This design comes from an exercise in tuning for small area on the open sky130 flow, not from production work.
In this exercise RTL edits were held to simulation tests only and were not proved equivalent to the original.
The series may have gaps, and a smaller design here may also do less where the tests do not look.

**Run 1: supply network**

Pins as bars on the die edge.
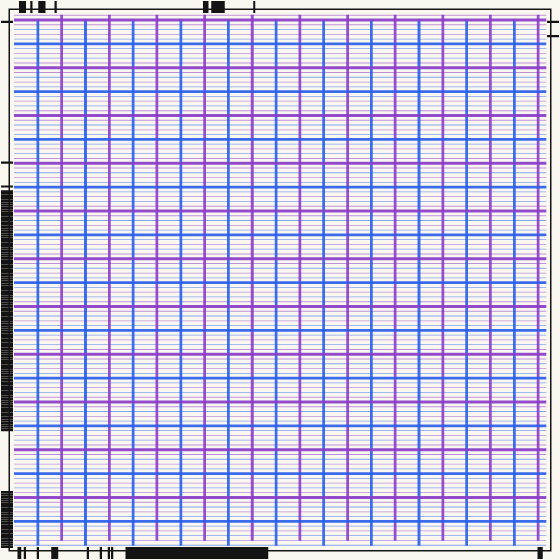
**Run 1: placement by cell class**

Fill, decap, tap and diode cells in gray.
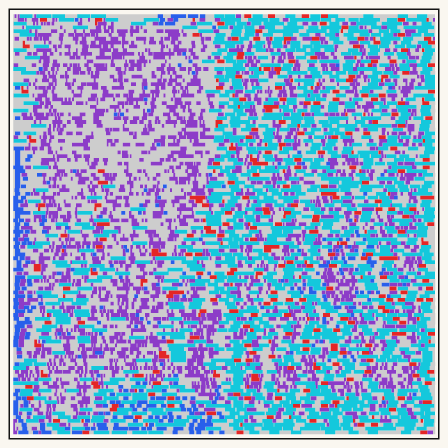
**Run 1: clock wires, drivers and flops**

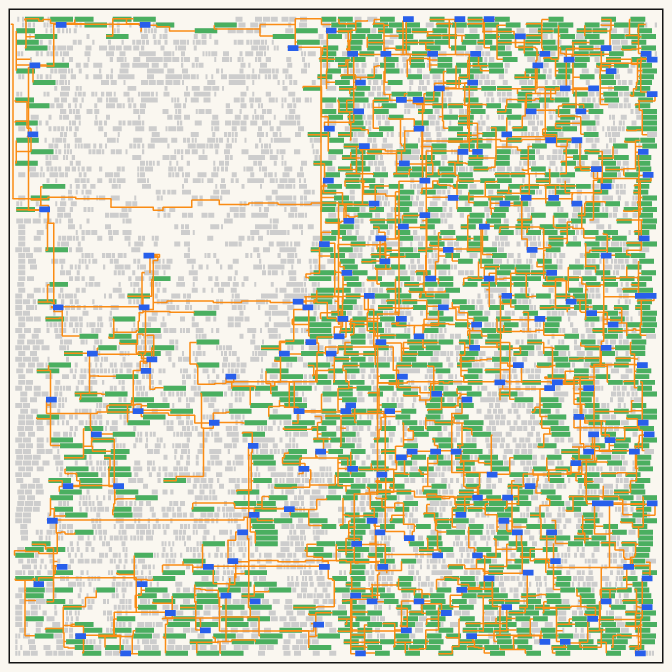
**Run 1: signal wires by layer**

The bar under the picture is 100 um long.
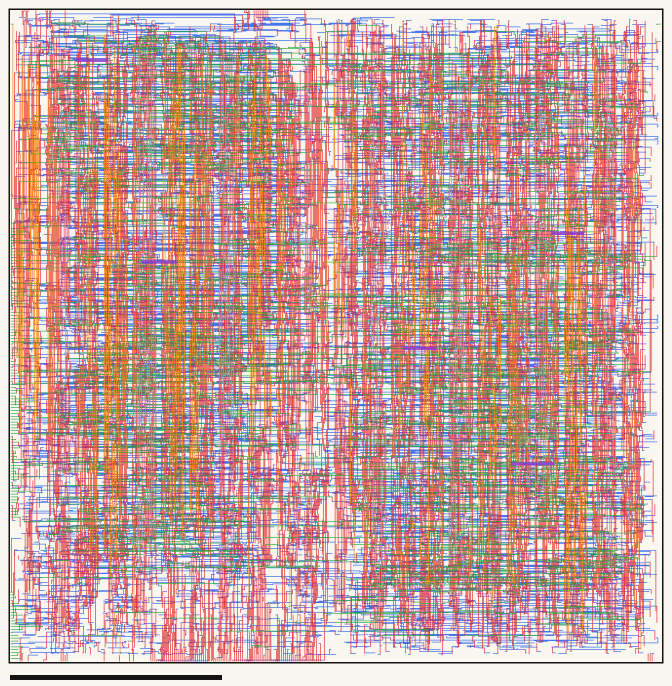
==> run.sh <==
#!/bin/bash
# synth_recipe.tcl (not shown) runs the flow's synth.tcl, then flattens the netlist and writes it again
# the make line also repeats each setting of config.mk as NAME=value (left out here)
make -C /OpenROAD-flow-scripts/flow DESIGN_CONFIG=/design/flow/config.mk WORK_HOME=/design/flow/orfs CLKGATE_MAP_FILE= SYNTH_SCRIPT=/design/flow/synth_recipe.tcl finish
==> config.mk <==
export PLATFORM = sky130hd
export DESIGN_NAME = MultiCycleCPU
export DESIGN_NICKNAME = MultiCycleCPU
export VERILOG_FILES = /design/flow/design.v
export SDC_FILE = /design/flow/constraint.sdc
export NUM_CORES = 4
export LEC_CHECK = 0
export CAP_MARGIN = 20
export CORE_MARGIN = 2
export CORE_UTILIZATION = 55
export CTS_BUF_LIST = sky130_fd_sc_hd__clkbuf_8
export CTS_CLUSTER_SIZE = 30
export SLEW_MARGIN = 20
==> constraint.sdc <==
create_clock -name core_clock -period 10.0 [get_ports {clk}]
set_input_delay 2.0000 -clock core_clock [delete_from_list [all_inputs] [get_ports {clk}]]
set_output_delay 2.0000 -clock core_clock [all_outputs]
set_load 0.01 [all_outputs]
==> design.v <==
module SimpleRegisterFile(
	input  wire        clk,
	input  wire        reset,
	input  wire [4:0]  idx_read_next,
	output wire [31:0] data_read,
	input  wire [4:0]  idx_write,
	input  wire [31:0] data_write,
	input  wire        write_pending,
	output wire        write_done
);
reg  [4:0]  t;
reg  [31:0] w [0:30];
reg  [30:0] v;
function [4:0] ring_pos(input [4:0] r, input [4:0] tt);
	reg [5:0] u;
	begin
		u = {1'b0, r} + {1'b0, tt};
		ring_pos = (u >= 6'd31) ? u - 6'd31 : u[4:0];
	end
endfunction
wire [4:0] wpos = ring_pos(idx_write, t);
wire [4:0] t_next = (t == 5'd30) ? 5'd0 : t + 5'd1;
reg  [4:0] rpos;
wire [30:0] ins;
wire [30:0] sel;
genvar p;
generate
	for (p = 0; p < 31; p = p + 1) begin : g_pos
		if (p % 8 == 0) begin : g_ins
			assign ins[p] = write_pending && wpos == ((p + 30) % 31);
		end else begin : g_noins
			assign ins[p] = 1'b0;
		end
		assign sel[p] = v[p] && rpos == p;
		always @(posedge clk) begin
			w[p] <= ins[p] ? data_write : w[(p + 30) % 31];
		end
	end
endgenerate
assign write_done = |ins;
integer i;
reg [31:0] rd;
always @(*) begin
	rd = 32'h0;
	for (i = 0; i < 31; i = i + 1)
		rd = rd | ({32{sel[i]}} & w[i]);
end
assign data_read = rd;
always @(posedge clk or posedge reset) begin
	if (reset) begin
		t <= 5'd0;
		v <= 31'h0;
		rpos <= 5'd31;
	end else begin
		t <= t_next;
		rpos <= (idx_read_next == 5'd0) ? 5'd31 : ring_pos(idx_read_next, t_next);
		v <= {v[29:0], v[30]} | ins;
	end
end
endmodule
module MultiCycleCPU(
	input  wire        clk,
	input  wire        reset,
	output wire        base_ram_ce_n,
	output wire        base_ram_oe_n,
	output wire        base_ram_we_n,
	output reg  [3:0]  base_ram_be_n,
	output wire [19:0] base_ram_addr,
	output wire [31:0] base_ram_data_o,
	output reg         base_ram_data_oe,
	input  wire [31:0] base_ram_data_i,
	output reg         uart_rdn,
	output wire        uart_wrn,
	input  wire        uart_dataready,
	input  wire        uart_tbre,
	input  wire        uart_tsre,
	output wire        ext_ram_ce_n,
	output wire        ext_ram_oe_n,
	output wire        ext_ram_we_n,
	output reg  [3:0]  ext_ram_be_n,
	output wire [19:0] ext_ram_addr,
	output reg  [31:0] ext_ram_data_o,
	output reg         ext_ram_data_oe,
	input  wire [31:0] ext_ram_data_i,
	output reg  [31:0] pc_out,
	output wire [31:0] addr_out
);
localparam [1:0] S_IF = 2'd0, S_ID = 2'd1, S_EX = 2'd2, S_ERR = 2'd3;
localparam [1:0] M_IDLE = 2'd0, M_RD = 2'd1, M_WPREP = 2'd2, M_WSTART = 2'd3;
localparam [2:0] W_IDLE = 3'd0, W_LOW = 3'd1, W_TBRE = 3'd2, W_TSRE = 3'd3, W_DONE = 3'd4;
reg [1:0]  st;
reg [1:0]  ms;
reg [3:0]  cnt;
reg        urd, uwr;
reg [2:0]  ws;
reg [4:0]  rs1, rs2;
reg        wbv;
reg [2:0]  step;
reg        acc;             
reg [31:0] insn;
reg [31:0] opa;             
reg [31:0] wb;              
reg [4:0]  wbi;             
reg        cond;            
reg [7:0]  b_lo;            
assign addr_out = {16'h0, 3'h0, rs1, 3'h0, rs2};
wire [6:0] opcode = insn[6:0];
wire [2:0] f3 = insn[14:12];
wire       f7z = insn[31:25] == 7'h0;
wire [4:0] rd = insn[11:7];
wire       rd_nz = rd != 5'd0;
wire c_op    = opcode == 7'b0110011 && f7z && (f3 == 3'b000 || f3 == 3'b111 || f3 == 3'b110 || f3 == 3'b100);
wire c_opimm = opcode == 7'b0010011 && (f3 == 3'b000 || f3 == 3'b111 || f3 == 3'b110 || (f7z && (f3 == 3'b001 || f3 == 3'b101)));
wire c_auipc = opcode == 7'b0010111;
wire c_lui   = opcode == 7'b0110111;
wire c_jal   = opcode == 7'b1101111;
wire c_jalr  = opcode == 7'b1100111 && f3 == 3'b000;
wire c_br    = opcode == 7'b1100011 && f3[2:1] == 2'b00;
wire c_ld    = opcode == 7'b0000011 && (f3 == 3'b000 || f3 == 3'b010);
wire c_st    = opcode == 7'b0100011 && (f3 == 3'b000 || f3 == 3'b010);
wire c_ill   = !(c_op || c_opimm || c_auipc || c_lui || c_jal || c_jalr || c_br || c_ld || c_st);
wire is_word = f3[1];       
wire [31:0] imm_I = {{20{insn[31]}}, insn[31:20]};
wire [31:0] imm_S = {{20{insn[31]}}, insn[31:25], insn[11:7]};
wire [31:0] imm_B = {{20{insn[31]}}, insn[7], insn[30:25], insn[11:8], 1'b0};
wire [31:0] imm_U = {insn[31:12], 12'h0};
wire [31:0] imm_J = {{12{insn[31]}}, insn[19:12], insn[20], insn[30:21], 1'b0};
wire [31:0] imm = c_st ? imm_S : c_br ? imm_B : (c_lui || c_auipc) ? imm_U : c_jal ? imm_J : imm_I;
reg [2:0] last_step;
always @(*) begin
	if (c_jal) last_step = rd_nz ? 3'd3 : 3'd1;
	else if (c_jalr) last_step = rd_nz ? 3'd4 : 3'd2;
	else if (c_lui) last_step = 3'd1;
	else if (c_ld) last_step = 3'd4;
	else last_step = 3'd3;
end
wire [31:0] rdata;
wire        wb_done;
SimpleRegisterFile regs (
	.clk(clk),
	.reset(reset),
	.idx_read_next(st == S_ID ? insn[24:20] : insn[19:15]),
	.data_read(rdata),
	.idx_write(wbi),
	.data_write(wb),
	.write_pending(wbv),
	.write_done(wb_done)
);
wire first = !pc_out[31];   
wire use_pc = st == S_IF || (st == S_ID && c_jal) || c_auipc || (c_jalr && step == 3'd2);
wire use_rd = !use_pc && st != S_ID;    
wire [31:0] alu_a = ({32{use_pc}} & pc_out) | ({32{use_rd}} & rdata);
reg  [31:0] alu_b;
always @(*) begin
	if (st == S_IF) alu_b = first ? 32'h80000000 : ((c_jal || (c_br && cond)) ? imm : 32'd4);
	else if ((st == S_ID && c_jal) || (c_jalr && step == 3'd2)) alu_b = 32'd4;
	else if (c_op || c_br) alu_b = opa;
	else alu_b = imm;
end
wire [31:0] sum = alu_a + alu_b;
wire [31:0] x = alu_a ^ alu_b;
wire        eq = x == 32'h0;
function [31:0] rev32(input [31:0] a);
	integer k;
	for (k = 0; k < 32; k = k + 1) rev32[k] = a[31 - k];
endfunction
wire [31:0] shr = (f3[2] ? alu_a : rev32(alu_a)) >> alu_b[4:0];
reg [31:0] alu;
always @(*) begin
	case ((c_op || c_opimm) ? f3 : 3'b000)
		3'b111: alu = alu_a & alu_b;
		3'b110: alu = alu_a | alu_b;
		3'b100: alu = x;
		3'b001: alu = rev32(shr);
		3'b101: alu = shr;
		default: alu = sum;
	endcase
end
wire [31:0] npc = (!first && c_jalr) ? opa : sum;
wire [31:0] ma = wb;
wire ma_base = ma[31:22] == 10'b1000_0000_00;
wire ma_ext  = ma[31:22] == 10'b1000_0000_01;
wire ma_ok   = ma[1:0] == 2'b00 || !is_word;
wire ma_uart = ma[31:3] == 29'h02000000 && !is_word;
wire ma_udat = ma_uart && ma[2:0] == 3'd0;
wire ma_ustat = ma_uart && ma[2:0] == 3'd5;
wire pc_base = npc[31:22] == 10'b1000_0000_00 && npc[1:0] == 2'b00;
wire pc_ext  = npc[31:22] == 10'b1000_0000_01 && npc[1:0] == 2'b00;
assign base_ram_ce_n = !((ms == M_RD || ms == M_WSTART) && !acc);
assign base_ram_oe_n = !(ms == M_RD && !acc);
assign base_ram_we_n = !(ms == M_WSTART && !acc);
assign ext_ram_ce_n  = !((ms == M_RD || ms == M_WSTART) && acc);
assign ext_ram_oe_n  = !(ms == M_RD && acc);
assign ext_ram_we_n  = !(ms == M_WSTART && acc);
wire [19:0] bus_addr = st == S_IF ? pc_out[21:2] : ma[21:2];
assign base_ram_addr = bus_addr;
assign ext_ram_addr = bus_addr;
wire [31:0] st_data = is_word ? opa : ({24'h0, opa[7:0]} << {ma[1:0], 3'b000});
assign base_ram_data_o = {st_data[31:8], b_lo};
assign uart_wrn = ws != W_LOW;
wire [31:0] rdbus = acc ? ext_ram_data_i : base_ram_data_i;
reg  [7:0]  rbyte;
always @(*) begin
	case (ma[1:0])
		2'd0: rbyte = rdbus[7:0];
		2'd1: rbyte = rdbus[15:8];
		2'd2: rbyte = rdbus[23:16];
		default: rbyte = rdbus[31:24];
	endcase
end
wire [31:0] ldata = is_word ? rdbus : {{24{rbyte[7]}}, rbyte};
wire fire = (urd || uwr) ? cnt == 4'd9 : cnt == 4'd3;
wire counting = ms == M_RD || ms == M_WSTART || urd || uwr;
wire mem_step = (c_ld || c_st) && step == 3'd2;
reg [1:0]  n_st, n_ms;
reg [2:0]  n_step, n_ws;
reg        n_urd, n_uwr, n_acc, n_cond, n_wbv, n_rdn, n_b_oe, n_e_oe;
reg [31:0] n_insn, n_opa, n_wb, n_pc_out, n_e_data;
reg [4:0]  n_rs1, n_rs2;
reg [7:0]  n_b_lo;
reg [3:0]  n_b_be_n, n_e_be_n;
reg        load_wb, set_wbv;
always @(*) begin
	n_st = st; n_ms = ms; n_step = step; n_ws = ws;
	n_urd = urd; n_uwr = uwr; n_acc = acc; n_cond = cond;
	n_rdn = uart_rdn; n_b_oe = base_ram_data_oe; n_e_oe = ext_ram_data_oe;
	n_insn = insn; n_opa = opa; n_wb = wb; n_pc_out = pc_out; n_e_data = ext_ram_data_o;
	n_rs1 = rs1; n_rs2 = rs2; n_b_lo = b_lo;
	n_b_be_n = base_ram_be_n; n_e_be_n = ext_ram_be_n;
	load_wb = 1'b0;
	set_wbv = 1'b0;
	case (st)
	S_IF: begin
		if (ms == M_IDLE) begin
			n_pc_out = npc;
			if (pc_base) begin
				n_b_be_n = 4'b0000; n_b_oe = 1'b0; n_ms = M_RD; n_acc = 1'b0;
			end else if (pc_ext) begin
				n_e_be_n = 4'b0000; n_e_oe = 1'b0; n_ms = M_RD; n_acc = 1'b1;
			end else begin
				n_st = S_ERR;
			end
		end else if (fire) begin
			n_insn = rdbus;
			n_ms = M_IDLE;
			n_st = S_ID;
		end
	end
	S_ID: begin
		n_rs1 = insn[19:15];
		n_rs2 = insn[24:20];
		n_step = 3'd0;
		n_st = S_EX;
		n_wb = sum;
		load_wb = c_lui || c_jal;
		set_wbv = load_wb;
	end
	S_EX: begin
		if (c_ill) begin
			n_st = S_ERR;
		end else if (mem_step) begin
			n_wb = ldata;
			if (urd) begin
				if (fire) begin
					if (!uart_rdn) begin
						n_rdn = 1'b1;
						load_wb = 1'b1; set_wbv = 1'b1;
						n_urd = 1'b0;
						n_step = step + 3'd1;
					end else if (uart_dataready) begin
						n_rdn = 1'b0;
						n_b_oe = 1'b0;
					end
				end
			end else if (uwr) begin
				if (fire) begin
					case (ws)
					W_IDLE: begin
						n_ws = W_LOW; n_b_lo = opa[7:0]; n_b_oe = 1'b1;
					end
					W_LOW: n_ws = W_TBRE;
					W_TBRE: if (uart_tbre) n_ws = W_TSRE;
					W_TSRE: if (uart_tsre) n_ws = W_DONE;
					default: begin
						n_ws = W_IDLE; n_uwr = 1'b0; n_step = step + 3'd1;
					end
					endcase
				end
			end else if (ms == M_IDLE) begin
				if (ma_base && ma_ok) begin
					n_acc = 1'b0;
					if (c_ld) begin
						n_b_be_n = 4'b0000; n_b_oe = 1'b0; n_ms = M_RD;
					end else begin
						n_b_be_n = is_word ? 4'b0000 : ~(4'b0001 << ma[1:0]);
						n_b_lo = st_data[7:0];
						n_b_oe = 1'b1; n_ms = M_WPREP;
					end
				end else if (ma_ext && ma_ok) begin
					n_acc = 1'b1;
					if (c_ld) begin
						n_e_be_n = 4'b0000; n_e_oe = 1'b0; n_ms = M_RD;
					end else begin
						n_e_be_n = is_word ? 4'b0000 : ~(4'b0001 << ma[1:0]);
						n_e_data = st_data;
						n_e_oe = 1'b1; n_ms = M_WPREP;
					end
				end else if (ma_udat) begin
					n_acc = 1'b0;
					n_urd = c_ld;
					n_uwr = c_st;
				end else if (ma_uart) begin
					n_wb = {26'h0, ma_ustat, 4'h0, ma_ustat && uart_dataready};
					load_wb = c_ld; set_wbv = c_ld;
					n_step = step + 3'd1;
				end else begin
					n_st = S_ERR;
				end
			end else if (ms == M_RD) begin
				if (fire) begin
					load_wb = 1'b1; set_wbv = 1'b1;
					n_ms = M_IDLE;
					n_step = step + 3'd1;
				end
			end else if (ms == M_WPREP) begin
				n_ms = M_WSTART;
			end else begin
				if (fire) begin
					n_ms = M_IDLE;
					n_step = step + 3'd1;
				end
			end
		end else if (step == last_step) begin
			n_st = S_IF;
		end else begin
			n_step = step + 3'd1;
			if (step == 3'd0) n_opa = rdata;
			if (step == 3'd1) begin
				n_wb = alu;
				load_wb = c_op || c_opimm || c_auipc || c_ld || c_st;
				set_wbv = c_op || c_opimm || c_auipc;
				if (c_br) n_cond = eq ^ f3[0];
				if (c_jalr) n_opa = {sum[31:1], 1'b0};
			end
			if (step == 3'd2) begin
				n_wb = sum;
				load_wb = c_jalr;
				set_wbv = c_jalr;
			end
		end
	end
	default: ;
	endcase
	n_wbv = (set_wbv && rd_nz) || (wbv && !wb_done);
end
always @(posedge clk or posedge reset) begin
	if (reset) begin
		st <= S_IF;
		ms <= M_IDLE;
		cnt <= 4'd0;
		urd <= 1'b0; uwr <= 1'b0;
		ws <= W_IDLE;
		rs1 <= 5'd0; rs2 <= 5'd0;
		wbv <= 1'b0;
		pc_out <= 32'h0;
		uart_rdn <= 1'b1;
		base_ram_data_oe <= 1'b0; ext_ram_data_oe <= 1'b0;
		base_ram_be_n <= 4'b0000; ext_ram_be_n <= 4'b0000;
	end else begin
		st <= n_st;
		ms <= n_ms;
		cnt <= (counting && !fire) ? cnt + 4'd1 : 4'd0;
		urd <= n_urd; uwr <= n_uwr;
		ws <= n_ws;
		rs1 <= n_rs1; rs2 <= n_rs2;
		wbv <= n_wbv;
		pc_out <= n_pc_out;
		uart_rdn <= n_rdn;
		base_ram_data_oe <= n_b_oe; ext_ram_data_oe <= n_e_oe;
		base_ram_be_n <= n_b_be_n; ext_ram_be_n <= n_e_be_n;
	end
end
always @(posedge clk) begin
	step <= n_step;
	acc <= n_acc;
	insn <= n_insn;
	opa <= n_opa;
	if (load_wb) begin
		wb <= n_wb;
		wbi <= rd;
	end
	cond <= n_cond;
	b_lo <= n_b_lo;
	ext_ram_data_o <= n_e_data;
end
endmodule
==> impl_metrics.tcl, run 1 <==
set metrics [dict create \
    grt_start_max_net_pins 56 \
    hp-class "reg -> reg" \
    drive_gt1_share_pct 14.71 \
    cts_tree "yes" \
    crit_chain "nand2b_2 -> buf_4 -> nor3_1 -> a2111oi_0 -> nand3_1 -> or4_1 -> a22o_1 -> ha_1 -> nand2_1 -> o21ai_0 -> a211oi_1 -> nor3_1 -> or4b_2 -> o211a_1 -> or4b_2 -> nand2_1 -> nor2_1 -> a211oi_1 -> a21o_1 -> nand3_1" \
    relSlewSlack_pct 18.19 \
    status "timing/DRC/antenna clean" \
    cp_data_arrival_time_ps 9420 \
    fmax_mhz 115.4 \
    syn_inst 5020 \
    via_count 45694 \
    worst_pin_slew_ps 1214 \
    multi_input_gates 3246 \
    ys_seq_area_share_pct 53.16 \
    clkCellAreaFrac_pct 7.117 \
    num_io_pins 255 \
    wl_met2_um 98980 \
    synth_flop_cell "dfxtp_1" \
    cts-root-buf "clkbuf_8" \
    holdBufCountCts 0 \
    highest_layer "met5" \
    antenna_cells 10 \
    cp_data_required_time_ps 10760 \
    crit_buf_inv 1 \
    hold_depth 0 \
    wl_per_cell_um 35.93 \
    wl_met1_um 80960 \
    die_w_um 307.6 \
    ys_ff_latch 1246 \
    maxCapViolations 0 \
    clockBufferCount 244 \
    numCtsBuffers 189 \
    setup_viol 0 \
    synth_cell_types 99 \
    sh_seq_area_pct 46.49 \
    track_usage_pct 48.71 \
    finalHoldViolations 0 \
    rsz0062_at_grt "false" \
    tapCellCount 1186 \
    avgSynthCellArea_um2 10.10 \
    htreeDepth 4 \
    cts_buffer_depth 3 \
    seq_cells 1246 \
    cp_top_family "simple AND/OR/NAND/NOR gates" \
    postRouteAntennaNets 0 \
    io_buffers 232 \
    synth_area_um2 50700 \
    multi_input_area_share_pct 36.95 \
    wl_met3_um 32640 \
    nets 5355 \
    grt_pass1_vias 43240 \
    yosysWarnings 3 \
    synthArstFlopShare_pct 8.668 \
    cp_slowest_cell "nand2b_2" \
    cts_setup_buffers 0 \
    slowest_delay_ps 1010 \
    post_cts_resized 0 \
    die_area_um2 94630 \
    antenna_found_initial 19 \
    synth_top_cell_by_area "dfxtp_1" \
    top_area_cell_class "sequential cells" \
    critPathMaxFanout 36 \
]
Back to the opening pictures, 'supply network':
VSS: marked blue. VDD: marked purple.
The core has 111 rows. 255 signal pins sit on the boundary. 22 straps on met4. 112 met1 rails follow the rows. 22 straps on met5.
Die Y-Extent: 307.6 um
core area: 91520 um^2

Back to the opening pictures, 'placement by cell class':
clock drivers and dummy loads: marked red, cells 351. flops: marked cyan, cells 1246. other buffers and delay cells: marked blue, cells 382. combinational and other logic: marked purple, cells 3377.

Back to the opening pictures, 'clock wires, drivers and flops':
clock drivers: marked blue, count 189. clock wires: marked orange, length 14800 um. flip-flops: marked green, count 1246.
Position of the flops: spread over the die.
clock latency (worst-skew pair): 920 ps
Worst Skew: 47.16 ps

Back to the opening pictures, 'signal wires by layer':
metal 5: marked purple, wire length 75.2 um. metal 3: marked green, wire length 32.6 mm. metal 2: marked red, wire length 99.0 mm. metal 1: marked blue, wire length 81.0 mm. metal 4: marked orange, wire length 22.8 mm.

run 1: final timing paths:
kind | end | start | slack, ps
setup reg to reg | ext_ram_be_n[3] | regs.rpos[3] | 1340
hold reg to reg | regs.w[23][21] | regs.w[22][21] | 320
hold / removal | regs.w[23][21] | regs.w[22][21] | 320
min in group asynchronous | cnt[3] | reset | 1630
setup / recovery | ext_ram_be_n[3] | regs.rpos[3] | 1340
max in group asynchronous | regs.v[6] | reset | 6880
run 1: logic make-up after synthesis:
logic type      count (synthesis)  share of synthesized area [%]
xor+xnor                       46                         0.7946
other cells                     1                       0.007396
mux                           315                          7.433
flops                        1246                          53.16
simple gates                 1599                          15.29
fa+ha+maj                      90                          2.265
compound gates               1174                          16.04
buf+inv                       549                          5.010
run 1: registers in the layout, summed over array words and instances, names as in the netlist, 8 cells and up:
signal / cells
ext_ram_data_o: 32
pc_out: 32
regs.v: 31
b_lo: 8
regs.w: 992
opa: 32
wb: 32
insn: 32
run 1: stage by stage:
step / setup slack [ps] / cell area, um^2 / util [%] / std cells
floorplan: 3457 / 50780 / - / 5041
global placement: 1751 / 53810 / 58.79 / 6190
detailed placement: 1729 / 53810 / 58.79 / 6190
CTS: 1682 / 57930 / 63.30 / 6541
global route: 1086 / 57960 / 63.33 / 6544
finish: 1337 / 57980 / 63.35 / 6552
run 1: cells in the final DEF, fill, tap and decap left out, types with 33 or more instances in the layout:
cell / n
o21ai_0: 258
buf_4: 148
nand2_1: 568
dfxtp_1: 992
a21o_1: 33
nand4_1: 44
a22o_1: 42
nor2_1: 189
edfxtp_1: 146
and3_1: 128
nand3_1: 134
ha_1: 86
clkdlybuf4s50_1: 232
clkbuf_8: 244
dfrtp_1: 102
a2111oi_0: 113
a21oi_1: 199
a22oi_1: 216
inv_1: 173
mux2i_1: 65
mux2_2: 222
a221oi_1: 35
nor3_1: 287
run 1: per-layer routing:
metal	vias up	track usage, %
li1	18706	-
met5	-	0
met2	4004	71.91
met3	1202	16.79
met4	10	38.48
met1	21772	57.90
## Run 2: what changed since run 1
--- a/config.mk
+++ b/config.mk
@@ -9,5 +9,3 @@
 export CORE_MARGIN = 2
-export CORE_UTILIZATION = 55
-export CTS_BUF_LIST = sky130_fd_sc_hd__clkbuf_8
-export CTS_CLUSTER_SIZE = 30
+export CORE_UTILIZATION = 40
 export SLEW_MARGIN = 20
**Run 2: worst path highlighted**

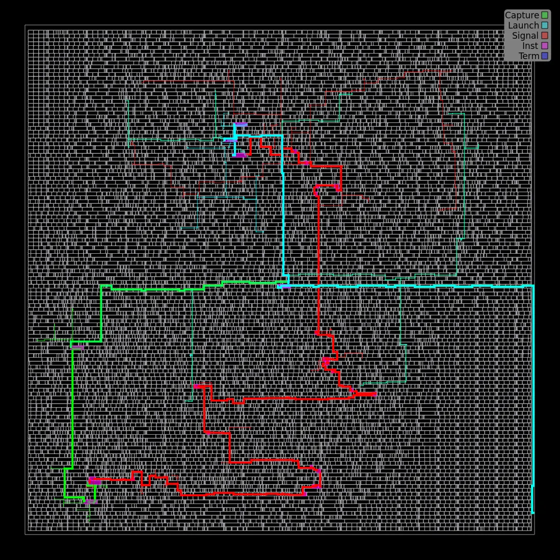
Final TNS setup: 0 ps
Period minus WS final: 8090 ps
Setup WS post-layout: 1910 ps

**Run 2: signal wires by layer**

The bar under the picture is 100 um long.
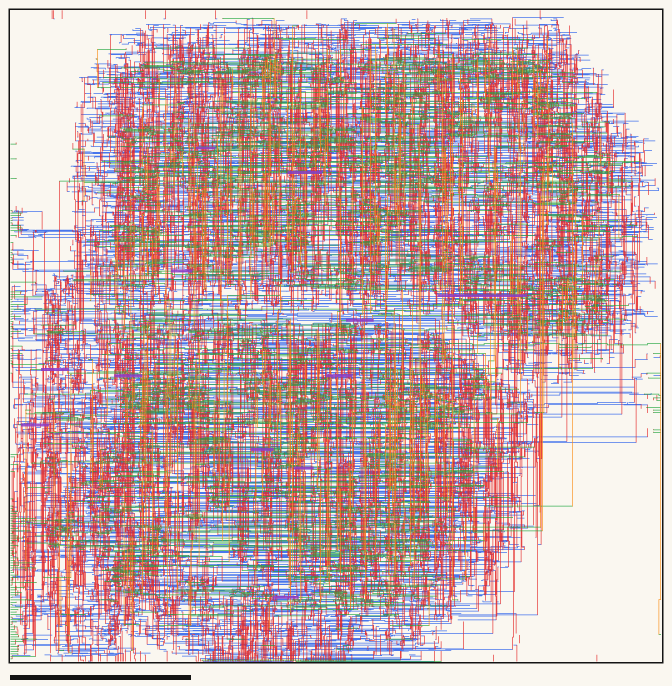
metal 2: marked red, wire length 97.8 mm. metal 3: marked green, wire length 35.5 mm. metal 5: marked purple, wire length 186 um. metal 4: marked orange, wire length 15200 um. metal 1: marked blue, wire length 102 mm.

==> impl_metrics.tcl, run 2 <==
set metrics [dict create \
    status "timing/DRC/antenna clean" \
    holdBufCountCts 0 \
    relSlewSlack_pct 16.52 \
    synth_flop_cell "dfxtp_1" \
    reg2reg_to "st[0]" \
    finalHoldViolations 0 \
    largest-register "regs.w" \
    critPathLaunchType "flop" \
    cts_setup_buffers 0 \
    gp_congestion 1.052 \
    avgSynthCellArea_um2 10.10 \
    worstSetupEndpointType "flop" \
    final.fill_count 11654 \
    hold_depth 0 \
    synth_commonest_cells "dfxtp_1 (992), nand2_1 (571), nor3_1 (290)" \
    fmax_mhz 123.6 \
    die_y_um 360.0 \
    yosysTopAreaCellShare_pct 39.17 \
    largest_reg_flops 992 \
    postRouteAntennaNets 0 \
    critPathKind "reg -> reg" \
    cts_buffer_depth 3 \
    setup_viol 0 \
    finalClockSkew_ps 57.48 \
    nets 5311 \
    die_area_um2 129600 \
    syn_inst 5020 \
    wl_um 250500 \
    fin_cells 6923 \
    drt_iter0_drc 7900 \
    hold_ws_ps 308.3 \
    yosysWarnings 3 \
    cp_data_arrival_time_ps 8750 \
    synthArstFlopShare_pct 8.668 \
    dr.pass1.iters 8 \
    multi_input_area_um2 21440 \
    hpwl_um 177500 \
    r2r-start "regs.rpos[2]" \
    critPathMaxFanout 23 \
    ys_seq_area_share_pct 53.16 \
    min_period_over_period_pct 80.90 \
    maxCapViolations 0 \
    clk_latency_ps 800 \
    cts_tree "yes" \
    synth-edff-count 146 \
    grt_start_max_net_pins 56 \
    placed_cells 6668 \
    clkTransAtPathRegs_ps 70 \
    wl_per_cell_um 36.19 \
    whs_endpoint "regs.w[17][22]" \
    synth_area_um2 50700 \
    synth.area.top_cells "dfxtp_1 (39%), edfxtp_1 (8.6%), dfrtp_1 (5.0%), mux2_2 (4.9%), nand2_1 (4.2%)" \
    track_usage_pct 37.34 \
    rsz0062_at_grt "false" \
    drive_gt1_share_pct 13.80 \
    worst_pin_slew_ps 1252 \
    cts.sinks 1246 \
    post_cts_resized 0 \
    hp-class "reg -> reg" \
    antenna_found_initial 25 \
    mostFrequentLayoutCell "dfxtp_1" \
    worstHoldStart "regs.w[16][22]" \
    layout_common_cells "dfxtp_1 (992), nand2_1 (568), nor3_1 (285), o21ai_0 (263), clkdlybuf4s50_1 (232)" \
    grt_pass1_wl_um 341700 \
    rr_worst_depth 21 \
    coreArea_um2 125700 \
    seqCellArea_um2 26950 \
    area_growth_pct 16.58 \
    cts-root-buf "clkbuf_16" \
    htreeDepth 4 \
    overflow 0 \
    ys_ff_latch 1246 \
    synth_top_cell_by_area "dfxtp_1" \
    rows 130 \
    die_w_um 360.0 \
    via_per_inst 6.598 \
    drcViolationCount 0 \
    cp_data_required_time_ps 10660 \
    num_io_pins 255 \
    numCtsBuffers 132 \
    via_count 45680 \
    io_buffers 232 \
    drv_slew 0 \
    synth_cell_types 99 \
    regToRegSetupSlack_ps 1910 \
    synth.most_common_cell "dfxtp_1" \
    grt_pass1_vias 42374 \
    initial_core_util_pct 40.32 \
]
[run 2: cell counts after synthesis]
No cell type changed its count.
[run 2: how the worst max path moves through the flow]
| stage | depth (start not counted) | end | start |
|---|---|---|---|
| after floorplan | 22 | ext_ram_be_n[0] | insn[2] |
| after global placement | 18 | ext_ram_be_n[2] | regs.rpos[2] |
| after detailed placement | 19 | ext_ram_be_n[0] | regs.rpos[2] |
| after CTS | 19 | ext_ram_be_n[0] | regs.rpos[2] |
| after global routing | 20 | st[0] | regs.rpos[2] |
| final | 21 | st[0] | regs.rpos[2] |
[run 2: cells by family after synthesis]
family	share of synthesized area, %
other cells	0.007396
xor+xnor	0.7946
fa+ha+maj	2.265
mux	7.433
buf+inv	5.010
simple gates	15.29
flops	53.16
compound gates	16.04
[run 2: final cells by class]
class                   instances  share of cell area (%)
diodes                         11                 0.04657
clock buffers                 183                   6.450
clock inverters                61                   1.287
inverters                     131                  0.8404
multi-input cells            3246                   36.28
flip-flops and latches       1246                   45.60
well taps                    1650                   3.493
repair buffers                395                   5.999
[run 2: routing by layer]
layer  up-vias  track usage [%]  routed length (um)
met1     22472            52.03              101800
met3       747            12.78               35500
li1      18613                -                   -
met2      3824            50.28               97790
met4        24            19.93               15210
met5         -                0                 185
[run 2: critical path, cell delays in order (launching register included)]
cell       delay [ps]
dfstp_2           760
or3_1             800
buf_4             460
nor3_1             90
a2111oi_0         500
nand4_1           160
nor3_1            640
o21ai_1           370
ha_1              430
a21o_1            200
a21oi_1           260
o21ai_0           250
a21o_1            350
a41o_1            360
a21oi_1           660
nor3_1            170
a211oi_1          340
nand3_1           130
a211oi_2          180
buf_4             270
a31oi_1           200
mux2_2            350
[run 2: per-stage QoR]
step	area, um^2	setup slack [ps]	utilization, %
floorplan	50780	3457	-
global placement	54490	1941	43.34
detailed placement	54490	1999	43.34
CTS	59070	1975	46.98
global route	59080	1741	46.99
finish	59110	1910	47.01
## Run 3: what changed since run 2
==> flow/run.sh (new file) <==
#!/bin/bash
# Standard synthesis, then the standard ORFS layout with a few knobs changed:
# smaller port buffers, clock tree without dummy loads, power/area recovery
# after global routing. Each step's output goes to its own log file here.
set -euo pipefail
bash standard.sh synth > synth.log 2>&1
bash standard.sh \
  "BUFFER_PORTS_ARGS=-buffer_cell sky130_fd_sc_hd__buf_1" \
  "CTS_ARGS=-sink_clustering_enable -repair_clock_nets -dont_use_dummy_load" \
  "RECOVER_POWER=100" \
  finish > layout.log 2>&1
==> standard.sh (new file) <==
#!/bin/bash
# synth_recipe.tcl (not shown) runs the flow's synth.tcl, then flattens the netlist and writes it again
# the make line also repeats each setting of config.mk as NAME=value (left out here)
make -C /OpenROAD-flow-scripts/flow DESIGN_CONFIG=/design/flow/config.mk WORK_HOME=/design/flow/orfs CLKGATE_MAP_FILE= SYNTH_SCRIPT=/design/flow/synth_recipe.tcl "${@:-finish}"
--- a/config.mk
+++ b/config.mk
@@ -9,3 +9,3 @@
 export CORE_MARGIN = 2
-export CORE_UTILIZATION = 40
+export CORE_UTILIZATION = 55
 export SLEW_MARGIN = 20
removed: run.sh
**Run 3: worst path highlighted**

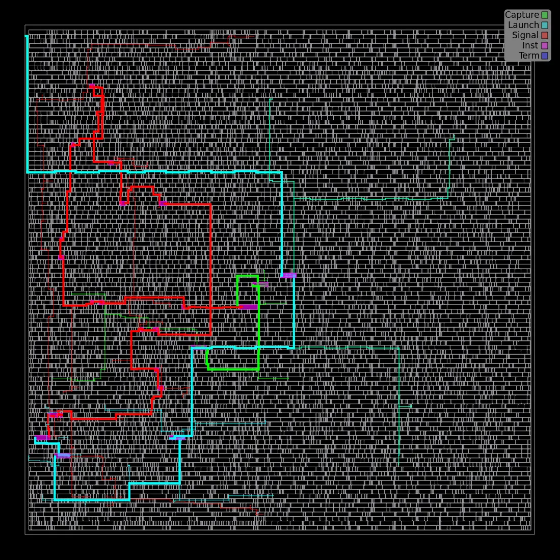
Setup WS post-layout: 761.2 ps
Period minus WS final: 9239 ps
Core Util, Final: 60.34%
Non-Filler Instances: 6314

**Run 3: placement by cell class**

Fill, decap, tap and diode cells in gray.
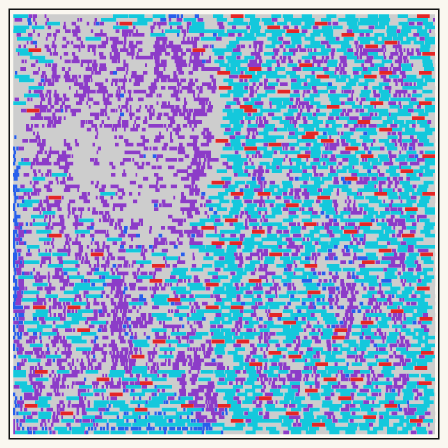
combinational and other logic: marked purple, cells 3377. flops: marked cyan, cells 1246. clock drivers: marked red, cells 119. other buffers and delay cells: marked blue, cells 374.

==> impl_metrics.tcl, run 3 <==
set metrics [dict create \
    synth_top_cell_by_area "dfxtp_1" \
    largest_reg_flops 992 \
    holdBufCountCts 0 \
    track_usage_pct 47.86 \
    num_io_pins 255 \
    mostFrequentLayoutCell "dfxtp_1" \
    cts.sinks 1246 \
    synth.area.top_cells "dfxtp_1 (39%), edfxtp_1 (8.6%), dfrtp_1 (5.0%), mux2_2 (4.9%), nand2_1 (4.2%)" \
    post_cts_resized 0 \
    finalHoldViolations 0 \
    die_w_um 307.6 \
    nets 5277 \
    dr.pass1.iters 10 \
    setup_viol 0 \
    slowest_delay_ps 2020 \
    cts_setup_buffers 0 \
    crit_buf_inv 2 \
    grt_pass1_vias 41904 \
    synth_flop_cell "dfxtp_1" \
    synth-edff-count 146 \
    cp_data_required_time_ps 10340 \
    cts_tree "yes" \
    gp_congestion 1.120 \
    die_y_um 307.6 \
    worstSetupEndpointType "flop" \
    critPathKind "reg -> reg" \
    min_period_over_period_pct 92.39 \
    finalClockSkew_ps 98.55 \
    hpwl_um 161500 \
    synth_area_um2 50700 \
    grt_pass1_wl_um 319800 \
    grt_start_max_net_pins 62 \
    wl_per_cell_um 36.83 \
    crit_chain "inv_1 -> ha_1 -> clkbuf_1 -> o2111ai_1 -> a21boi_1 -> nor2_1 -> a22o_1 -> ha_1 -> a2111oi_0 -> a211oi_1 -> o211ai_1 -> a21oi_1 -> nor2_1 -> xor2_1 -> a21oi_1 -> a221oi_1 -> o21ai_0" \
    fmax_mhz 108.2 \
    clkTransAtPathRegs_ps 60 \
    postRouteAntennaNets 0 \
    status "failed layout checks" \
    largest-register "regs.w" \
    antenna_found_initial 16 \
    clk_latency_ps 750 \
    numCtsBuffers 119 \
    synth_cell_types 99 \
    so_faults "max-capacitance violations, max-slew violations" \
    cp_slowest_cell "clkbuf_1" \
    rsz0062_at_grt "false" \
    maxCapViolations 27 \
    avgSynthCellArea_um2 10.10 \
    coreArea_um2 91520 \
    ys_seq_area_share_pct 53.16 \
    drive_gt1_share_pct 10.38 \
    critPathMaxFanout 37 \
    tns_ps 0 \
    wl_um 232600 \
    overflow 0 \
    via_count 45253 \
    die_area_um2 94630 \
    htreeDepth 3 \
    cts_buffer_depth 3 \
    synth.most_common_cell "dfxtp_1" \
    relSlewSlack_pct -169.6 \
    area_growth_pct 8.931 \
    rows 111 \
    io_buffers 232 \
    drcViolationCount 0 \
    cts-root-buf "clkbuf_16" \
    yosysTopAreaCellShare_pct 39.17 \
    drv_slew 723 \
    synthArstFlopShare_pct 8.668 \
    drt_iter0_drc 7366 \
    cp_data_arrival_time_ps 9580 \
    layout_common_cells "dfxtp_1 (992), nand2_1 (569), nor3_1 (287), o21ai_0 (264), buf_1 (232)" \
    syn_inst 5020 \
    initial_core_util_pct 55.40 \
    hp-class "reg -> reg" \
    worst_pin_slew_ps 4044 \
    cp_top_family "compound AO/OA/AOI/OAI gates" \
    ys_ff_latch 1246 \
    yosysWarnings 3 \
    via_per_inst 7.167 \
    critPathLaunchType "flop" \
    synth_commonest_cells "dfxtp_1 (992), nand2_1 (571), nor3_1 (290)" \
]
==> run 3: layout make-up <==
class | count | area, um^2
Inverter | 131 | 493.0
Tap cell | 1186 | 1484
Multi-Input combinational cell | 3246 | 21430
Fill cell | 7762 | 36290
Timing Repair Buffer | 374 | 1862
Antenna cell | 12 | 30.03
Sequential cell | 1246 | 26950
Clock buffer | 119 | 2978
==> run 3: through the flow <==
stage | utilization, % | worst slack, ps | instance area, um^2 | hold slack, ps | instances
after floorplan | - | 3457 | 50780 | 323.1 | 5041
after global placement | 57.18 | 1620 | 52330 | 324.7 | 6182
after detailed placement | 57.19 | 1814 | 52350 | 330.5 | 6182
after CTS | 60.45 | 1737 | 55320 | 292.3 | 6301
after global routing | 60.31 | 668.7 | 55200 | 294.2 | 6303
final | 60.34 | 761.2 | 55230 | 285.7 | 6314
==> run 3: metal layers <==
layer	routed length (um)	share of wire, %	vias up	track usage [%]
met2	99060	43	3895	72.32
li1	-	-	18413	-
met4	21420	9.2	10	35.24
met3	30770	13	1122	14.12
met5	68	0.029	-	0
met1	81240	35	21813	57.99
==> run 3: path summary, 6_finish.rpt <==
path                                   start      endpoint  slack [ps]  cells past startpoint
worst min-delay path            regs.w[6][8]  regs.w[7][8]         290                      0
min in group asynchronous              reset        rs1[0]        2080                      2
worst max-delay path                   st[1]        wb[26]         760                     17
max in group asynchronous              reset           wbv        3230                      3
worst min register to register  regs.w[6][8]  regs.w[7][8]         290                      0
worst max register to register         st[1]        wb[26]         760                     17
==> run 3: cell families after synthesis <==
group / synth area share [%]
buffers and inverters: 5.010
multiplexers: 7.433
adder cells (fa/ha/maj): 2.265
other: 0.007396
AND/OR/NAND/NOR: 15.29
XOR/XNOR: 0.7946
flip-flops: 53.16
AO/OA/AOI/OAI: 16.04
## Run 4: what changed since run 3
==> flow/run.sh (replaced) <==
#!/bin/bash
# Standard synthesis, then the standard ORFS layout with a few knobs changed:
# smaller port buffers and a clock tree of larger clkbuf_16 clusters without
# dummy loads. Each step's output goes to its own log file here.
set -euo pipefail
bash standard.sh synth > synth.log 2>&1
bash standard.sh \
  "BUFFER_PORTS_ARGS=-buffer_cell sky130_fd_sc_hd__buf_1" \
  "CTS_ARGS=-sink_clustering_enable -repair_clock_nets -dont_use_dummy_load -sink_clustering_size 30 -sink_clustering_max_diameter 100" \
  finish > layout.log 2>&1
**Run 4: signal wires by layer**

The bar under the picture is 100 um long.
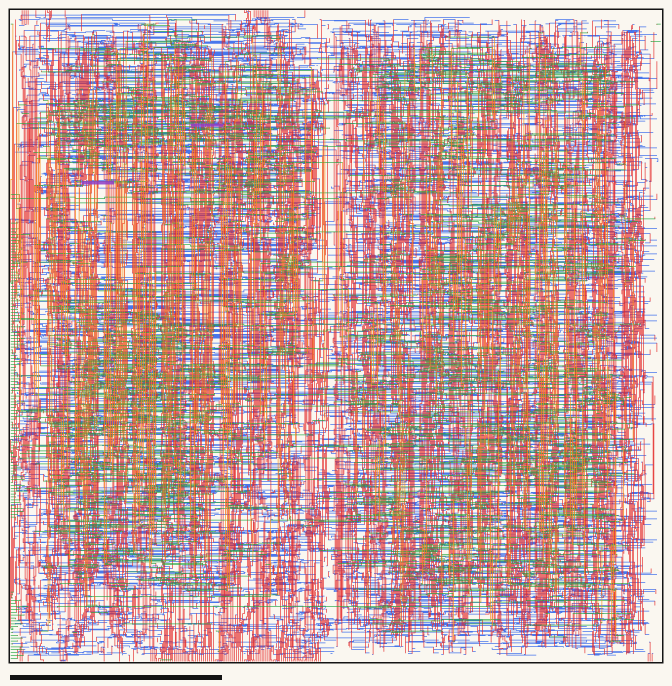
metal 3: marked green, wire length 30.0 mm. metal 1: marked blue, wire length 81.8 mm. metal 4: marked orange, wire length 21.3 mm. metal 2: marked red, wire length 98.3 mm. metal 5: marked purple, wire length 27.6 um.
wire per inst: 37.07 um
GRT Overall Usage: 47.44%
WL final: 231500 um
via count: 44507

**Run 4: clock wires, drivers and flops**

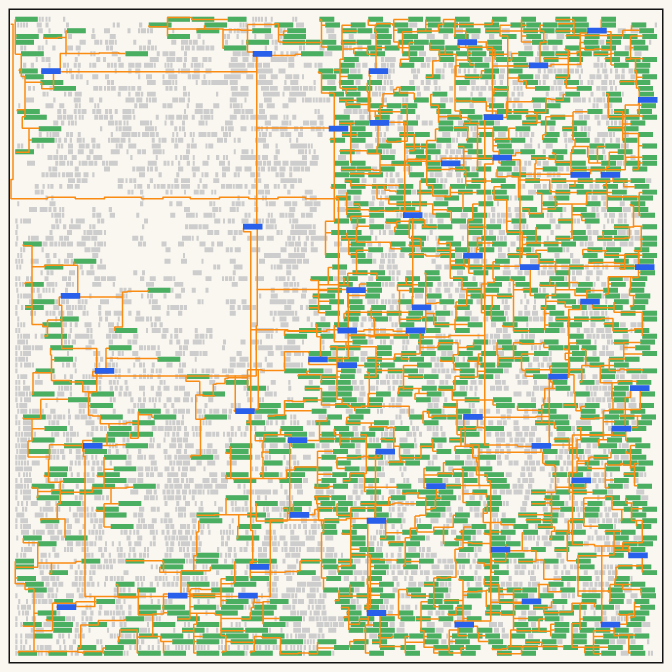
clock wires: marked orange, length 12300 um. flip-flops: marked green, count 1246. clock drivers: marked blue, count 51.
There are 52 routed clock nets.
Worst Skew: 104.4 ps
clock latency (worst-skew pair): 740 ps

==> impl_metrics.tcl, run 4 <==
set metrics [dict create \
    cp_data_required_time_ps 10520 \
    final.fill_count 7878 \
    ys_ff_latch 1246 \
    worstSetupEndpointType "flop" \
    nets 5208 \
    synth_area_um2 50700 \
    postRouteAntennaNets 0 \
    critPathKind "reg -> reg" \
    maxCapViolations 0 \
    die_area_um2 94630 \
    synth-edff-count 146 \
    hpwl_um 161500 \
    grt_pass1_vias 41119 \
    hold_ws_ps 257.5 \
    crit_chain "and3b_4 -> and2_1 -> a22o_1 -> a221oi_1 -> nand4_1 -> a22o_1 -> ha_1 -> inv_1 -> fa_1 -> nor2b_1 -> o21a_1 -> o21ai_0 -> a211oi_1 -> o211ai_1 -> a21oi_1 -> mux2_2 -> o22ai_1 -> nand3_1 -> a211oi_4 -> a22oi_1 -> mux2i_1" \
    place_area_um2 52350 \
    syn_inst 5020 \
    grt_pass1_wl_um 317000 \
    die_y_um 307.6 \
    fin_crit_ps 8434 \
    synth_commonest_cells "dfxtp_1 (992), nand2_1 (571), nor3_1 (290)" \
    cts.sinks 1246 \
    fmax_mhz 118.6 \
    crit_buf_inv 1 \
    synth.most_common_cell "dfxtp_1" \
    drt_iter0_drc 7652 \
    largest_reg_flops 992 \
    gp_congestion 1.120 \
    relSlewSlack_pct 14.31 \
    largest-register "regs.w" \
    cp_top_family "compound AO/OA/AOI/OAI gates" \
    overflow 0 \
    via_per_inst 7.127 \
    synth_flop_cell "dfxtp_1" \
    avgSynthCellArea_um2 10.10 \
    critPathMaxFanout 43 \
    rows 111 \
    synthArstFlopShare_pct 8.668 \
    io_buffers 232 \
    design_area_um2 53660 \
    antenna_found_initial 15 \
    synth.area.top_cells "dfxtp_1 (39%), edfxtp_1 (8.6%), dfrtp_1 (5.0%), mux2_2 (4.9%), nand2_1 (4.2%)" \
    mostFrequentLayoutCell "dfxtp_1" \
    clkTransAtPathRegs_ps 120 \
    num_io_pins 255 \
    dr.pass1.iters 7 \
    drv_slew 0 \
    yosysWarnings 3 \
    grt_start_max_net_pins 62 \
    synth_cell_types 99 \
    cp_slowest_cell "and2_1" \
    cts_buffer_depth 3 \
    coreArea_um2 91520 \
    post_cts_resized 0 \
    setup_viol 0 \
    status "timing/DRC/antenna clean" \
    area_growth_pct 5.841 \
    cts-root-buf "clkbuf_16" \
    critPathLaunchType "flop" \
    hp-class "reg -> reg" \
    die_w_um 307.6 \
    worst_pin_slew_ps 1272 \
    cts_tree "yes" \
    htreeDepth 2 \
    drive_gt1_share_pct 10.72 \
    finalHoldViolations 0 \
    initial_core_util_pct 55.40 \
    layout_common_cells "dfxtp_1 (992), nand2_1 (569), nor3_1 (286), o21ai_0 (263), buf_1 (232)" \
    drcViolationCount 0 \
    yosysTopAreaCellShare_pct 39.17 \
    cp_data_arrival_time_ps 8960 \
    numCtsBuffers 51 \
    holdBufCountCts 0 \
    synth_top_cell_by_area "dfxtp_1" \
    tns_ps 0 \
    ys_seq_area_share_pct 53.16 \
    slowest_delay_ps 1060 \
    cts_setup_buffers 0 \
    min_period_over_period_pct 84.34 \
    rsz0062_at_grt "false" \
    crit_top_cell "a22o_1" \
]
==> run 4: logic make-up (layout without fill, tap and decap cells) <==
family	Yosys count	after routing	synth area share, %
and+or+nand+nor	1599	1599	15.29
DFF	1246	1246	53.16
AOI/OAI and AO/OA	1174	1174	16.04
buffers and inverters	549	555	5.010
muxes	315	315	7.433
adders and majority gates	90	90	2.265
xor gates and xnor gates	46	46	0.7946
other	1	34	0.007396
==> run 4: worst register-to-register path, stage by stage, from the launching register on <==
cell and delay, ps:
dfstp_2 750, and3b_4 820, and2_1 1080, a22o_1 270, a221oi_1 50, nand4_1 250
a22o_1 260, ha_1 240, inv_1 80, fa_1 470, nor2b_1 140, o21a_1 150
o21ai_0 310, a211oi_1 620, o211ai_1 310, a21oi_1 400, mux2_2 380, o22ai_1 160
nand3_1 200, a211oi_4 720, a22oi_1 410, mux2i_1 200
==> run 4: cell type report <==
type / instances / area (um^2) / share of cell area [%]
clock buffers: 51 / 1276 / 2.378
flip-flops and latches: 1246 / 26950 / 50.23
well taps: 1186 / 1484 / 2.765
repair buffers: 373 / 1967 / 3.665
inverters: 131 / 494.2 / 0.9210
multi-input cells: 3246 / 21460 / 39.99
diodes: 12 / 30.03 / 0.05596
==> run 4: path summary, 6_finish.rpt <==
kind	start	endpoint	slack (ps)	depth (start not counted)
max	regs.rpos[2]	base_ram_be_n[1]	1570	21
min	regs.w[14][11]	regs.w[15][11]	260	0
max reg2reg	regs.rpos[2]	base_ram_be_n[1]	1570	21
min reg2reg	regs.w[14][11]	regs.w[15][11]	260	0
max in group asynchronous	reset	regs.v[8]	7080	3
min in group asynchronous	reset	rs1[0]	1460	2
==> run 4: metrics by stage <==
step                      worst slack [ps]  util, %  std cells
after global placement                1620    57.18       6182
after detailed placement              1814    57.19       6182
after global routing                  1520    58.60       6234
final                                 1566    58.63       6245
after floorplan                       3457        -       5041
after CTS                             1739    58.59       6233
==> run 4: layer usage <==
| metal | wire length [um] | track usage [%] |
|---|---|---|
| met5 | 27 | 0 |
| met4 | 21340 | 35.27 |
| met3 | 30040 | 12.92 |
| met2 | 98310 | 71.49 |
| met1 | 81790 | 58.23 |
## Run 5: what changed since run 4
--- a/design.v
+++ b/design.v
@@ -122,2 +122,7 @@
 wire is_word = f3[1];       
+wire c_shift = c_opimm && f3[1:0] == 2'b01;    
+function [31:0] rev32(input [31:0] v);
+	integer k;
+	for (k = 0; k < 32; k = k + 1) rev32[k] = v[31 - k];
+endfunction
 wire [31:0] imm_I = {{20{insn[31]}}, insn[31:20]};
@@ -141,3 +146,3 @@
 	.reset(reset),
-	.idx_read_next(st == S_ID ? insn[24:20] : insn[19:15]),
+	.idx_read_next((st == S_ID && !c_shift) ? insn[24:20] : insn[19:15]),
 	.data_read(rdata),
@@ -159,21 +164,13 @@
 end
-wire [31:0] sum = alu_a + alu_b;
-wire [31:0] x = alu_a ^ alu_b;
-wire        eq = x == 32'h0;
-function [31:0] rev32(input [31:0] a);
-	integer k;
-	for (k = 0; k < 32; k = k + 1) rev32[k] = a[31 - k];
-endfunction
-wire [31:0] shr = (f3[2] ? alu_a : rev32(alu_a)) >> alu_b[4:0];
-reg [31:0] alu;
-always @(*) begin
-	case ((c_op || c_opimm) ? f3 : 3'b000)
-		3'b111: alu = alu_a & alu_b;
-		3'b110: alu = alu_a | alu_b;
-		3'b100: alu = x;
-		3'b001: alu = rev32(shr);
-		3'b101: alu = shr;
-		default: alu = sum;
-	endcase
-end
+wire [31:0] sum, alu;
+wire        eq;
+CpuAlu alu_u (
+	.a(alu_a),
+	.b(alu_b),
+	.sh_in(opa),
+	.f3((c_op || c_opimm) ? f3 : 3'b000),
+	.sum(sum),
+	.alu(alu),
+	.eq(eq)
+);
 wire [31:0] npc = (!first && c_jalr) ? opa : sum;
@@ -234,3 +231,3 @@
 		if (ms == M_IDLE) begin
-			n_pc_out = npc;
+			n_pc_out = {npc[31:1], 1'b0};    
 			if (pc_base) begin
@@ -336,3 +333,3 @@
 			n_step = step + 3'd1;
-			if (step == 3'd0) n_opa = rdata;
+			if (step == 3'd0) n_opa = (c_shift && !f3[2]) ? rev32(rdata) : rdata;
 			if (step == 3'd1) begin
@@ -387,6 +384,4 @@
 	opa <= n_opa;
-	if (load_wb) begin
-		wb <= n_wb;
-		wbi <= rd;
-	end
+	if (load_wb) wb <= n_wb;
+	wbi <= rd;
 	cond <= n_cond;
@@ -396 +391,42 @@
 endmodule
+module CpuAlu(
+	input  wire [31:0] a,
+	input  wire [31:0] b,
+	input  wire [31:0] sh_in,
+	input  wire [2:0]  f3,
+	output wire [31:0] sum,
+	output wire [31:0] alu,
+	output wire        eq
+);
+wire [31:0] p = a ^ b;
+wire [31:0] g = a & b;
+wire [32:0] c;
+assign c[0] = 1'b0;
+genvar k;
+generate
+	for (k = 0; k < 8; k = k + 1) begin : grp
+		wire [3:0] gp = p[4*k+3:4*k];
+		wire [3:0] gg = g[4*k+3:4*k];
+		wire ci = c[4*k];
+		assign c[4*k+1] = gg[0] | (gp[0] & ci);
+		assign c[4*k+2] = gg[1] | (gp[1] & gg[0]) | (gp[1] & gp[0] & ci);
+		assign c[4*k+3] = gg[2] | (gp[2] & gg[1]) | (gp[2] & gp[1] & gg[0]) | (gp[2] & gp[1] & gp[0] & ci);
+		assign c[4*k+4] = gg[3] | (gp[3] & gg[2]) | (gp[3] & gp[2] & gg[1]) | (gp[3] & gp[2] & gp[1] & gg[0]) | (&gp & ci);
+	end
+endgenerate
+assign sum = p ^ c[31:0];
+assign eq = ~|p;
+function [31:0] rev32(input [31:0] v);
+	integer i;
+	for (i = 0; i < 32; i = i + 1) rev32[i] = v[31 - i];
+endfunction
+wire [31:0] shr = sh_in >> b[4:0];
+wire s_add = f3 == 3'b000;
+wire s_xor = f3 == 3'b100;
+wire s_or  = f3 == 3'b110;
+wire s_and = f3 == 3'b111;
+wire s_sll = f3 == 3'b001;
+wire s_srl = f3 == 3'b101;
+assign alu = ({32{s_add}} & sum) | ({32{s_xor | s_or}} & p) | ({32{s_or | s_and}} & g)
+	| ({32{s_srl}} & shr) | ({32{s_sll}} & rev32(shr));
+endmodule
==> flow/run.sh (replaced) <==
#!/bin/bash
# Standard synthesis, then the standard ORFS layout with two knobs changed:
# port buffers of the smallest buffer cell, and a clock tree of clkbuf_16
# clusters of up to 24 flip-flops without dummy loads. Each step's output
# goes to its own log file here.
set -euo pipefail
bash standard.sh synth > synth.log 2>&1
bash standard.sh \
  "BUFFER_PORTS_ARGS=-buffer_cell sky130_fd_sc_hd__buf_1" \
  "CTS_ARGS=-sink_clustering_enable -repair_clock_nets -dont_use_dummy_load -sink_clustering_size 24 -sink_clustering_max_diameter 70" \
  finish > layout.log 2>&1
--- a/config.mk
+++ b/config.mk
@@ -11 +11,2 @@
 export SLEW_MARGIN = 20
+export SYNTH_HIERARCHICAL = 1
**Run 5: worst path highlighted**

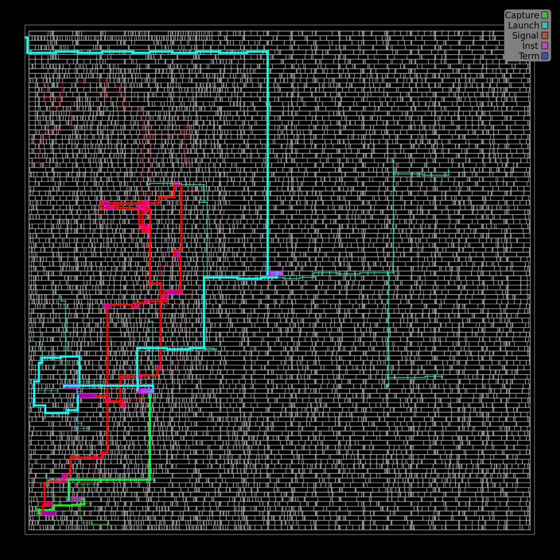
Core Util, Final: 59.11%
Setup WS post-layout: 1496 ps
Non-Filler Instances: 5227

**Run 5: placement by cell class**

Fill, decap, tap and diode cells in gray.
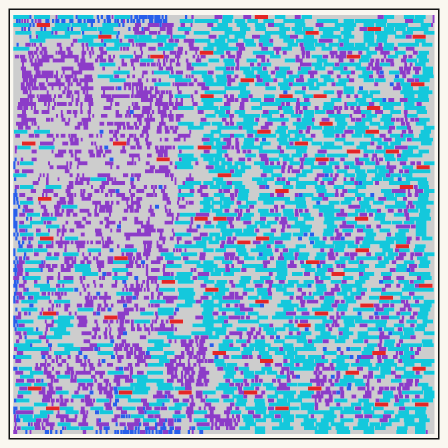
other buffers and delay cells: marked blue, cells 316. clock drivers: marked red, cells 67. combinational and other logic: marked purple, cells 2519. flops: marked cyan, cells 1245.

==> impl_metrics.tcl, run 5 <==
set metrics [dict create \
    htreeDepth 3 \
    critPathKind "reg -> reg" \
    via_per_inst 6.685 \
    gp_congestion 1.052 \
    mostFrequentLayoutCell "dfxtp_1" \
    largest-register "regs.w" \
    setup_viol 0 \
    synth_top_cell_by_area "dfxtp_1" \
    grt_pass1_vias 33648 \
    holdBufCountCts 0 \
    yosysWarnings 10 \
    cp_slowest_cell "and2_1" \
    die_w_um 294.6 \
    worst_pin_slew_ps 1061 \
    maxCapViolations 0 \
    track_usage_pct 37.89 \
    area_growth_pct 6.373 \
    cp_top_family "simple AND/OR/NAND/NOR gates" \
    crit_buf_inv 1 \
    wl_um 167400 \
    rsz0062_at_grt "false" \
    critPathMaxFanout 36 \
    drcViolationCount 0 \
    place_area_um2 47710 \
    antenna_found_initial 8 \
    fmax_mhz 117.6 \
    antenna_cells 0 \
    postRouteAntennaNets 0 \
    worstHoldStart "regs.w[16][13]" \
    post_cts_resized 0 \
    numCtsBuffers 67 \
    clk_latency_ps 670 \
    ys_ff_latch 1245 \
    drt_iter0_drc 4724 \
    num_io_pins 255 \
    cts_buffer_depth 3 \
    finalClockSkew_ps 99.09 \
    die_area_um2 86760 \
    wl_per_cell_um 32.02 \
    synth_area_um2 46430 \
    synth-edff-count 141 \
    avgSynthCellArea_um2 11.35 \
    die_y_um 294.6 \
    finalHoldViolations 0 \
    cts_tree "yes" \
    relSlewSlack_pct 28.92 \
    cts-root-buf "clkbuf_16" \
    critPathLaunchType "flop" \
    crit_chain "nor3b_1 -> nand2_1 -> o31ai_1 -> and2_1 -> nand2_1 -> o21ai_4 -> buf_4 -> ha_1 -> a21oi_1 -> nor4bb_1 -> o22ai_2 -> o31ai_1 -> a221o_2 -> nor2_1 -> fa_1 -> xnor2_1 -> nor4_1 -> nand4_1 -> mux2_2 -> nor2_1 -> a21boi_0 -> a211oi_2 -> mux2_2" \
    status "timing/DRC/antenna clean" \
    largest_reg_flops 992 \
    worstSetupEndpointType "flop" \
    cp_data_required_time_ps 10500 \
    grt_start_max_net_pins 67 \
    startpoint "insn[3]" \
    syn_inst 4092 \
    hp-class "reg -> reg" \
    synthArstFlopShare_pct 8.594 \
    ys_seq_area_share_pct 57.89 \
    drv_slew 0 \
    io_buffers 231 \
    clkTransAtPathRegs_ps 100 \
    layout_common_cells "dfxtp_1 (997), a22oi_1 (389), nand2_1 (293), buf_1 (231), o21ai_0 (229)" \
    cts.sinks 1245 \
    initial_core_util_pct 55.57 \
    synth.most_common_cell "dfxtp_1" \
    overflow 0 \
    grt_pass1_wl_um 237700 \
    tns_ps 0 \
    min_period_over_period_pct 85.04 \
    via_count 34940 \
    yosysTopAreaCellShare_pct 42.99 \
    r2r-start "insn[3]" \
    coreArea_um2 83560 \
    drive_gt1_share_pct 10.18 \
    design_area_um2 49390 \
    slowest_delay_ps 810 \
    fin_crit_ps 8504 \
    synth_cell_types 105 \
    rows 106 \
    hpwl_um 113500 \
    nets 4283 \
    synth_flop_cell "dfxtp_1" \
    dr.pass1.iters 8 \
    cts_setup_buffers 0 \
    cp_data_arrival_time_ps 9010 \
    synth.area.top_cells "dfxtp_1 (43%), edfxtp_1 (9.1%), a22oi_1 (6.3%), dfrtp_1 (5.4%), o21ai_0 (2.5%)" \
    synth_commonest_cells "dfxtp_1 (997), a22oi_1 (389), nand2_1 (293)" \
]
run 5: cell types whose count changed in the layout (fill, tap and decap cells not counted), moves of 108 or more:
cell       change
nand2_1      -276
nor3_1       -245
a22oi_1      +173
mux2_2       -128
and3_1       -113
a2111oi_0    -108
run 5: metrics by stage:
step,cells,setup slack (ps),hold slack [ps]
2_1_floorplan,4114,3652,329.8
3_3_place_gp,5160,1900,332.5
3_5_place_dp,5160,1719,335.5
4_1_cts,5227,1676,316.7
5_1_grt,5227,1052,319.0
6_report,5227,1496,312.0
run 5: logic make-up after synthesis:
| family | count (synthesis) | share of synthesized area, % |
|---|---|---|
| xor+xnor | 35 | 0.6764 |
| fa+ha+maj | 65 | 1.913 |
| other cells | 1 | 0.008076 |
| simple gates | 886 | 9.712 |
| compound gates | 1116 | 16.76 |
| flops | 1245 | 57.89 |
| mux | 338 | 8.771 |
| buf+inv | 406 | 4.271 |
run 5: layer usage:
layer / wire length (um) / GRT usage [%] / vias to the layer above / part of all wire (%)
met5: 11 / 0 / - / 0.0066
met4: 10410 / 20.73 / 2 / 6.2
met3: 14730 / 6.048 / 497 / 8.8
met2: 76050 / 60.61 / 2072 / 45
met1: 66170 / 49.28 / 17238 / 40
li1: - / - / 15131 / -
run 5: area by class of cell:
cell class	count	area (um^2)
clock buffers	67	1677
fillers	7020	34160
inverters	56	210.2
multi-input cells	2463	17770
flip-flops and latches	1245	26880
well taps	1080	1351
repair buffers	316	1505
run 5: modules after synthesis, one instance, submodules excluded:
module / area (um^2) / cells inside
CpuAlu: 4018 / 570
SimpleRegisterFile: 29250 / 2113
MultiCycleCPU: 13170 / 1409
run 5: final timing paths:
kind / endpoint / slack [ps] / depth (start not counted)
setup / recovery: base_ram_be_n[1] / 1500 / 23
hold / removal: regs.w[17][13] / 310 / 0
setup reg to reg: base_ram_be_n[1] / 1500 / 23
hold reg to reg: regs.w[17][13] / 310 / 0
max in group asynchronous: pc_out[3] / 7580 / 3
min in group asynchronous: regs.v[9] / 1470 / 3
## Run 6: what changed since run 5
--- a/config.mk
+++ b/config.mk
@@ -9,3 +9,3 @@
 export CORE_MARGIN = 2
-export CORE_UTILIZATION = 55
+export CORE_UTILIZATION = 65
 export SLEW_MARGIN = 20
**Run 6: supply network**

Pins as bars on the die edge.
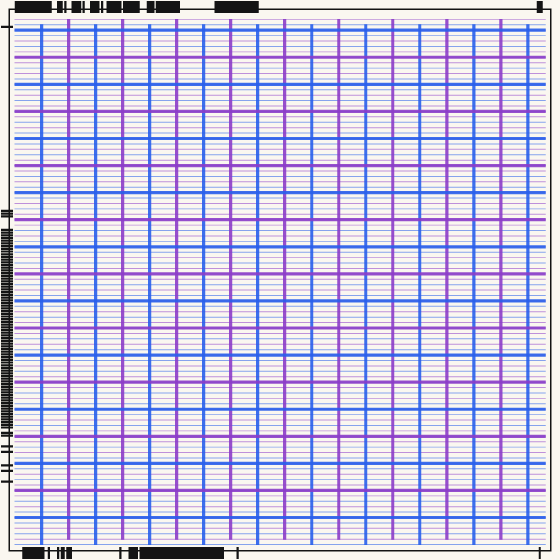
VDD: marked purple. VSS: marked blue.
19 straps on met5. 255 signal pins sit on the boundary. 98 met1 rails follow the rows. 19 straps on met4. The core has 97 rows.
Die Y-Extent: 271.3 um
core area: 70390 um^2
die width: 271.3 um

**Run 6: placement by cell class**

Fill, decap, tap and diode cells in gray.
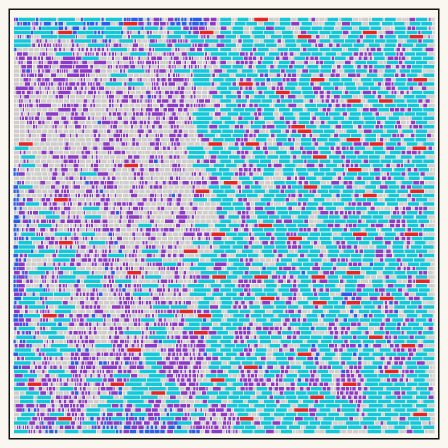
clock drivers: marked red, cells 67. flops: marked cyan, cells 1245. other buffers and delay cells: marked blue, cells 302. combinational and other logic: marked purple, cells 2519.
Rows: 97
Core Util, Final: 69.80%

==> impl_metrics.tcl, run 6 <==
set metrics [dict create \
    status "timing/DRC/antenna clean" \
    synth_commonest_cells "dfxtp_1 (997), a22oi_1 (389), nand2_1 (293)" \
    fin_crit_ps 8405 \
    antenna_cells 0 \
    drv_slew 0 \
    cp_data_arrival_time_ps 8890 \
    htreeDepth 3 \
    cts_tree "yes" \
    layout_common_cells "dfxtp_1 (997), a22oi_1 (389), nand2_1 (293), buf_1 (231), o21ai_0 (229)" \
    critPathKind "reg -> reg" \
    relSlewSlack_pct 26.75 \
    initial_core_util_pct 65.96 \
    startpoint "insn[12]" \
    synth-edff-count 141 \
    tns_ps 0 \
    drt_iter0_drc 5403 \
    numCtsBuffers 67 \
    maxCapViolations 0 \
    die_area_um2 73590 \
    reg2reg_to "base_ram_be_n[1]" \
    synth_cell_types 105 \
    crit_buf_inv 1 \
    worstSetupEndpointType "flop" \
    placed_cells 5006 \
    cts.sinks 1245 \
    wl_um 161400 \
    min_period_over_period_pct 84.05 \
    syn_inst 4092 \
    track_usage_pct 42.94 \
    via_per_inst 7.057 \
    grt_pass1_vias 34708 \
    cts_setup_buffers 0 \
    nets 4269 \
    ys_seq_area_share_pct 57.89 \
    critPathLaunchType "flop" \
    worst_pin_slew_ps 1089 \
    area_growth_pct 5.820 \
    cp_data_required_time_ps 10480 \
    synth_area_um2 46430 \
    clkTransAtPathRegs_ps 100 \
    grt_pass1_wl_um 233300 \
    avgSynthCellArea_um2 11.35 \
    overflow 0 \
    cts-root-buf "clkbuf_16" \
    dr.pass1.iters 7 \
    drive_gt1_share_pct 9.872 \
    clk_latency_ps 650 \
    holdBufCountCts 0 \
    postRouteAntennaNets 0 \
    drcViolationCount 0 \
    worstHoldStart "regs.w[3][0]" \
    yosysTopAreaCellShare_pct 42.99 \
    hpwl_um 108000 \
    rr_worst_depth 22 \
    hold_ws_ps 300.3 \
    yosysWarnings 10 \
    fin_ws_ps 1595 \
    antenna_found_initial 1 \
    whs_endpoint "regs.w[4][0]" \
    synth_flop_cell "dfxtp_1" \
    io_buffers 231 \
]
[run 6: cell counts after synthesis]
Identical to the previous run, type by type.
[run 6: cell type report]
| class | instances | area (um^2) |
|---|---|---|
| clock buffer | 67 | 1677 |
| inverter | 56 | 210.2 |
| timing repair buffer | 302 | 1413 |
| sequential | 1245 | 26880 |
| multi-input combinational | 2463 | 17780 |
| tap | 940 | 1176 |
| fill | 5271 | 21260 |
[run 6: routing by layer]
metal	vias up	GRT usage [%]	wire length (um)
met5	-	0	0
met4	0	25.98	11830
met3	675	9.659	18040
met2	2716	67.11	71640
met1	17318	54.71	59900
li1	15089	-	-
[run 6: logic make-up (layout without fill, tap and decap cells)]
| logic type | count (synthesis) | count (layout) | synth area share (%) |
|---|---|---|---|
| DFF | 1245 | 1245 | 57.89 |
| and+or+nand+nor | 886 | 886 | 9.712 |
| xor gates and xnor gates | 35 | 35 | 0.6764 |
| muxes | 338 | 338 | 8.771 |
| adders and majority gates | 65 | 65 | 1.913 |
| buffers and inverters | 406 | 425 | 4.271 |
| AOI/OAI and AO/OA | 1116 | 1116 | 16.76 |
| other | 1 | 23 | 0.008076 |
[run 6: worst max-delay path by stage]
stage                                   to  cells past startpoint
after floorplan           base_ram_be_n[0]                     26
after global placement    base_ram_be_n[2]                     22
after detailed placement  base_ram_be_n[1]                     22
after CTS                 base_ram_be_n[1]                     22
after global routing      base_ram_be_n[1]                     22
final                     base_ram_be_n[1]                     22
[run 6: stage by stage]
step / utilization [%] / area [um^2]
after CTS: 69.80 / 49130
after global placement: 67.41 / 47450
after floorplan: - / 46510
after global routing: 69.80 / 49130
final: 69.80 / 49130
after detailed placement: 67.41 / 47450
[run 6: per-module statistics from Yosys, one instance, submodules excluded]
module,times used,flops+latches,cells inside,cell area (um^2)
MultiCycleCPU,1,212,1409,13170
CpuAlu,1,0,570,4018
SimpleRegisterFile,1,1033,2113,29250
## Run 7: what changed since run 6
--- a/config.mk
+++ b/config.mk
@@ -10,2 +10,3 @@
 export CORE_UTILIZATION = 65
+export GPL_TIMING_DRIVEN = 0
 export SLEW_MARGIN = 20
**Run 7: placement by cell class**

Fill, decap, tap and diode cells in gray.
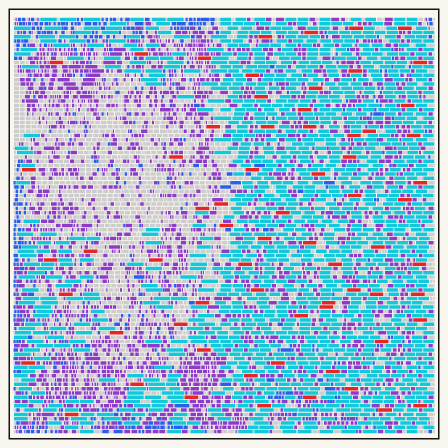
combinational and other logic: marked purple, cells 2519. other buffers and delay cells: marked blue, cells 596. flops: marked cyan, cells 1245. clock drivers: marked red, cells 67.
sequential cell area share: 53.17%
Design Area, Final: 50550 um^2
Core Util, Final: 71.81%

**Run 7: signal wires by layer**

The bar under the picture is 100 um long.
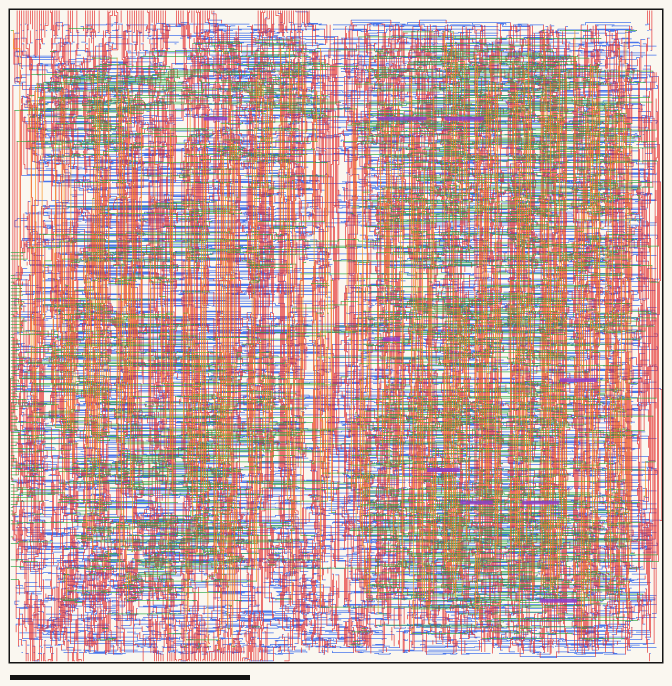
metal 2: marked red, wire length 82.5 mm. metal 4: marked orange, wire length 21.1 mm. metal 1: marked blue, wire length 64.8 mm. metal 5: marked purple, wire length 112 um. metal 3: marked green, wire length 28.5 mm.

==> impl_metrics.tcl, run 7 <==
set metrics [dict create \
    die_area_um2 73590 \
    synth_xor_area_share_pct 0.6764 \
    cp_top_family "simple AND/OR/NAND/NOR gates" \
    synthArstFlopShare_pct 8.594 \
    rows 97 \
    fin_crit_ps 10010 \
    wl_per_cell_um 36.60 \
    grt_pass1_wl_um 271900 \
    largest-register "regs.w" \
    via_count 39305 \
    avgSynthCellArea_um2 11.35 \
    place_area_um2 48820 \
    synth.most_common_cell "dfxtp_1" \
    worstSetupEndpointType "flop" \
    fmax_mhz 99.94 \
    synth_cell_types 105 \
    grt_pass1_vias 37667 \
    cts_tree "yes" \
    track_usage_pct 52.08 \
    io_buffers 231 \
    whs_endpoint "regs.w[7][11]" \
    crit_end "base_ram_be_n[0]" \
    worstHoldStart "regs.w[6][11]" \
    synth_commonest_cells "dfxtp_1 (997), a22oi_1 (389), nand2_1 (293)" \
    coreArea_um2 70390 \
    finalClockSkew_ps 129.1 \
    overflow 0 \
    die_y_um 271.3 \
    worst_pin_slew_ps 1402 \
    seqCellArea_um2 26880 \
    so_faults "negative setup slack" \
    r2r-start "regs.rpos[2]" \
    largest_reg_flops 992 \
    synth-edff-count 141 \
    hold_depth 0 \
    multi_input_area_um2 17690 \
    regToRegSetupSlack_ps -6 \
    status "failed layout checks" \
    dr.pass1.iters 9 \
    synth-compound-area-share_pct 16.76 \
    die_w_um 271.3 \
    drive_gt1_share_pct 10.53 \
    maxCapViolations 0 \
    clk_latency_ps 680 \
    ys_ff_latch 1245 \
    relSlewSlack_pct 6.517 \
    cts_buffer_depth 3 \
    cts.sinks 1245 \
    nets 4563 \
    yosysTopAreaCellShare_pct 42.99 \
    layout_common_cells "dfxtp_1 (997), a22oi_1 (389), nand2_1 (293), buf_1 (254), o21ai_0 (232)" \
    area_growth_pct 8.863 \
    postRouteAntennaNets 0 \
    clkTransAtPathRegs_ps 90 \
    cp.depth 27 \
    yosysWarnings 10 \
    drv_slew 0 \
    hp-class "reg -> reg" \
    finalHoldViolations 0 \
    via_per_inst 7.302 \
    fin_ws_ps -5.523 \
    rr_worst_depth 27 \
    critPathLaunchType "flop" \
    yosys.area_share.adder_pct 1.913 \
    synth_flop_cell "dfxtp_1" \
    synthMuxAreaShare_pct 8.771 \
    cp_data_required_time_ps 10510 \
    numCtsBuffers 67 \
    setup_viol 1 \
    startpoint "regs.rpos[2]" \
    min_period_over_period_pct 100.1 \
    cp_data_arrival_time_ps 10510 \
    synth-simple-area-share_pct 9.712 \
    drt_iter0_drc 7202 \
    crit_buf_inv 4 \
    gp_congestion 1.130 \
    initial_core_util_pct 65.96 \
    hold_ws_ps 309.7 \
    grt_start_max_net_pins 43 \
    hpwl_um 140200 \
    critPathKind "reg -> reg" \
    num_io_pins 255 \
    synth_area_um2 46430 \
    synth_top_cell_by_area "dfxtp_1" \
    drcViolationCount 0 \
    final.fill_count 4898 \
    cts-root-buf "clkbuf_16" \
    holdBufCountCts 0 \
    mostFrequentLayoutCell "dfxtp_1" \
    cp_slowest_cell "buf_1" \
    rsz0062_at_grt "false" \
    slowest_delay_ps 1080 \
    ys_seq_area_share_pct 57.89 \
    htreeDepth 3 \
    wl_um 197000 \
    critPathMaxFanout 10 \
    reg2reg_to "base_ram_be_n[0]" \
    syn_inst 4092 \
    synth_top_family_by_area "compound AO/OA/AOI/OAI gates" \
    synth.area.top_cells "dfxtp_1 (43%), edfxtp_1 (9.1%), a22oi_1 (6.3%), dfrtp_1 (5.4%), o21ai_0 (2.5%)" \
    antenna_found_initial 19 \
]
==> run 7: cells by family (layout without fill, tap and decap cells) <==
kind of cell               Yosys count  in the layout
AOI/OAI and AO/OA                 1116           1116
other                                1             39
buffers and inverters              406            719
muxes                              338            338
adders and majority gates           65             65
and+or+nand+nor                    886            886
xor gates and xnor gates            35             35
DFF                               1245           1245
==> run 7: worst register-to-register path: stages (launching register included) <==
cell	delay (ps)
dfstp_2	550
nor2b_1	460
and3_1	250
clkbuf_1	510
buf_2	680
buf_1	1090
a22oi_1	270
nand3_1	170
or4_1	280
nand2_1	220
o21ai_0	250
ha_1	160
buf_2	210
nand2_1	140
nor4bb_1	550
o22ai_2	340
o31ai_1	580
a221o_2	370
nor2_1	80
fa_1	430
xnor2_1	230
nor4_1	310
nand4_1	200
mux2_2	380
nor2_1	160
a21boi_0	170
a211oi_2	450
mux2_2	390
==> run 7: repair_timing <==
action,CTS,global route
resized for setup,0,4
hold endpoints to repair,0,0
endpoints found under the setup margin,0,8
setup buffers,0,0
==> run 7: metrics by stage <==
step / std cells / util (%) / worst slack, ps / setup TNS (ps)
2_1_floorplan: 4114 / - / 3652 / 0
4_1_cts: 5367 / 71.73 / 486.0 / 0
3_3_place_gp: 5285 / 68.98 / 391.1 / 0
5_1_grt: 5368 / 71.75 / 39.26 / 0
6_report: 5383 / 71.81 / -5.523 / -5.523
3_5_place_dp: 5300 / 69.35 / 544.7 / 0
==> run 7: routing by layer <==
layer / wire length [um] / part of all wire [%] / global-route usage, %
met2: 82480 / 42 / 76.46
met4: 21100 / 11 / 44.23
met1: 64820 / 33 / 61.96
met5: 112 / 0.057 / 0
met3: 28500 / 14 / 17.05
==> run 7: area by class of cell <==
class,count,area share [%]
Antenna cell,16,0.07921
Buffer,350,3.616
Sequential cell,1245,53.17
Timing Repair Buffer,246,2.074
Inverter,56,0.4208
Clock buffer,67,3.317
Tap cell,940,2.327
Multi-Input combinational cell,2463,34.99
==> run 7: per-module statistics from Yosys, one instance, submodules excluded <==
module,area (um^2),cells
MultiCycleCPU,13170,1409
SimpleRegisterFile,29250,2113
CpuAlu,4018,570
## Run 8: what changed since run 7
==> flow/run.sh (replaced) <==
#!/bin/bash
# Standard synthesis, then the standard ORFS layout with two knobs changed:
# port buffers of the smallest buffer cell, and a clock tree of clkbuf_16
# clusters of up to 28 flip-flops without dummy loads. Each step's output
# goes to its own log file here.
set -euo pipefail
bash standard.sh synth > synth.log 2>&1
bash standard.sh \
  "BUFFER_PORTS_ARGS=-buffer_cell sky130_fd_sc_hd__buf_1" \
  "CTS_ARGS=-sink_clustering_enable -repair_clock_nets -dont_use_dummy_load -sink_clustering_size 28 -sink_clustering_max_diameter 80" \
  finish > layout.log 2>&1
--- a/config.mk
+++ b/config.mk
@@ -9,4 +9,3 @@
 export CORE_MARGIN = 2
-export CORE_UTILIZATION = 65
-export GPL_TIMING_DRIVEN = 0
+export CORE_UTILIZATION = 75
 export SLEW_MARGIN = 20
**Run 8: clock wires, drivers and flops**

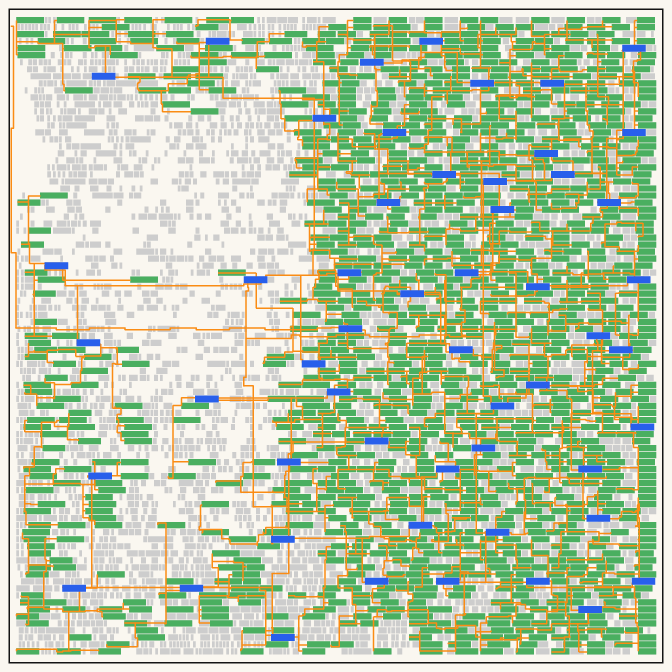
clock wires: marked orange, length 10700 um. clock drivers: marked blue, count 53. flip-flops: marked green, count 1245.
There are 54 routed clock nets. Position of the flops: spread over the die.
Worst Skew: 108.7 ps

**Run 8: signal wires by layer**

The bar under the picture is 100 um long.
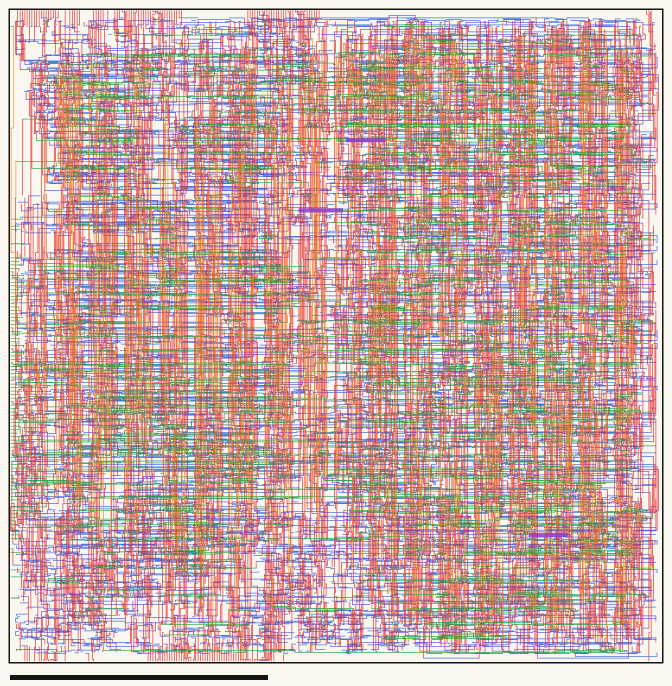
metal 1: marked blue, wire length 55.6 mm. metal 2: marked red, wire length 72.5 mm. metal 5: marked purple, wire length 43.2 um. metal 4: marked orange, wire length 17600 um. metal 3: marked green, wire length 24.6 mm.
WL final: 170300 um
via count: 37762
wire per inst: 34.67 um
GRT Overall Usage: 51.90%

==> impl_metrics.tcl, run 8 <==
set metrics [dict create \
    status "timing/DRC/antenna clean" \
    cp_data_required_time_ps 10540 \
    worstHoldStart "regs.w[29][4]" \
    postRouteAntennaNets 0 \
    cts-root-buf "clkbuf_16" \
    final.fill_count 3459 \
    startpoint "regs.rpos[3]" \
    cp_data_arrival_time_ps 9110 \
    htreeDepth 2 \
    reg2reg_to "base_ram_be_n[0]" \
    numCtsBuffers 53 \
    rsz0062_at_grt "false" \
    yosysTopAreaCellShare_pct 42.99 \
    relSlewSlack_pct 17.86 \
    synth-edff-count 141 \
    antenna_found_initial 6 \
    grt_pass1_vias 36988 \
    drt_iter0_drc 6533 \
    crit_buf_inv 1 \
    synth_commonest_cells "dfxtp_1 (997), a22oi_1 (389), nand2_1 (293)" \
    synth_area_um2 46430 \
    gp_congestion 1.071 \
    tns_ps 0 \
    synthArstFlopShare_pct 8.594 \
    avgSynthCellArea_um2 11.35 \
    dr.pass1.iters 11 \
    syn_inst 4092 \
    fin_crit_ps 8576 \
    via_per_inst 7.688 \
    synth.most_common_cell "dfxtp_1" \
    coreArea_um2 61480 \
    cts.sinks 1245 \
    drv_slew 0 \
    critPathMaxFanout 21 \
    wl_met2_um 72480 \
    cts_tree "yes" \
    r2r-start "regs.rpos[3]" \
    synth_top_cell_by_area "dfxtp_1" \
    cp.depth 25 \
    clk_latency_ps 700 \
    regToRegSetupSlack_ps 1420 \
    critPathLaunchType "flop" \
    mostFrequentLayoutCell "dfxtp_1" \
    hpwl_um 110400 \
    synth_flop_cell "dfxtp_1" \
    setup_viol 0 \
    overflow 0 \
    synth_cell_types 105 \
    ys_seq_area_share_pct 57.89 \
    ys_ff_latch 1245 \
    dp_slack_ps 1854 \
    crit_end "base_ram_be_n[0]" \
    layout_common_cells "dfxtp_1 (997), a22oi_1 (389), nand2_1 (293), buf_1 (231), o21ai_0 (229)" \
    multi_input_area_um2 17770 \
    holdBufCountCts 0 \
    clkTransAtPathRegs_ps 100 \
    rows 91 \
    maxCapViolations 0 \
    drive_gt1_share_pct 9.517 \
    cp_slowest_cell "or4_1" \
    cts_setup_buffers 0 \
    die_y_um 252.8 \
    hp-class "reg -> reg" \
    worstSetupEndpointType "flop" \
    wl_met1_um 55640 \
    worst_pin_slew_ps 1228 \
    io_buffers 231 \
    slowest_delay_ps 750 \
    wl_met3_um 24600 \
    yosysWarnings 10 \
    fin_ws_ps 1424 \
    highest_layer "met5" \
    drcViolationCount 0 \
    cts_buffer_depth 3 \
    fmax_mhz 116.6 \
    num_io_pins 255 \
    grt_pass1_wl_um 242000 \
    cp_top_family "simple AND/OR/NAND/NOR gates" \
    nets 4255 \
    critPathKind "reg -> reg" \
    largest-register "regs.w" \
    initial_core_util_pct 75.52 \
    area_growth_pct 4.635 \
    synth.area.top_cells "dfxtp_1 (43%), edfxtp_1 (9.1%), a22oi_1 (6.3%), dfrtp_1 (5.4%), o21ai_0 (2.5%)" \
    post_cts_resized 0 \
    min_period_over_period_pct 85.76 \
    die_area_um2 63920 \
    hold_depth 0 \
    die_w_um 252.8 \
    finalHoldViolations 0 \
    seqCellArea_um2 26880 \
    grt_start_max_net_pins 67 \
    rr_worst_depth 25 \
    largest_reg_flops 992 \
    final_util_pct 79.02 \
]
## run 8: how the worst min path moves through the flow
stage | endpoint | slack, ps
after CTS | regs.w[20][4] | 300
after floorplan | regs.w[10][1] | 330
after global routing | regs.w[10][6] | 310
final | regs.w[30][4] | 290
after global placement | regs.w[11][22] | 330
after detailed placement | regs.w[17][27] | 340
## run 8: kinds of logic (layout without fill, tap and decap cells)
group / count (synthesis) / in the layout / synth area share [%]
adder cells (fa/ha/maj): 65 / 65 / 1.913
buffers and inverters: 406 / 411 / 4.271
multiplexers: 338 / 338 / 8.771
AO/OA/AOI/OAI: 1116 / 1116 / 16.76
AND/OR/NAND/NOR: 886 / 886 / 9.712
other: 1 / 26 / 0.008076
XOR/XNOR: 35 / 35 / 0.6764
flip-flops: 1245 / 1245 / 57.89
## run 8: layer usage
metal	track usage, %	vias up
li1	-	15103
met1	61.03	17782
met2	77.60	3683
met3	16.83	1188
met4	43.36	6
met5	0	-
## run 8: through the flow
step	std cells	hold WS, ps	area [um^2]
2_1_floorplan	4114	329.8	46510
3_3_place_gp	4856	332.4	47250
3_5_place_dp	4856	336.3	47250
4_1_cts	4909	303.5	48570
5_1_grt	4909	306.4	48580
6_report	4912	294.3	48580
## run 8: per-module statistics from Yosys (local to each module, per instance)
| module | copies in the design | flip-flops and latches | cell area, um^2 |
|---|---|---|---|
| CpuAlu | 1 | 0 | 4018 |
| MultiCycleCPU | 1 | 212 | 13170 |
| SimpleRegisterFile | 1 | 1033 | 29250 |
## run 8: area by class of cell
cell class | count | area share [%]
inverter | 56 | 0.4327
sequential | 1245 | 55.32
timing repair buffer | 302 | 2.882
antenna | 3 | 0.01545
multi-input combinational | 2463 | 36.58
clock buffer | 53 | 2.730
tap | 790 | 2.035
## Run 9: what changed since run 8
==> flow/run.sh (replaced) <==
#!/bin/bash
# Standard synthesis, then the standard ORFS layout with two knobs changed:
# port buffers of the smallest buffer cell, and a clock tree whose leaf
# clusters of up to 18 flip-flops are driven by clkbuf_8 (clkbuf_16 above
# them), without dummy loads. Each step's output goes to its own log file.
set -euo pipefail
bash standard.sh synth > synth.log 2>&1
bash standard.sh \
  "BUFFER_PORTS_ARGS=-buffer_cell sky130_fd_sc_hd__buf_1" \
  "CTS_ARGS=-sink_clustering_enable -repair_clock_nets -dont_use_dummy_load -buf_list sky130_fd_sc_hd__clkbuf_16 -root_buf sky130_fd_sc_hd__clkbuf_16 -sink_clustering_buffer sky130_fd_sc_hd__clkbuf_8 -sink_clustering_size 18 -sink_clustering_max_diameter 60" \
  finish > layout.log 2>&1
**Run 9: supply network**

Pins as bars on the die edge.
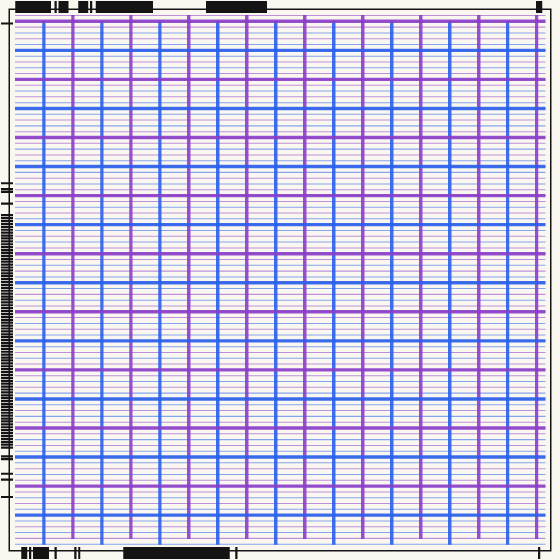
VDD: marked purple. VSS: marked blue.
255 signal pins sit on the boundary. 18 straps on met5. 18 straps on met4. The core has 91 rows. 92 met1 rails follow the rows.
core area: 61480 um^2
die width: 252.8 um

**Run 9: clock wires, drivers and flops**

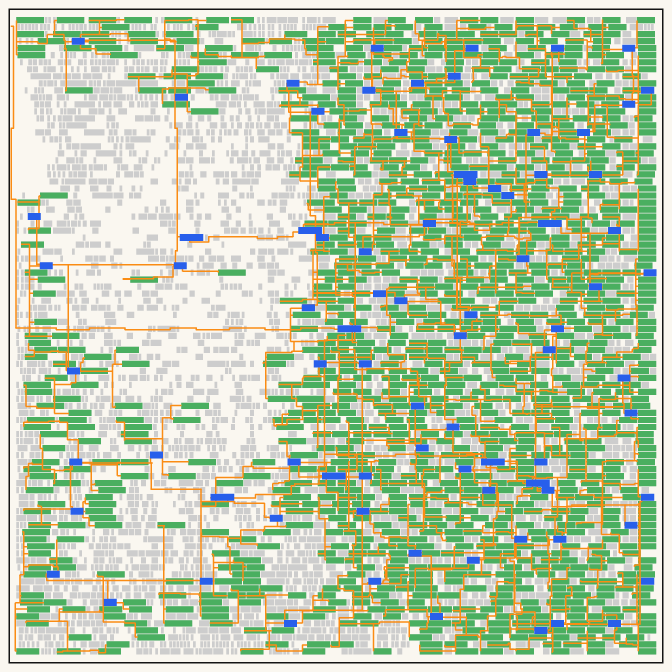
clock wires: marked orange, length 11100 um. flip-flops: marked green, count 1245. clock drivers: marked blue, count 83.
There are 84 routed clock nets.
Worst Skew: 100.4 ps
clock latency (worst-skew pair): 640 ps

==> impl_metrics.tcl, run 9 <==
set metrics [dict create \
    via_per_inst 7.616 \
    fin_crit_ps 8624 \
    fin_ws_ps 1376 \
    synth_area_um2 46430 \
    worstSetupEndpointType "flop" \
    dp_slack_ps 1854 \
    post_cts_resized 0 \
    synth_commonest_cells "dfxtp_1 (997), a22oi_1 (389), nand2_1 (293)" \
    critPathMaxFanout 21 \
    hold_depth 0 \
    synth.area.top_cells "dfxtp_1 (43%), edfxtp_1 (9.1%), a22oi_1 (6.3%), dfrtp_1 (5.4%), o21ai_0 (2.5%)" \
    cts.sinks 1245 \
    hp-class "reg -> reg" \
    postRouteAntennaNets 0 \
    holdBufCountCts 0 \
    rr_worst_depth 25 \
    gr-max-usage-layer "met2" \
    io_buffers 231 \
    cp_slowest_cell "or4_1" \
    wl_per_cell_um 33.86 \
    drt_iter0_drc 6451 \
    synth.most_common_cell "dfxtp_1" \
    drv_slew 0 \
    largest_reg_flops 992 \
    wl_um 167300 \
    via_count 37633 \
    cts_setup_buffers 0 \
    grt_pass1_wl_um 240000 \
    largest-register "regs.w" \
    synth_cell_types 105 \
    grt_pass1_vias 37305 \
    avgSynthCellArea_um2 11.35 \
    grtUsageMet3_pct 16.38 \
    critPathKind "reg -> reg" \
    synth_top_cell_by_area "dfxtp_1" \
    synthArstFlopShare_pct 8.594 \
    initial_core_util_pct 75.52 \
    relSlewSlack_pct 16.83 \
    status "timing/DRC/antenna clean" \
    drive_gt1_share_pct 10.19 \
    overflow 0 \
    ys_ff_latch 1245 \
    syn_inst 4092 \
    clkTransAtPathRegs_ps 110 \
    synth-edff-count 141 \
    drcViolationCount 0 \
    yosysTopAreaCellShare_pct 42.99 \
    gp_congestion 1.071 \
    cts_tree "yes" \
    ys_seq_area_share_pct 57.89 \
    track_usage_pct 51.45 \
    mostFrequentLayoutCell "dfxtp_1" \
    num_io_pins 255 \
    yosysWarnings 10 \
    setup_viol 0 \
    antenna_found_initial 3 \
    synth_flop_cell "dfxtp_1" \
    final.fill_count 3491 \
    htreeDepth 3 \
    grt_start_max_net_pins 67 \
    area_growth_pct 4.468 \
    hpwl_um 110400 \
    numCtsBuffers 83 \
    critPathLaunchType "flop" \
    min_period_over_period_pct 86.24 \
    cp_data_arrival_time_ps 9100 \
    nets 4286 \
    rows 91 \
    finalHoldViolations 0 \
    use_met2_pct 76.51 \
    slowest_delay_ps 730 \
    layout_common_cells "dfxtp_1 (997), a22oi_1 (389), nand2_1 (293), buf_1 (231), o21ai_0 (229)" \
    cts-root-buf "clkbuf_16" \
    met1_usage_pct 60.93 \
    cp_data_required_time_ps 10470 \
    worst_pin_slew_ps 1243 \
    die_area_um2 63920 \
    fmax_mhz 116.0 \
    tns_ps 0 \
    rsz0062_at_grt "false" \
    regToRegSetupSlack_ps 1380 \
    cts_buffer_depth 3 \
    final_util_pct 78.89 \
    dr.pass1.iters 10 \
    maxCapViolations 0 \
]
[run 9: logic make-up (layout without fill, tap and decap cells)]
family | after synthesis | count (layout) | share of synthesized area, %
compound gates | 1116 | 1116 | 16.76
xor+xnor | 35 | 35 | 0.6764
fa+ha+maj | 65 | 65 | 1.913
buf+inv | 406 | 442 | 4.271
flops | 1245 | 1245 | 57.89
mux | 338 | 338 | 8.771
other cells | 1 | 24 | 0.008076
simple gates | 886 | 886 | 9.712
[run 9: path summary, 6_finish.rpt]
check,start,end
worst max-delay path,regs.rpos[1],base_ram_be_n[1]
worst min-delay path,regs.w[9][6],regs.w[10][6]
worst min register to register,regs.w[9][6],regs.w[10][6]
min in group asynchronous,reset,regs.t[1]
worst max register to register,regs.rpos[1],base_ram_be_n[1]
max in group asynchronous,reset,pc_out[3]
[run 9: routing by layer]
metal / routed length [um] / part of all wire, %
met4: 17520 / 10
met1: 54500 / 33
met2: 71130 / 43
met3: 24130 / 14
met5: 13 / 0.0078
[run 9: worst max-delay path: cells and delay by family (launching register included)]
family / cells / cell delay, ps
AO/OA/AOI/OAI: 9 / 2790
AND/OR/NAND/NOR: 10 / 2750
adder cells (fa/ha/maj): 2 / 910
multiplexers: 2 / 770
flip-flops: 1 / 630
buffers and inverters: 1 / 370
XOR/XNOR: 1 / 210
[run 9: through the flow]
step | hold slack, ps | instance area [um^2] | instances
after floorplan | 329.8 | 46510 | 4114
after global routing | 303.1 | 48500 | 4940
after detailed placement | 336.3 | 47250 | 4856
after CTS | 305.1 | 48490 | 4939
final | 308.9 | 48510 | 4941
after global placement | 332.4 | 47250 | 4856
[run 9: final cells by class]
cell class                 instances  area (um^2)  share of cell area, %
inverter                          56        210.2                 0.4333
timing repair buffer             303         1415                  2.917
sequential                      1245        26880                  55.41
clock buffer                      83         1244                  2.564
multi-input combinational       2463        17770                  36.63
antenna                            1        2.502               0.005159
tap                              790        988.4                  2.038
[run 9: per-module statistics from Yosys (local to each module, per instance)]
module	cells	times used	flip-flops and latches	cell area (um^2)
SimpleRegisterFile	2113	1	1033	29250
MultiCycleCPU	1409	1	212	13170
CpuAlu	570	1	0	4018
## Run 10: what changed since run 9
--- a/design.v
+++ b/design.v
@@ -250,3 +250,3 @@
 		n_st = S_EX;
-		n_wb = sum;
+		n_wb = alu;           
 		load_wb = c_lui || c_jal;
@@ -342,3 +342,3 @@
 			if (step == 3'd2) begin
-				n_wb = sum;
+				n_wb = alu;       
 				load_wb = c_jalr;
@@ -429,4 +429,14 @@
 wire s_srl = f3 == 3'b101;
-assign alu = ({32{s_add}} & sum) | ({32{s_xor | s_or}} & p) | ({32{s_or | s_and}} & g)
-	| ({32{s_srl}} & shr) | ({32{s_sll}} & rev32(shr));
+wire [31:0] m0, m1;
+AluAoi222 u_m0 (.s0(s_add), .d0(sum), .s1(s_xor | s_or), .d1(p), .s2(s_or | s_and), .d2(g), .y(m0));
+AluAoi22 u_m1 (.s0(s_srl), .d0(shr), .s1(s_sll), .d1(rev32(shr)), .y(m1));
+assign alu = ~(m0 & m1);
+endmodule
+module AluAoi222(input wire s0, input wire [31:0] d0, input wire s1, input wire [31:0] d1,
+	input wire s2, input wire [31:0] d2, output wire [31:0] y);
+assign y = ~(({32{s0}} & d0) | ({32{s1}} & d1) | ({32{s2}} & d2));
+endmodule
+module AluAoi22(input wire s0, input wire [31:0] d0, input wire s1, input wire [31:0] d1,
+	output wire [31:0] y);
+assign y = ~(({32{s0}} & d0) | ({32{s1}} & d1));
 endmodule
==> flow/run.sh (replaced) <==
#!/bin/bash
# Standard synthesis, then the standard ORFS layout with two knobs changed:
# port buffers of the smallest buffer cell, and a clock tree of clkbuf_16
# clusters of up to 28 flip-flops without dummy loads. Each step's output
# goes to its own log file here.
set -euo pipefail
bash standard.sh synth > synth.log 2>&1
bash standard.sh \
  "BUFFER_PORTS_ARGS=-buffer_cell sky130_fd_sc_hd__buf_1" \
  "CTS_ARGS=-sink_clustering_enable -repair_clock_nets -dont_use_dummy_load -sink_clustering_size 28 -sink_clustering_max_diameter 80" \
  finish > layout.log 2>&1
**Run 10: placement by cell class**

Fill, decap, tap and diode cells in gray.
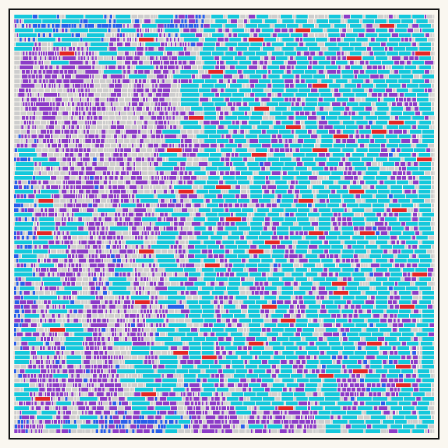
clock drivers: marked red, cells 52. other buffers and delay cells: marked blue, cells 294. flops: marked cyan, cells 1245. combinational and other logic: marked purple, cells 2431.

**Run 10: supply network**

Pins as bars on the die edge.
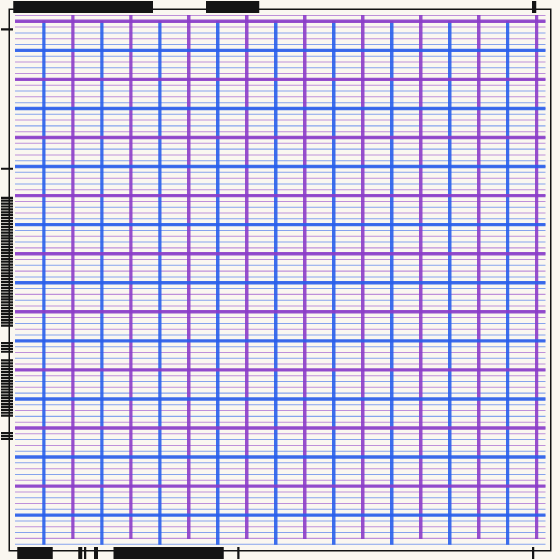
VDD: marked purple. VSS: marked blue.
18 straps on met4. The core has 91 rows.
die width: 252.8 um
Die Y-Extent: 252.8 um

==> impl_metrics.tcl, run 10 <==
set metrics [dict create \
    slowest_delay_ps 770 \
    regToRegSetupSlack_ps 2190 \
    yosysTopAreaCellShare_pct 42.99 \
    postRouteAntennaNets 0 \
    whs_endpoint "regs.w[22][0]" \
    cts_buffer_depth 3 \
    cts_tree "yes" \
    rr_worst_depth 27 \
    initial_core_util_pct 75.52 \
    synthArstFlopShare_pct 8.594 \
    use_met2_pct 72.43 \
    synth_cell_types 112 \
    nets 4158 \
    wl_met1_um 52390 \
    critPathKind "reg -> reg" \
    drive_gt1_share_pct 10.77 \
    grt_start_max_net_pins 67 \
    clkTransAtPathRegs_ps 100 \
    synth_area_um2 46430 \
    holdBufCountCts 0 \
    finalClockSkew_ps 84.35 \
    grtUsageMet3_pct 12.31 \
    critPathLaunchType "flop" \
    wl_per_cell_um 31.84 \
    fin_cells 4815 \
    multi_input_area_um2 17730 \
    hold_ws_ps 312.1 \
    ys_seq_area_share_pct 57.89 \
    finalHoldViolations 0 \
    critPathMaxFanout 17 \
    syn_inst 3989 \
    overflow 0 \
    tns_ps 0 \
    reg2reg_to "ext_ram_be_n[1]" \
    cts_setup_buffers 0 \
    largest-register "regs.w" \
    largest_reg_flops 992 \
    design_area_um2 48400 \
    relSlewSlack_pct 28.03 \
    status "timing/DRC/antenna clean" \
    via_per_inst 7.367 \
    synth.most_common_cell "dfxtp_1" \
    gp_congestion 1.109 \
    synth-edff-count 141 \
    synth.area.top_cells "dfxtp_1 (43%), edfxtp_1 (9.1%), a22oi_1 (6.0%), dfrtp_1 (5.4%), mux2_2 (2.6%)" \
    via_count 35474 \
    placed_cells 4760 \
    met1_usage_pct 57.11 \
    synth_flop_cell "dfxtp_1" \
    antenna_found_initial 6 \
    r2r-start "regs.rpos[2]" \
    post_cts_resized 0 \
    rsz0062_at_grt "false" \
    grt_pass1_vias 35114 \
    cts.sinks 1245 \
    cp_data_required_time_ps 10480 \
    avgSynthCellArea_um2 11.64 \
    die_area_um2 63910 \
    wl_um 153300 \
    htreeDepth 2 \
    worstHoldStart "regs.w[21][0]" \
    grt_pass1_wl_um 221100 \
    hp-class "reg -> reg" \
    place_area_um2 47080 \
    min_period_over_period_pct 78.14 \
    fin_crit_ps 7814 \
    drt_iter0_drc 5824 \
    wl_met2_um 67910 \
    maxCapViolations 0 \
    num_io_pins 255 \
    cp_slowest_cell "and3_2" \
    cp_top_family "simple AND/OR/NAND/NOR gates" \
    hpwl_um 101200 \
    layout_common_cells "dfxtp_1 (997), a22oi_1 (370), nand2_1 (258), buf_1 (231), o21ai_0 (190)" \
    cts-root-buf "clkbuf_16" \
    drcViolationCount 0 \
    cp_data_arrival_time_ps 8300 \
    hold_depth 0 \
    worstSetupEndpointType "flop" \
    dr.pass1.iters 14 \
    rows 91 \
    startpoint "regs.rpos[2]" \
    io_buffers 231 \
    yosysWarnings 10 \
    clk_latency_ps 670 \
    coreArea_um2 61480 \
    dp_slack_ps 2311 \
    numCtsBuffers 52 \
    ys_ff_latch 1245 \
    fin_ws_ps 2186 \
    highest_layer "met5" \
    seqCellArea_um2 26880 \
    gr-max-usage-layer "met2" \
    final.fill_count 3813 \
    synth_commonest_cells "dfxtp_1 (997), a22oi_1 (370), nand2_1 (260)" \
    fmax_mhz 128.0 \
    mostFrequentLayoutCell "dfxtp_1" \
    crit_buf_inv 2 \
    synth_top_cell_by_area "dfxtp_1" \
    setup_viol 0 \
    drv_slew 0 \
    track_usage_pct 46.84 \
    worst_pin_slew_ps 1070 \
    wl_met3_um 19880 \
    area_growth_pct 4.242 \
]
[run 10: changes by cell type after synthesis, moves of 21 or more]
| cell | change |
|---|---|
| a211oi_2 | +29 |
| nand2b_1 | +29 |
| a21oi_1 | -38 |
| a21o_1 | +30 |
| clkbuf_1 | -45 |
| inv_1 | -21 |
| a222oi_1 | +29 |
| o21ai_0 | -39 |
| nand2_1 | -33 |
[run 10: logic make-up (layout without fill, tap and decap cells)]
kind of cell,count (synthesis),after routing,share of synthesized area (%)
AOI/OAI and AO/OA,1059,1059,16.59
xor gates and xnor gates,34,34,0.6575
adders and majority gates,65,65,1.913
buffers and inverters,370,381,4.403
DFF,1245,1245,57.89
muxes,339,339,8.780
other,1,26,0.008077
and+or+nand+nor,876,876,9.758
[run 10: worst register-to-register path: stages, from the launching register on]
cell,delay (ps)
dfstp_2,570
nor2b_1,460
and3_2,770
buf_4,460
a22o_1,230
a221oi_1,50
nand3_1,100
or4_1,260
nand2b_1,80
o21ai_0,350
ha_1,350
nand4_1,170
nor2_1,70
or4_1,560
nand3_1,180
o21ai_1,150
and2_1,220
o21ai_0,170
nand2b_1,100
fa_1,380
xor2_1,200
nor4_1,300
nand4_1,130
mux2i_1,470
inv_1,90
o21ai_0,180
nand3_1,240
mux2_2,340
[run 10: how the worst max path moves through the flow]
| stage | end | slack, ps | cells past startpoint |
|---|---|---|---|
| floorplan | ext_ram_be_n[0] | 3900 | 23 |
| global placement | ext_ram_be_n[1] | 2310 | 25 |
| detailed placement | ext_ram_be_n[1] | 2310 | 25 |
| CTS | ext_ram_be_n[1] | 2240 | 25 |
| global route | ext_ram_be_n[1] | 1680 | 27 |
| finish | ext_ram_be_n[1] | 2190 | 27 |
[run 10: stage by stage]
stage / utilization [%]
finish: 78.72
global route: 78.71
CTS: 78.69
detailed placement: 76.57
global placement: 76.53
floorplan: -
[run 10: final cells by class]
class                      count  area share, %
timing repair buffer         294          2.810
sequential                  1245          55.53
antenna                        3        0.01551
multi-input combinational   2396          36.64
tap                          790          2.042
clock buffer                  52          2.689
inverter                      35         0.2714
## Run 11: what changed since run 10
--- a/design.v
+++ b/design.v
@@ -40,10 +40,19 @@
 assign write_done = |ins;
-integer i;
-reg [31:0] rd;
-always @(*) begin
-	rd = 32'h0;
-	for (i = 0; i < 31; i = i + 1)
-		rd = rd | ({32{sel[i]}} & w[i]);
-end
-assign data_read = rd;
+wire [31:0] rn [0:10];
+generate
+	for (p = 0; p < 10; p = p + 1) begin : g_rd
+		RfAoi222 u (
+			.s0(sel[3*p]),     .d0(w[3*p]),
+			.s1(sel[3*p + 1]), .d1(w[3*p + 1]),
+			.s2(sel[3*p + 2]), .d2(w[3*p + 2]),
+			.y(rn[p])
+		);
+	end
+endgenerate
+wire [31:0] ro0, ro1, ro2;
+RfNand2 u_rd30 (.s(sel[30]), .d(w[30]), .y(rn[10]));
+RfNand4 u_rc0 (.a(rn[0]), .b(rn[1]), .c(rn[2]), .d(rn[3]), .y(ro0));
+RfNand4 u_rc1 (.a(rn[4]), .b(rn[5]), .c(rn[6]), .d(rn[7]), .y(ro1));
+RfNand3 u_rc2 (.a(rn[8]), .b(rn[9]), .c(rn[10]), .y(ro2));
+assign data_read = ro0 | ro1 | ro2;
 always @(posedge clk or posedge reset) begin
@@ -60,2 +69,16 @@
 endmodule
+module RfAoi222(input wire s0, input wire [31:0] d0, input wire s1, input wire [31:0] d1,
+	input wire s2, input wire [31:0] d2, output wire [31:0] y);
+assign y = ~(({32{s0}} & d0) | ({32{s1}} & d1) | ({32{s2}} & d2));
+endmodule
+module RfNand2(input wire s, input wire [31:0] d, output wire [31:0] y);
+assign y = ~({32{s}} & d);
+endmodule
+module RfNand3(input wire [31:0] a, input wire [31:0] b, input wire [31:0] c, output wire [31:0] y);
+assign y = ~(a & b & c);
+endmodule
+module RfNand4(input wire [31:0] a, input wire [31:0] b, input wire [31:0] c, input wire [31:0] d,
+	output wire [31:0] y);
+assign y = ~(a & b & c & d);
+endmodule
 module MultiCycleCPU(
--- a/config.mk
+++ b/config.mk
@@ -9,3 +9,3 @@
 export CORE_MARGIN = 2
-export CORE_UTILIZATION = 75
+export CORE_UTILIZATION = 65
 export SLEW_MARGIN = 20
**Run 11: supply network**

Pins as bars on the die edge.
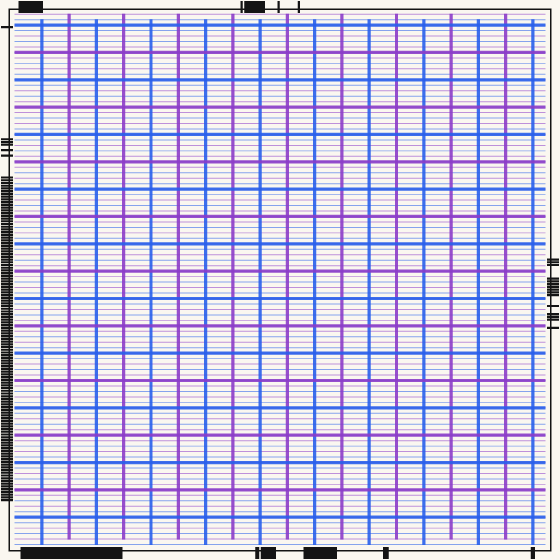
VDD: marked purple. VSS: marked blue.
19 straps on met5. 19 straps on met4.

**Run 11: worst path highlighted**

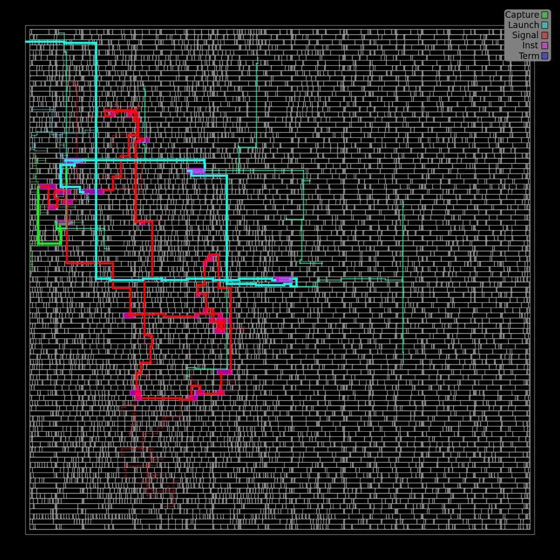
Setup WS post-layout: 2324 ps
Period minus WS final: 7676 ps
Core Util, Final: 68.45%
Non-Filler Instances: 4844

==> impl_metrics.tcl, run 11 <==
set metrics [dict create \
    via_per_inst 7.034 \
    relSlewSlack_pct 25.65 \
    synth-compound-area-share_pct 15.05 \
    worstHoldStart "regs.w[2][1]" \
    initial_core_util_pct 65.35 \
    dr.pass1.iters 13 \
    num_io_pins 255 \
    synthMuxAreaShare_pct 8.545 \
    wl_per_cell_um 30.99 \
    synth.area.top_cells "dfxtp_1 (44%), edfxtp_1 (9.3%), a222oi_1 (7.7%), dfrtp_1 (5.6%), mux2_2 (4.4%)" \
    yosys.area_share.adder_pct 1.979 \
    cts_buffer_depth 3 \
    holdBufCountCts 0 \
    r2r-start "insn[5]" \
    tns_ps 0 \
    drcViolationCount 0 \
    synthArstFlopShare_pct 8.594 \
    ys_ff_latch 1245 \
    reg2reg_to "base_ram_be_n[1]" \
    cts-root-buf "clkbuf_16" \
    critPathKind "reg -> reg" \
    drive_gt1_share_pct 11.79 \
    worst_pin_slew_ps 1115 \
    synth_commonest_cells "dfxtp_1 (997), nand2_1 (385), a222oi_1 (352)" \
    track_usage_pct 40.63 \
    overflow 0 \
    synth_top_cell_by_area "dfxtp_1" \
    finalClockSkew_ps 91.64 \
    setup_viol 0 \
    cts_setup_buffers 0 \
    critPathLaunchType "flop" \
    grt_pass1_vias 33254 \
    finalHoldViolations 0 \
    antenna_found_initial 6 \
    clkTransAtPathRegs_ps 100 \
    synth_xor_area_share_pct 0.7394 \
    nets 4040 \
    rsz0062_at_grt "false" \
    die_y_um 268.6 \
    wl_um 150100 \
    grt_start_max_net_pins 87 \
    yosysTopAreaCellShare_pct 43.84 \
    htreeDepth 2 \
    io_buffers 231 \
    hold_depth 0 \
    drt_iter0_drc 5959 \
    gp_congestion 1.062 \
    synth_top_family_by_area "compound AO/OA/AOI/OAI gates" \
    numCtsBuffers 55 \
    coreArea_um2 69660 \
    die_area_um2 72170 \
    maxCapViolations 0 \
    avgSynthCellArea_um2 11.91 \
    clk_latency_ps 690 \
    postRouteAntennaNets 0 \
    cts.sinks 1245 \
    design_area_um2 47690 \
    regToRegSetupSlack_ps 2320 \
    worstSetupEndpointType "flop" \
    largest-register "regs.w" \
    synth-edff-count 141 \
    yosysWarnings 11 \
    rows 97 \
    syn_inst 3823 \
    cp_data_arrival_time_ps 8190 \
    grt_pass1_wl_um 216300 \
    synth_cell_types 104 \
    synth_area_um2 45520 \
    critPathMaxFanout 40 \
    die_w_um 268.6 \
    drv_slew 0 \
    via_count 34072 \
    cp_data_required_time_ps 10520 \
    post_cts_resized 0 \
    slowest_delay_ps 710 \
    cts_tree "yes" \
    dp_slack_ps 2506 \
    layout_common_cells "dfxtp_1 (997), nand2_1 (383), a222oi_1 (352), o21ai_0 (233), buf_1 (231)" \
    place_area_um2 46300 \
    mostFrequentLayoutCell "dfxtp_1" \
    min_period_over_period_pct 76.76 \
    ys_seq_area_share_pct 59.04 \
    cp_slowest_cell "edfxtp_1" \
    synth_flop_cell "dfxtp_1" \
    whs_endpoint "regs.w[3][1]" \
    hold_ws_ps 300.7 \
    area_growth_pct 4.755 \
    placed_cells 4788 \
    largest_reg_flops 992 \
    synth-simple-area-share_pct 9.708 \
    rr_worst_depth 25 \
    hpwl_um 103300 \
    hp-class "reg -> reg" \
    synth.most_common_cell "dfxtp_1" \
    status "timing/DRC/antenna clean" \
    fmax_mhz 130.3 \
]
[run 11: cell count changes after synthesis, sizes merged, moves of 30 or more]
cell / delta
a22oi: -333
a222oi: +288
nand2: +125
clkbuf: -85
nand3: -64
buf: +62
o21ai: +59
a221oi: -57
a22o: -53
or4: -36
nor2: -34
or3: +32
nand2b: -30
[run 11: worst max path at each step]
stage | from | to | slack [ps] | cells past startpoint
after CTS | insn[5] | base_ram_be_n[1] | 2460 | 25
after detailed placement | insn[5] | base_ram_be_n[3] | 2510 | 25
after global placement | insn[5] | base_ram_be_n[0] | 2530 | 25
after global routing | insn[5] | base_ram_be_n[0] | 1990 | 25
after floorplan | regs.rpos[3] | base_ram_be_n[0] | 4020 | 24
final | insn[5] | base_ram_be_n[1] | 2320 | 25
[run 11: layout make-up]
| type | instances | area, um^2 |
|---|---|---|
| antenna | 1 | 2.502 |
| clock buffer | 55 | 1376 |
| inverter | 40 | 151.4 |
| fill | 5169 | 21980 |
| tap | 940 | 1176 |
| multi-input combinational | 2251 | 16630 |
| sequential | 1245 | 26880 |
| timing repair buffer | 312 | 1475 |
[run 11: worst max-delay path: cells and delay by family, from the launching register on]
family | cells | cell delay, ps
and+or+nand+nor | 10 | 2690
adders and majority gates | 2 | 760
buffers and inverters | 1 | 440
xor gates and xnor gates | 1 | 200
DFF | 1 | 710
muxes | 2 | 770
AOI/OAI and AO/OA | 9 | 1970
[run 11: kinds of logic (layout without fill, tap and decap cells)]
| kind of cell | Yosys count | in the layout |
|---|---|---|
| multiplexers | 334 | 334 |
| AO/OA/AOI/OAI | 903 | 903 |
| adder cells (fa/ha/maj) | 66 | 66 |
| other | 1 | 24 |
| flip-flops | 1245 | 1245 |
| AND/OR/NAND/NOR | 889 | 889 |
| XOR/XNOR | 36 | 36 |
| buffers and inverters | 349 | 407 |
[run 11: metal layers]
layer / track usage [%] / wire [um]
met5: 0 / 23
met1: 51.23 / 55210
met3: 9.178 / 16970
met4: 22.03 / 8691
met2: 65.25 / 69230
## Run 12: what changed since run 11
==> flow/run.sh (replaced) <==
#!/bin/bash
# Standard synthesis, then the standard ORFS layout with two knobs changed:
# port buffers of the smallest buffer cell, and a clock tree of clkbuf_16
# clusters of up to 30 flip-flops without dummy loads. Each step's output
# goes to its own log file here.
set -euo pipefail
bash standard.sh synth > synth.log 2>&1
bash standard.sh \
  "BUFFER_PORTS_ARGS=-buffer_cell sky130_fd_sc_hd__buf_1" \
  "CTS_ARGS=-sink_clustering_enable -repair_clock_nets -dont_use_dummy_load -sink_clustering_size 30 -sink_clustering_max_diameter 80" \
  finish > layout.log 2>&1
**Run 12: clock wires, drivers and flops**

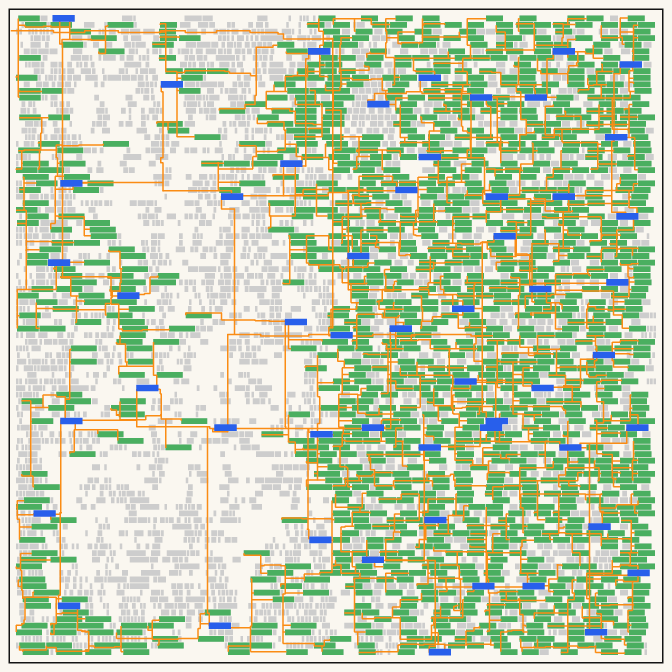
flip-flops: marked green, count 1245. clock drivers: marked blue, count 53. clock wires: marked orange, length 11000 um.
There are 54 routed clock nets.

**Run 12: signal wires by layer**

The bar under the picture is 100 um long.
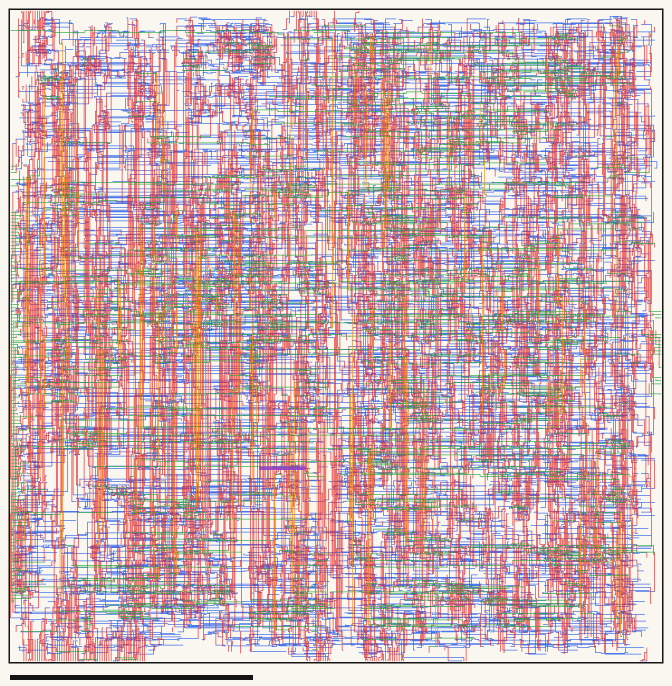
metal 2: marked red, wire length 69.4 mm. metal 1: marked blue, wire length 56.5 mm. metal 4: marked orange, wire length 8880 um. metal 3: marked green, wire length 15900 um. metal 5: marked purple, wire length 17.5 um.

==> impl_metrics.tcl, run 12 <==
set metrics [dict create \
    status "timing/DRC/antenna clean" \
    maxCapViolations 0 \
    synth_cell_types 104 \
    drt_iter0_drc 6326 \
    postRouteAntennaNets 0 \
    synthArstFlopShare_pct 8.594 \
    drv_slew 0 \
    layout_common_cells "dfxtp_1 (997), nand2_1 (383), a222oi_1 (352), o21ai_0 (233), buf_1 (231)" \
    mostFrequentLayoutCell "dfxtp_1" \
    area_growth_pct 4.661 \
    grt_pass1_vias 33179 \
    cts_setup_buffers 0 \
    clk_latency_ps 690 \
    io_buffers 231 \
    dr.pass1.iters 13 \
    grt_pass1_wl_um 216900 \
    design_area_um2 47640 \
    die_y_um 268.6 \
    yosysWarnings 11 \
    synth-compound-area-share_pct 15.05 \
    gp_congestion 1.062 \
    die_w_um 268.6 \
    critPathLaunchType "flop" \
    synthMuxAreaShare_pct 8.545 \
    largest_reg_flops 992 \
    cp_data_required_time_ps 10520 \
    cts-root-buf "clkbuf_16" \
    die_area_um2 72170 \
    nets 4038 \
    cts_buffer_depth 3 \
    num_io_pins 255 \
    grt_start_max_net_pins 87 \
    rsz0062_at_grt "false" \
    finalClockSkew_ps 103.9 \
    fin_crit_ps 7667 \
    finalHoldViolations 0 \
    synth_commonest_cells "dfxtp_1 (997), nand2_1 (385), a222oi_1 (352)" \
    ys_ff_latch 1245 \
    drive_gt1_share_pct 11.74 \
    wl_per_cell_um 31.13 \
    synth-edff-count 141 \
    via_count 34226 \
    hp-class "reg -> reg" \
    place_area_um2 46300 \
    cp_data_arrival_time_ps 8180 \
    htreeDepth 2 \
    tns_ps 0 \
    synth_top_cell_by_area "dfxtp_1" \
    critPathKind "reg -> reg" \
    worst_pin_slew_ps 1110 \
    largest-register "regs.w" \
    synth_xor_area_share_pct 0.7394 \
    avgSynthCellArea_um2 11.91 \
    relSlewSlack_pct 26.02 \
    post_cts_resized 0 \
    worstSetupEndpointType "flop" \
    hpwl_um 103300 \
    initial_core_util_pct 65.35 \
    fmax_mhz 130.4 \
    track_usage_pct 40.68 \
    synth-simple-area-share_pct 9.708 \
    synth_top_family_by_area "compound AO/OA/AOI/OAI gates" \
    antenna_found_initial 5 \
    clkTransAtPathRegs_ps 110 \
    overflow 0 \
    numCtsBuffers 53 \
    synth_area_um2 45520 \
    drcViolationCount 0 \
    final.fill_count 5196 \
    holdBufCountCts 0 \
    min_period_over_period_pct 76.67 \
    yosys.area_share.adder_pct 1.979 \
    synth_flop_cell "dfxtp_1" \
    setup_viol 0 \
    synth.area.top_cells "dfxtp_1 (44%), edfxtp_1 (9.3%), a222oi_1 (7.7%), dfrtp_1 (5.6%), mux2_2 (4.4%)" \
    syn_inst 3823 \
    via_per_inst 7.064 \
    synth.most_common_cell "dfxtp_1" \
    ys_seq_area_share_pct 59.04 \
    cts.sinks 1245 \
    critPathMaxFanout 40 \
    wl_um 150800 \
    cts_tree "yes" \
    rows 97 \
    coreArea_um2 69660 \
    yosysTopAreaCellShare_pct 43.84 \
]
-- run 12: logic make-up after synthesis --
family,count (synthesis)
simple gates,889
flops,1245
buf+inv,349
fa+ha+maj,66
xor+xnor,36
compound gates,903
mux,334
other cells,1
-- run 12: routing by layer --
layer / routed length [um] / vias up / global-route usage, %
met5: 17 / - / 0
met4: 8876 / 2 / 22.03
met3: 15950 / 466 / 7.635
met2: 69440 / 2533 / 65.54
met1: 56530 / 16753 / 52.15
li1: - / 14472 / -
-- run 12: cell type report --
cell class | instances | area [um^2] | share of cell area, %
tap | 940 | 1176 | 2.469
antenna | 4 | 10.01 | 0.02101
inverter | 40 | 151.4 | 0.3178
sequential | 1245 | 26880 | 56.41
timing repair buffer | 312 | 1475 | 3.096
clock buffer | 53 | 1326 | 2.784
multi-input combinational | 2251 | 16630 | 34.90
-- run 12: through the flow --
step	util (%)	hold WS (ps)	instances	setup slack [ps]
2_1_floorplan	-	329.8	3845	4024
3_3_place_gp	66.46	331.5	4788	2530
3_5_place_dp	66.46	335.3	4788	2506
4_1_cts	68.37	293.2	4841	2456
5_1_grt	68.38	279.8	4841	1986
6_report	68.39	282.8	4845	2333
-- run 12: worst max-delay path: stages (launching register included) --
cell	delay, ps
edfxtp_1	700
and3_1	390
and3_1	300
a221oi_2	470
and2_1	610
nand2_1	190
o21ai_4	80
buf_4	440
ha_1	380
a211oi_2	240
o21bai_2	150
a31oi_4	250
o211ai_1	130
nand3_1	160
o21ai_1	120
and2_1	210
o21ai_0	180
nand2b_1	100
fa_1	380
xor2_1	190
nor4_1	350
nand4_1	210
mux2_4	400
nand2b_4	180
a211oi_4	350
mux2_1	360
-- run 12: worst paths after layout --
check	start	end	slack, ps	cells after the start
max	insn[5]	base_ram_be_n[1]	2330	25
min	regs.w[29][2]	regs.w[30][2]	280	0
max reg2reg	insn[5]	base_ram_be_n[1]	2330	25
min reg2reg	regs.w[29][2]	regs.w[30][2]	280	0
max in group asynchronous	reset	rs2[4]	7550	3
min in group asynchronous	reset	regs.v[3]	1490	3

[static timing again, ports no longer ideal]
No port has a modelled driver above. Below, the same layouts with a new extraction and two added sets of constraints.
Step 1 sets driving cells, clkbuf_16 on the clock port and buf_2 on the other inputs (assumed; they add their load-dependent delay and slew).
Step 2 also shifts input and output timing later by t, the mid clock arrival at the registers, as if the neighbouring blocks saw the same clock.
Slacks: no drivers / after step 1 / after step 2; pairs: no drivers / after step 1.
run	shift t [ns]	setup slack, ns	worst register clock-pin slew, ns	worst data-port slew with drivers (ns)
run 1	0.972	1.337 / 1.337 / 1.337	0.07 / 0.07	0.04
run 2	0.848	1.910 / 1.910 / 1.910	0.07 / 0.07	0.06
run 3	0.779	0.761 / 0.761 / 0.761	0.07 / 0.07	0.06
run 4	0.766	1.566 / 1.566 / 1.566	0.12 / 0.12	0.07
run 5	0.696	1.496 / 1.496 / 1.496	0.10 / 0.10	0.04
run 6	0.676	1.595 / 1.595 / 1.595	0.10 / 0.10	0.04
run 7	0.696	-0.006 / -0.006 / -0.006	0.10 / 0.10	0.04
run 8	0.715	1.424 / 1.424 / 1.424	0.11 / 0.11	0.05
run 9	0.658	1.376 / 1.376 / 1.376	0.12 / 0.12	0.05
run 10	0.698	2.186 / 2.186 / 2.186	0.11 / 0.11	0.05
run 11	0.714	2.324 / 2.324 / 2.324	0.11 / 0.11	0.06
run 12	0.702	2.333 / 2.333 / 2.333	0.11 / 0.11	0.06
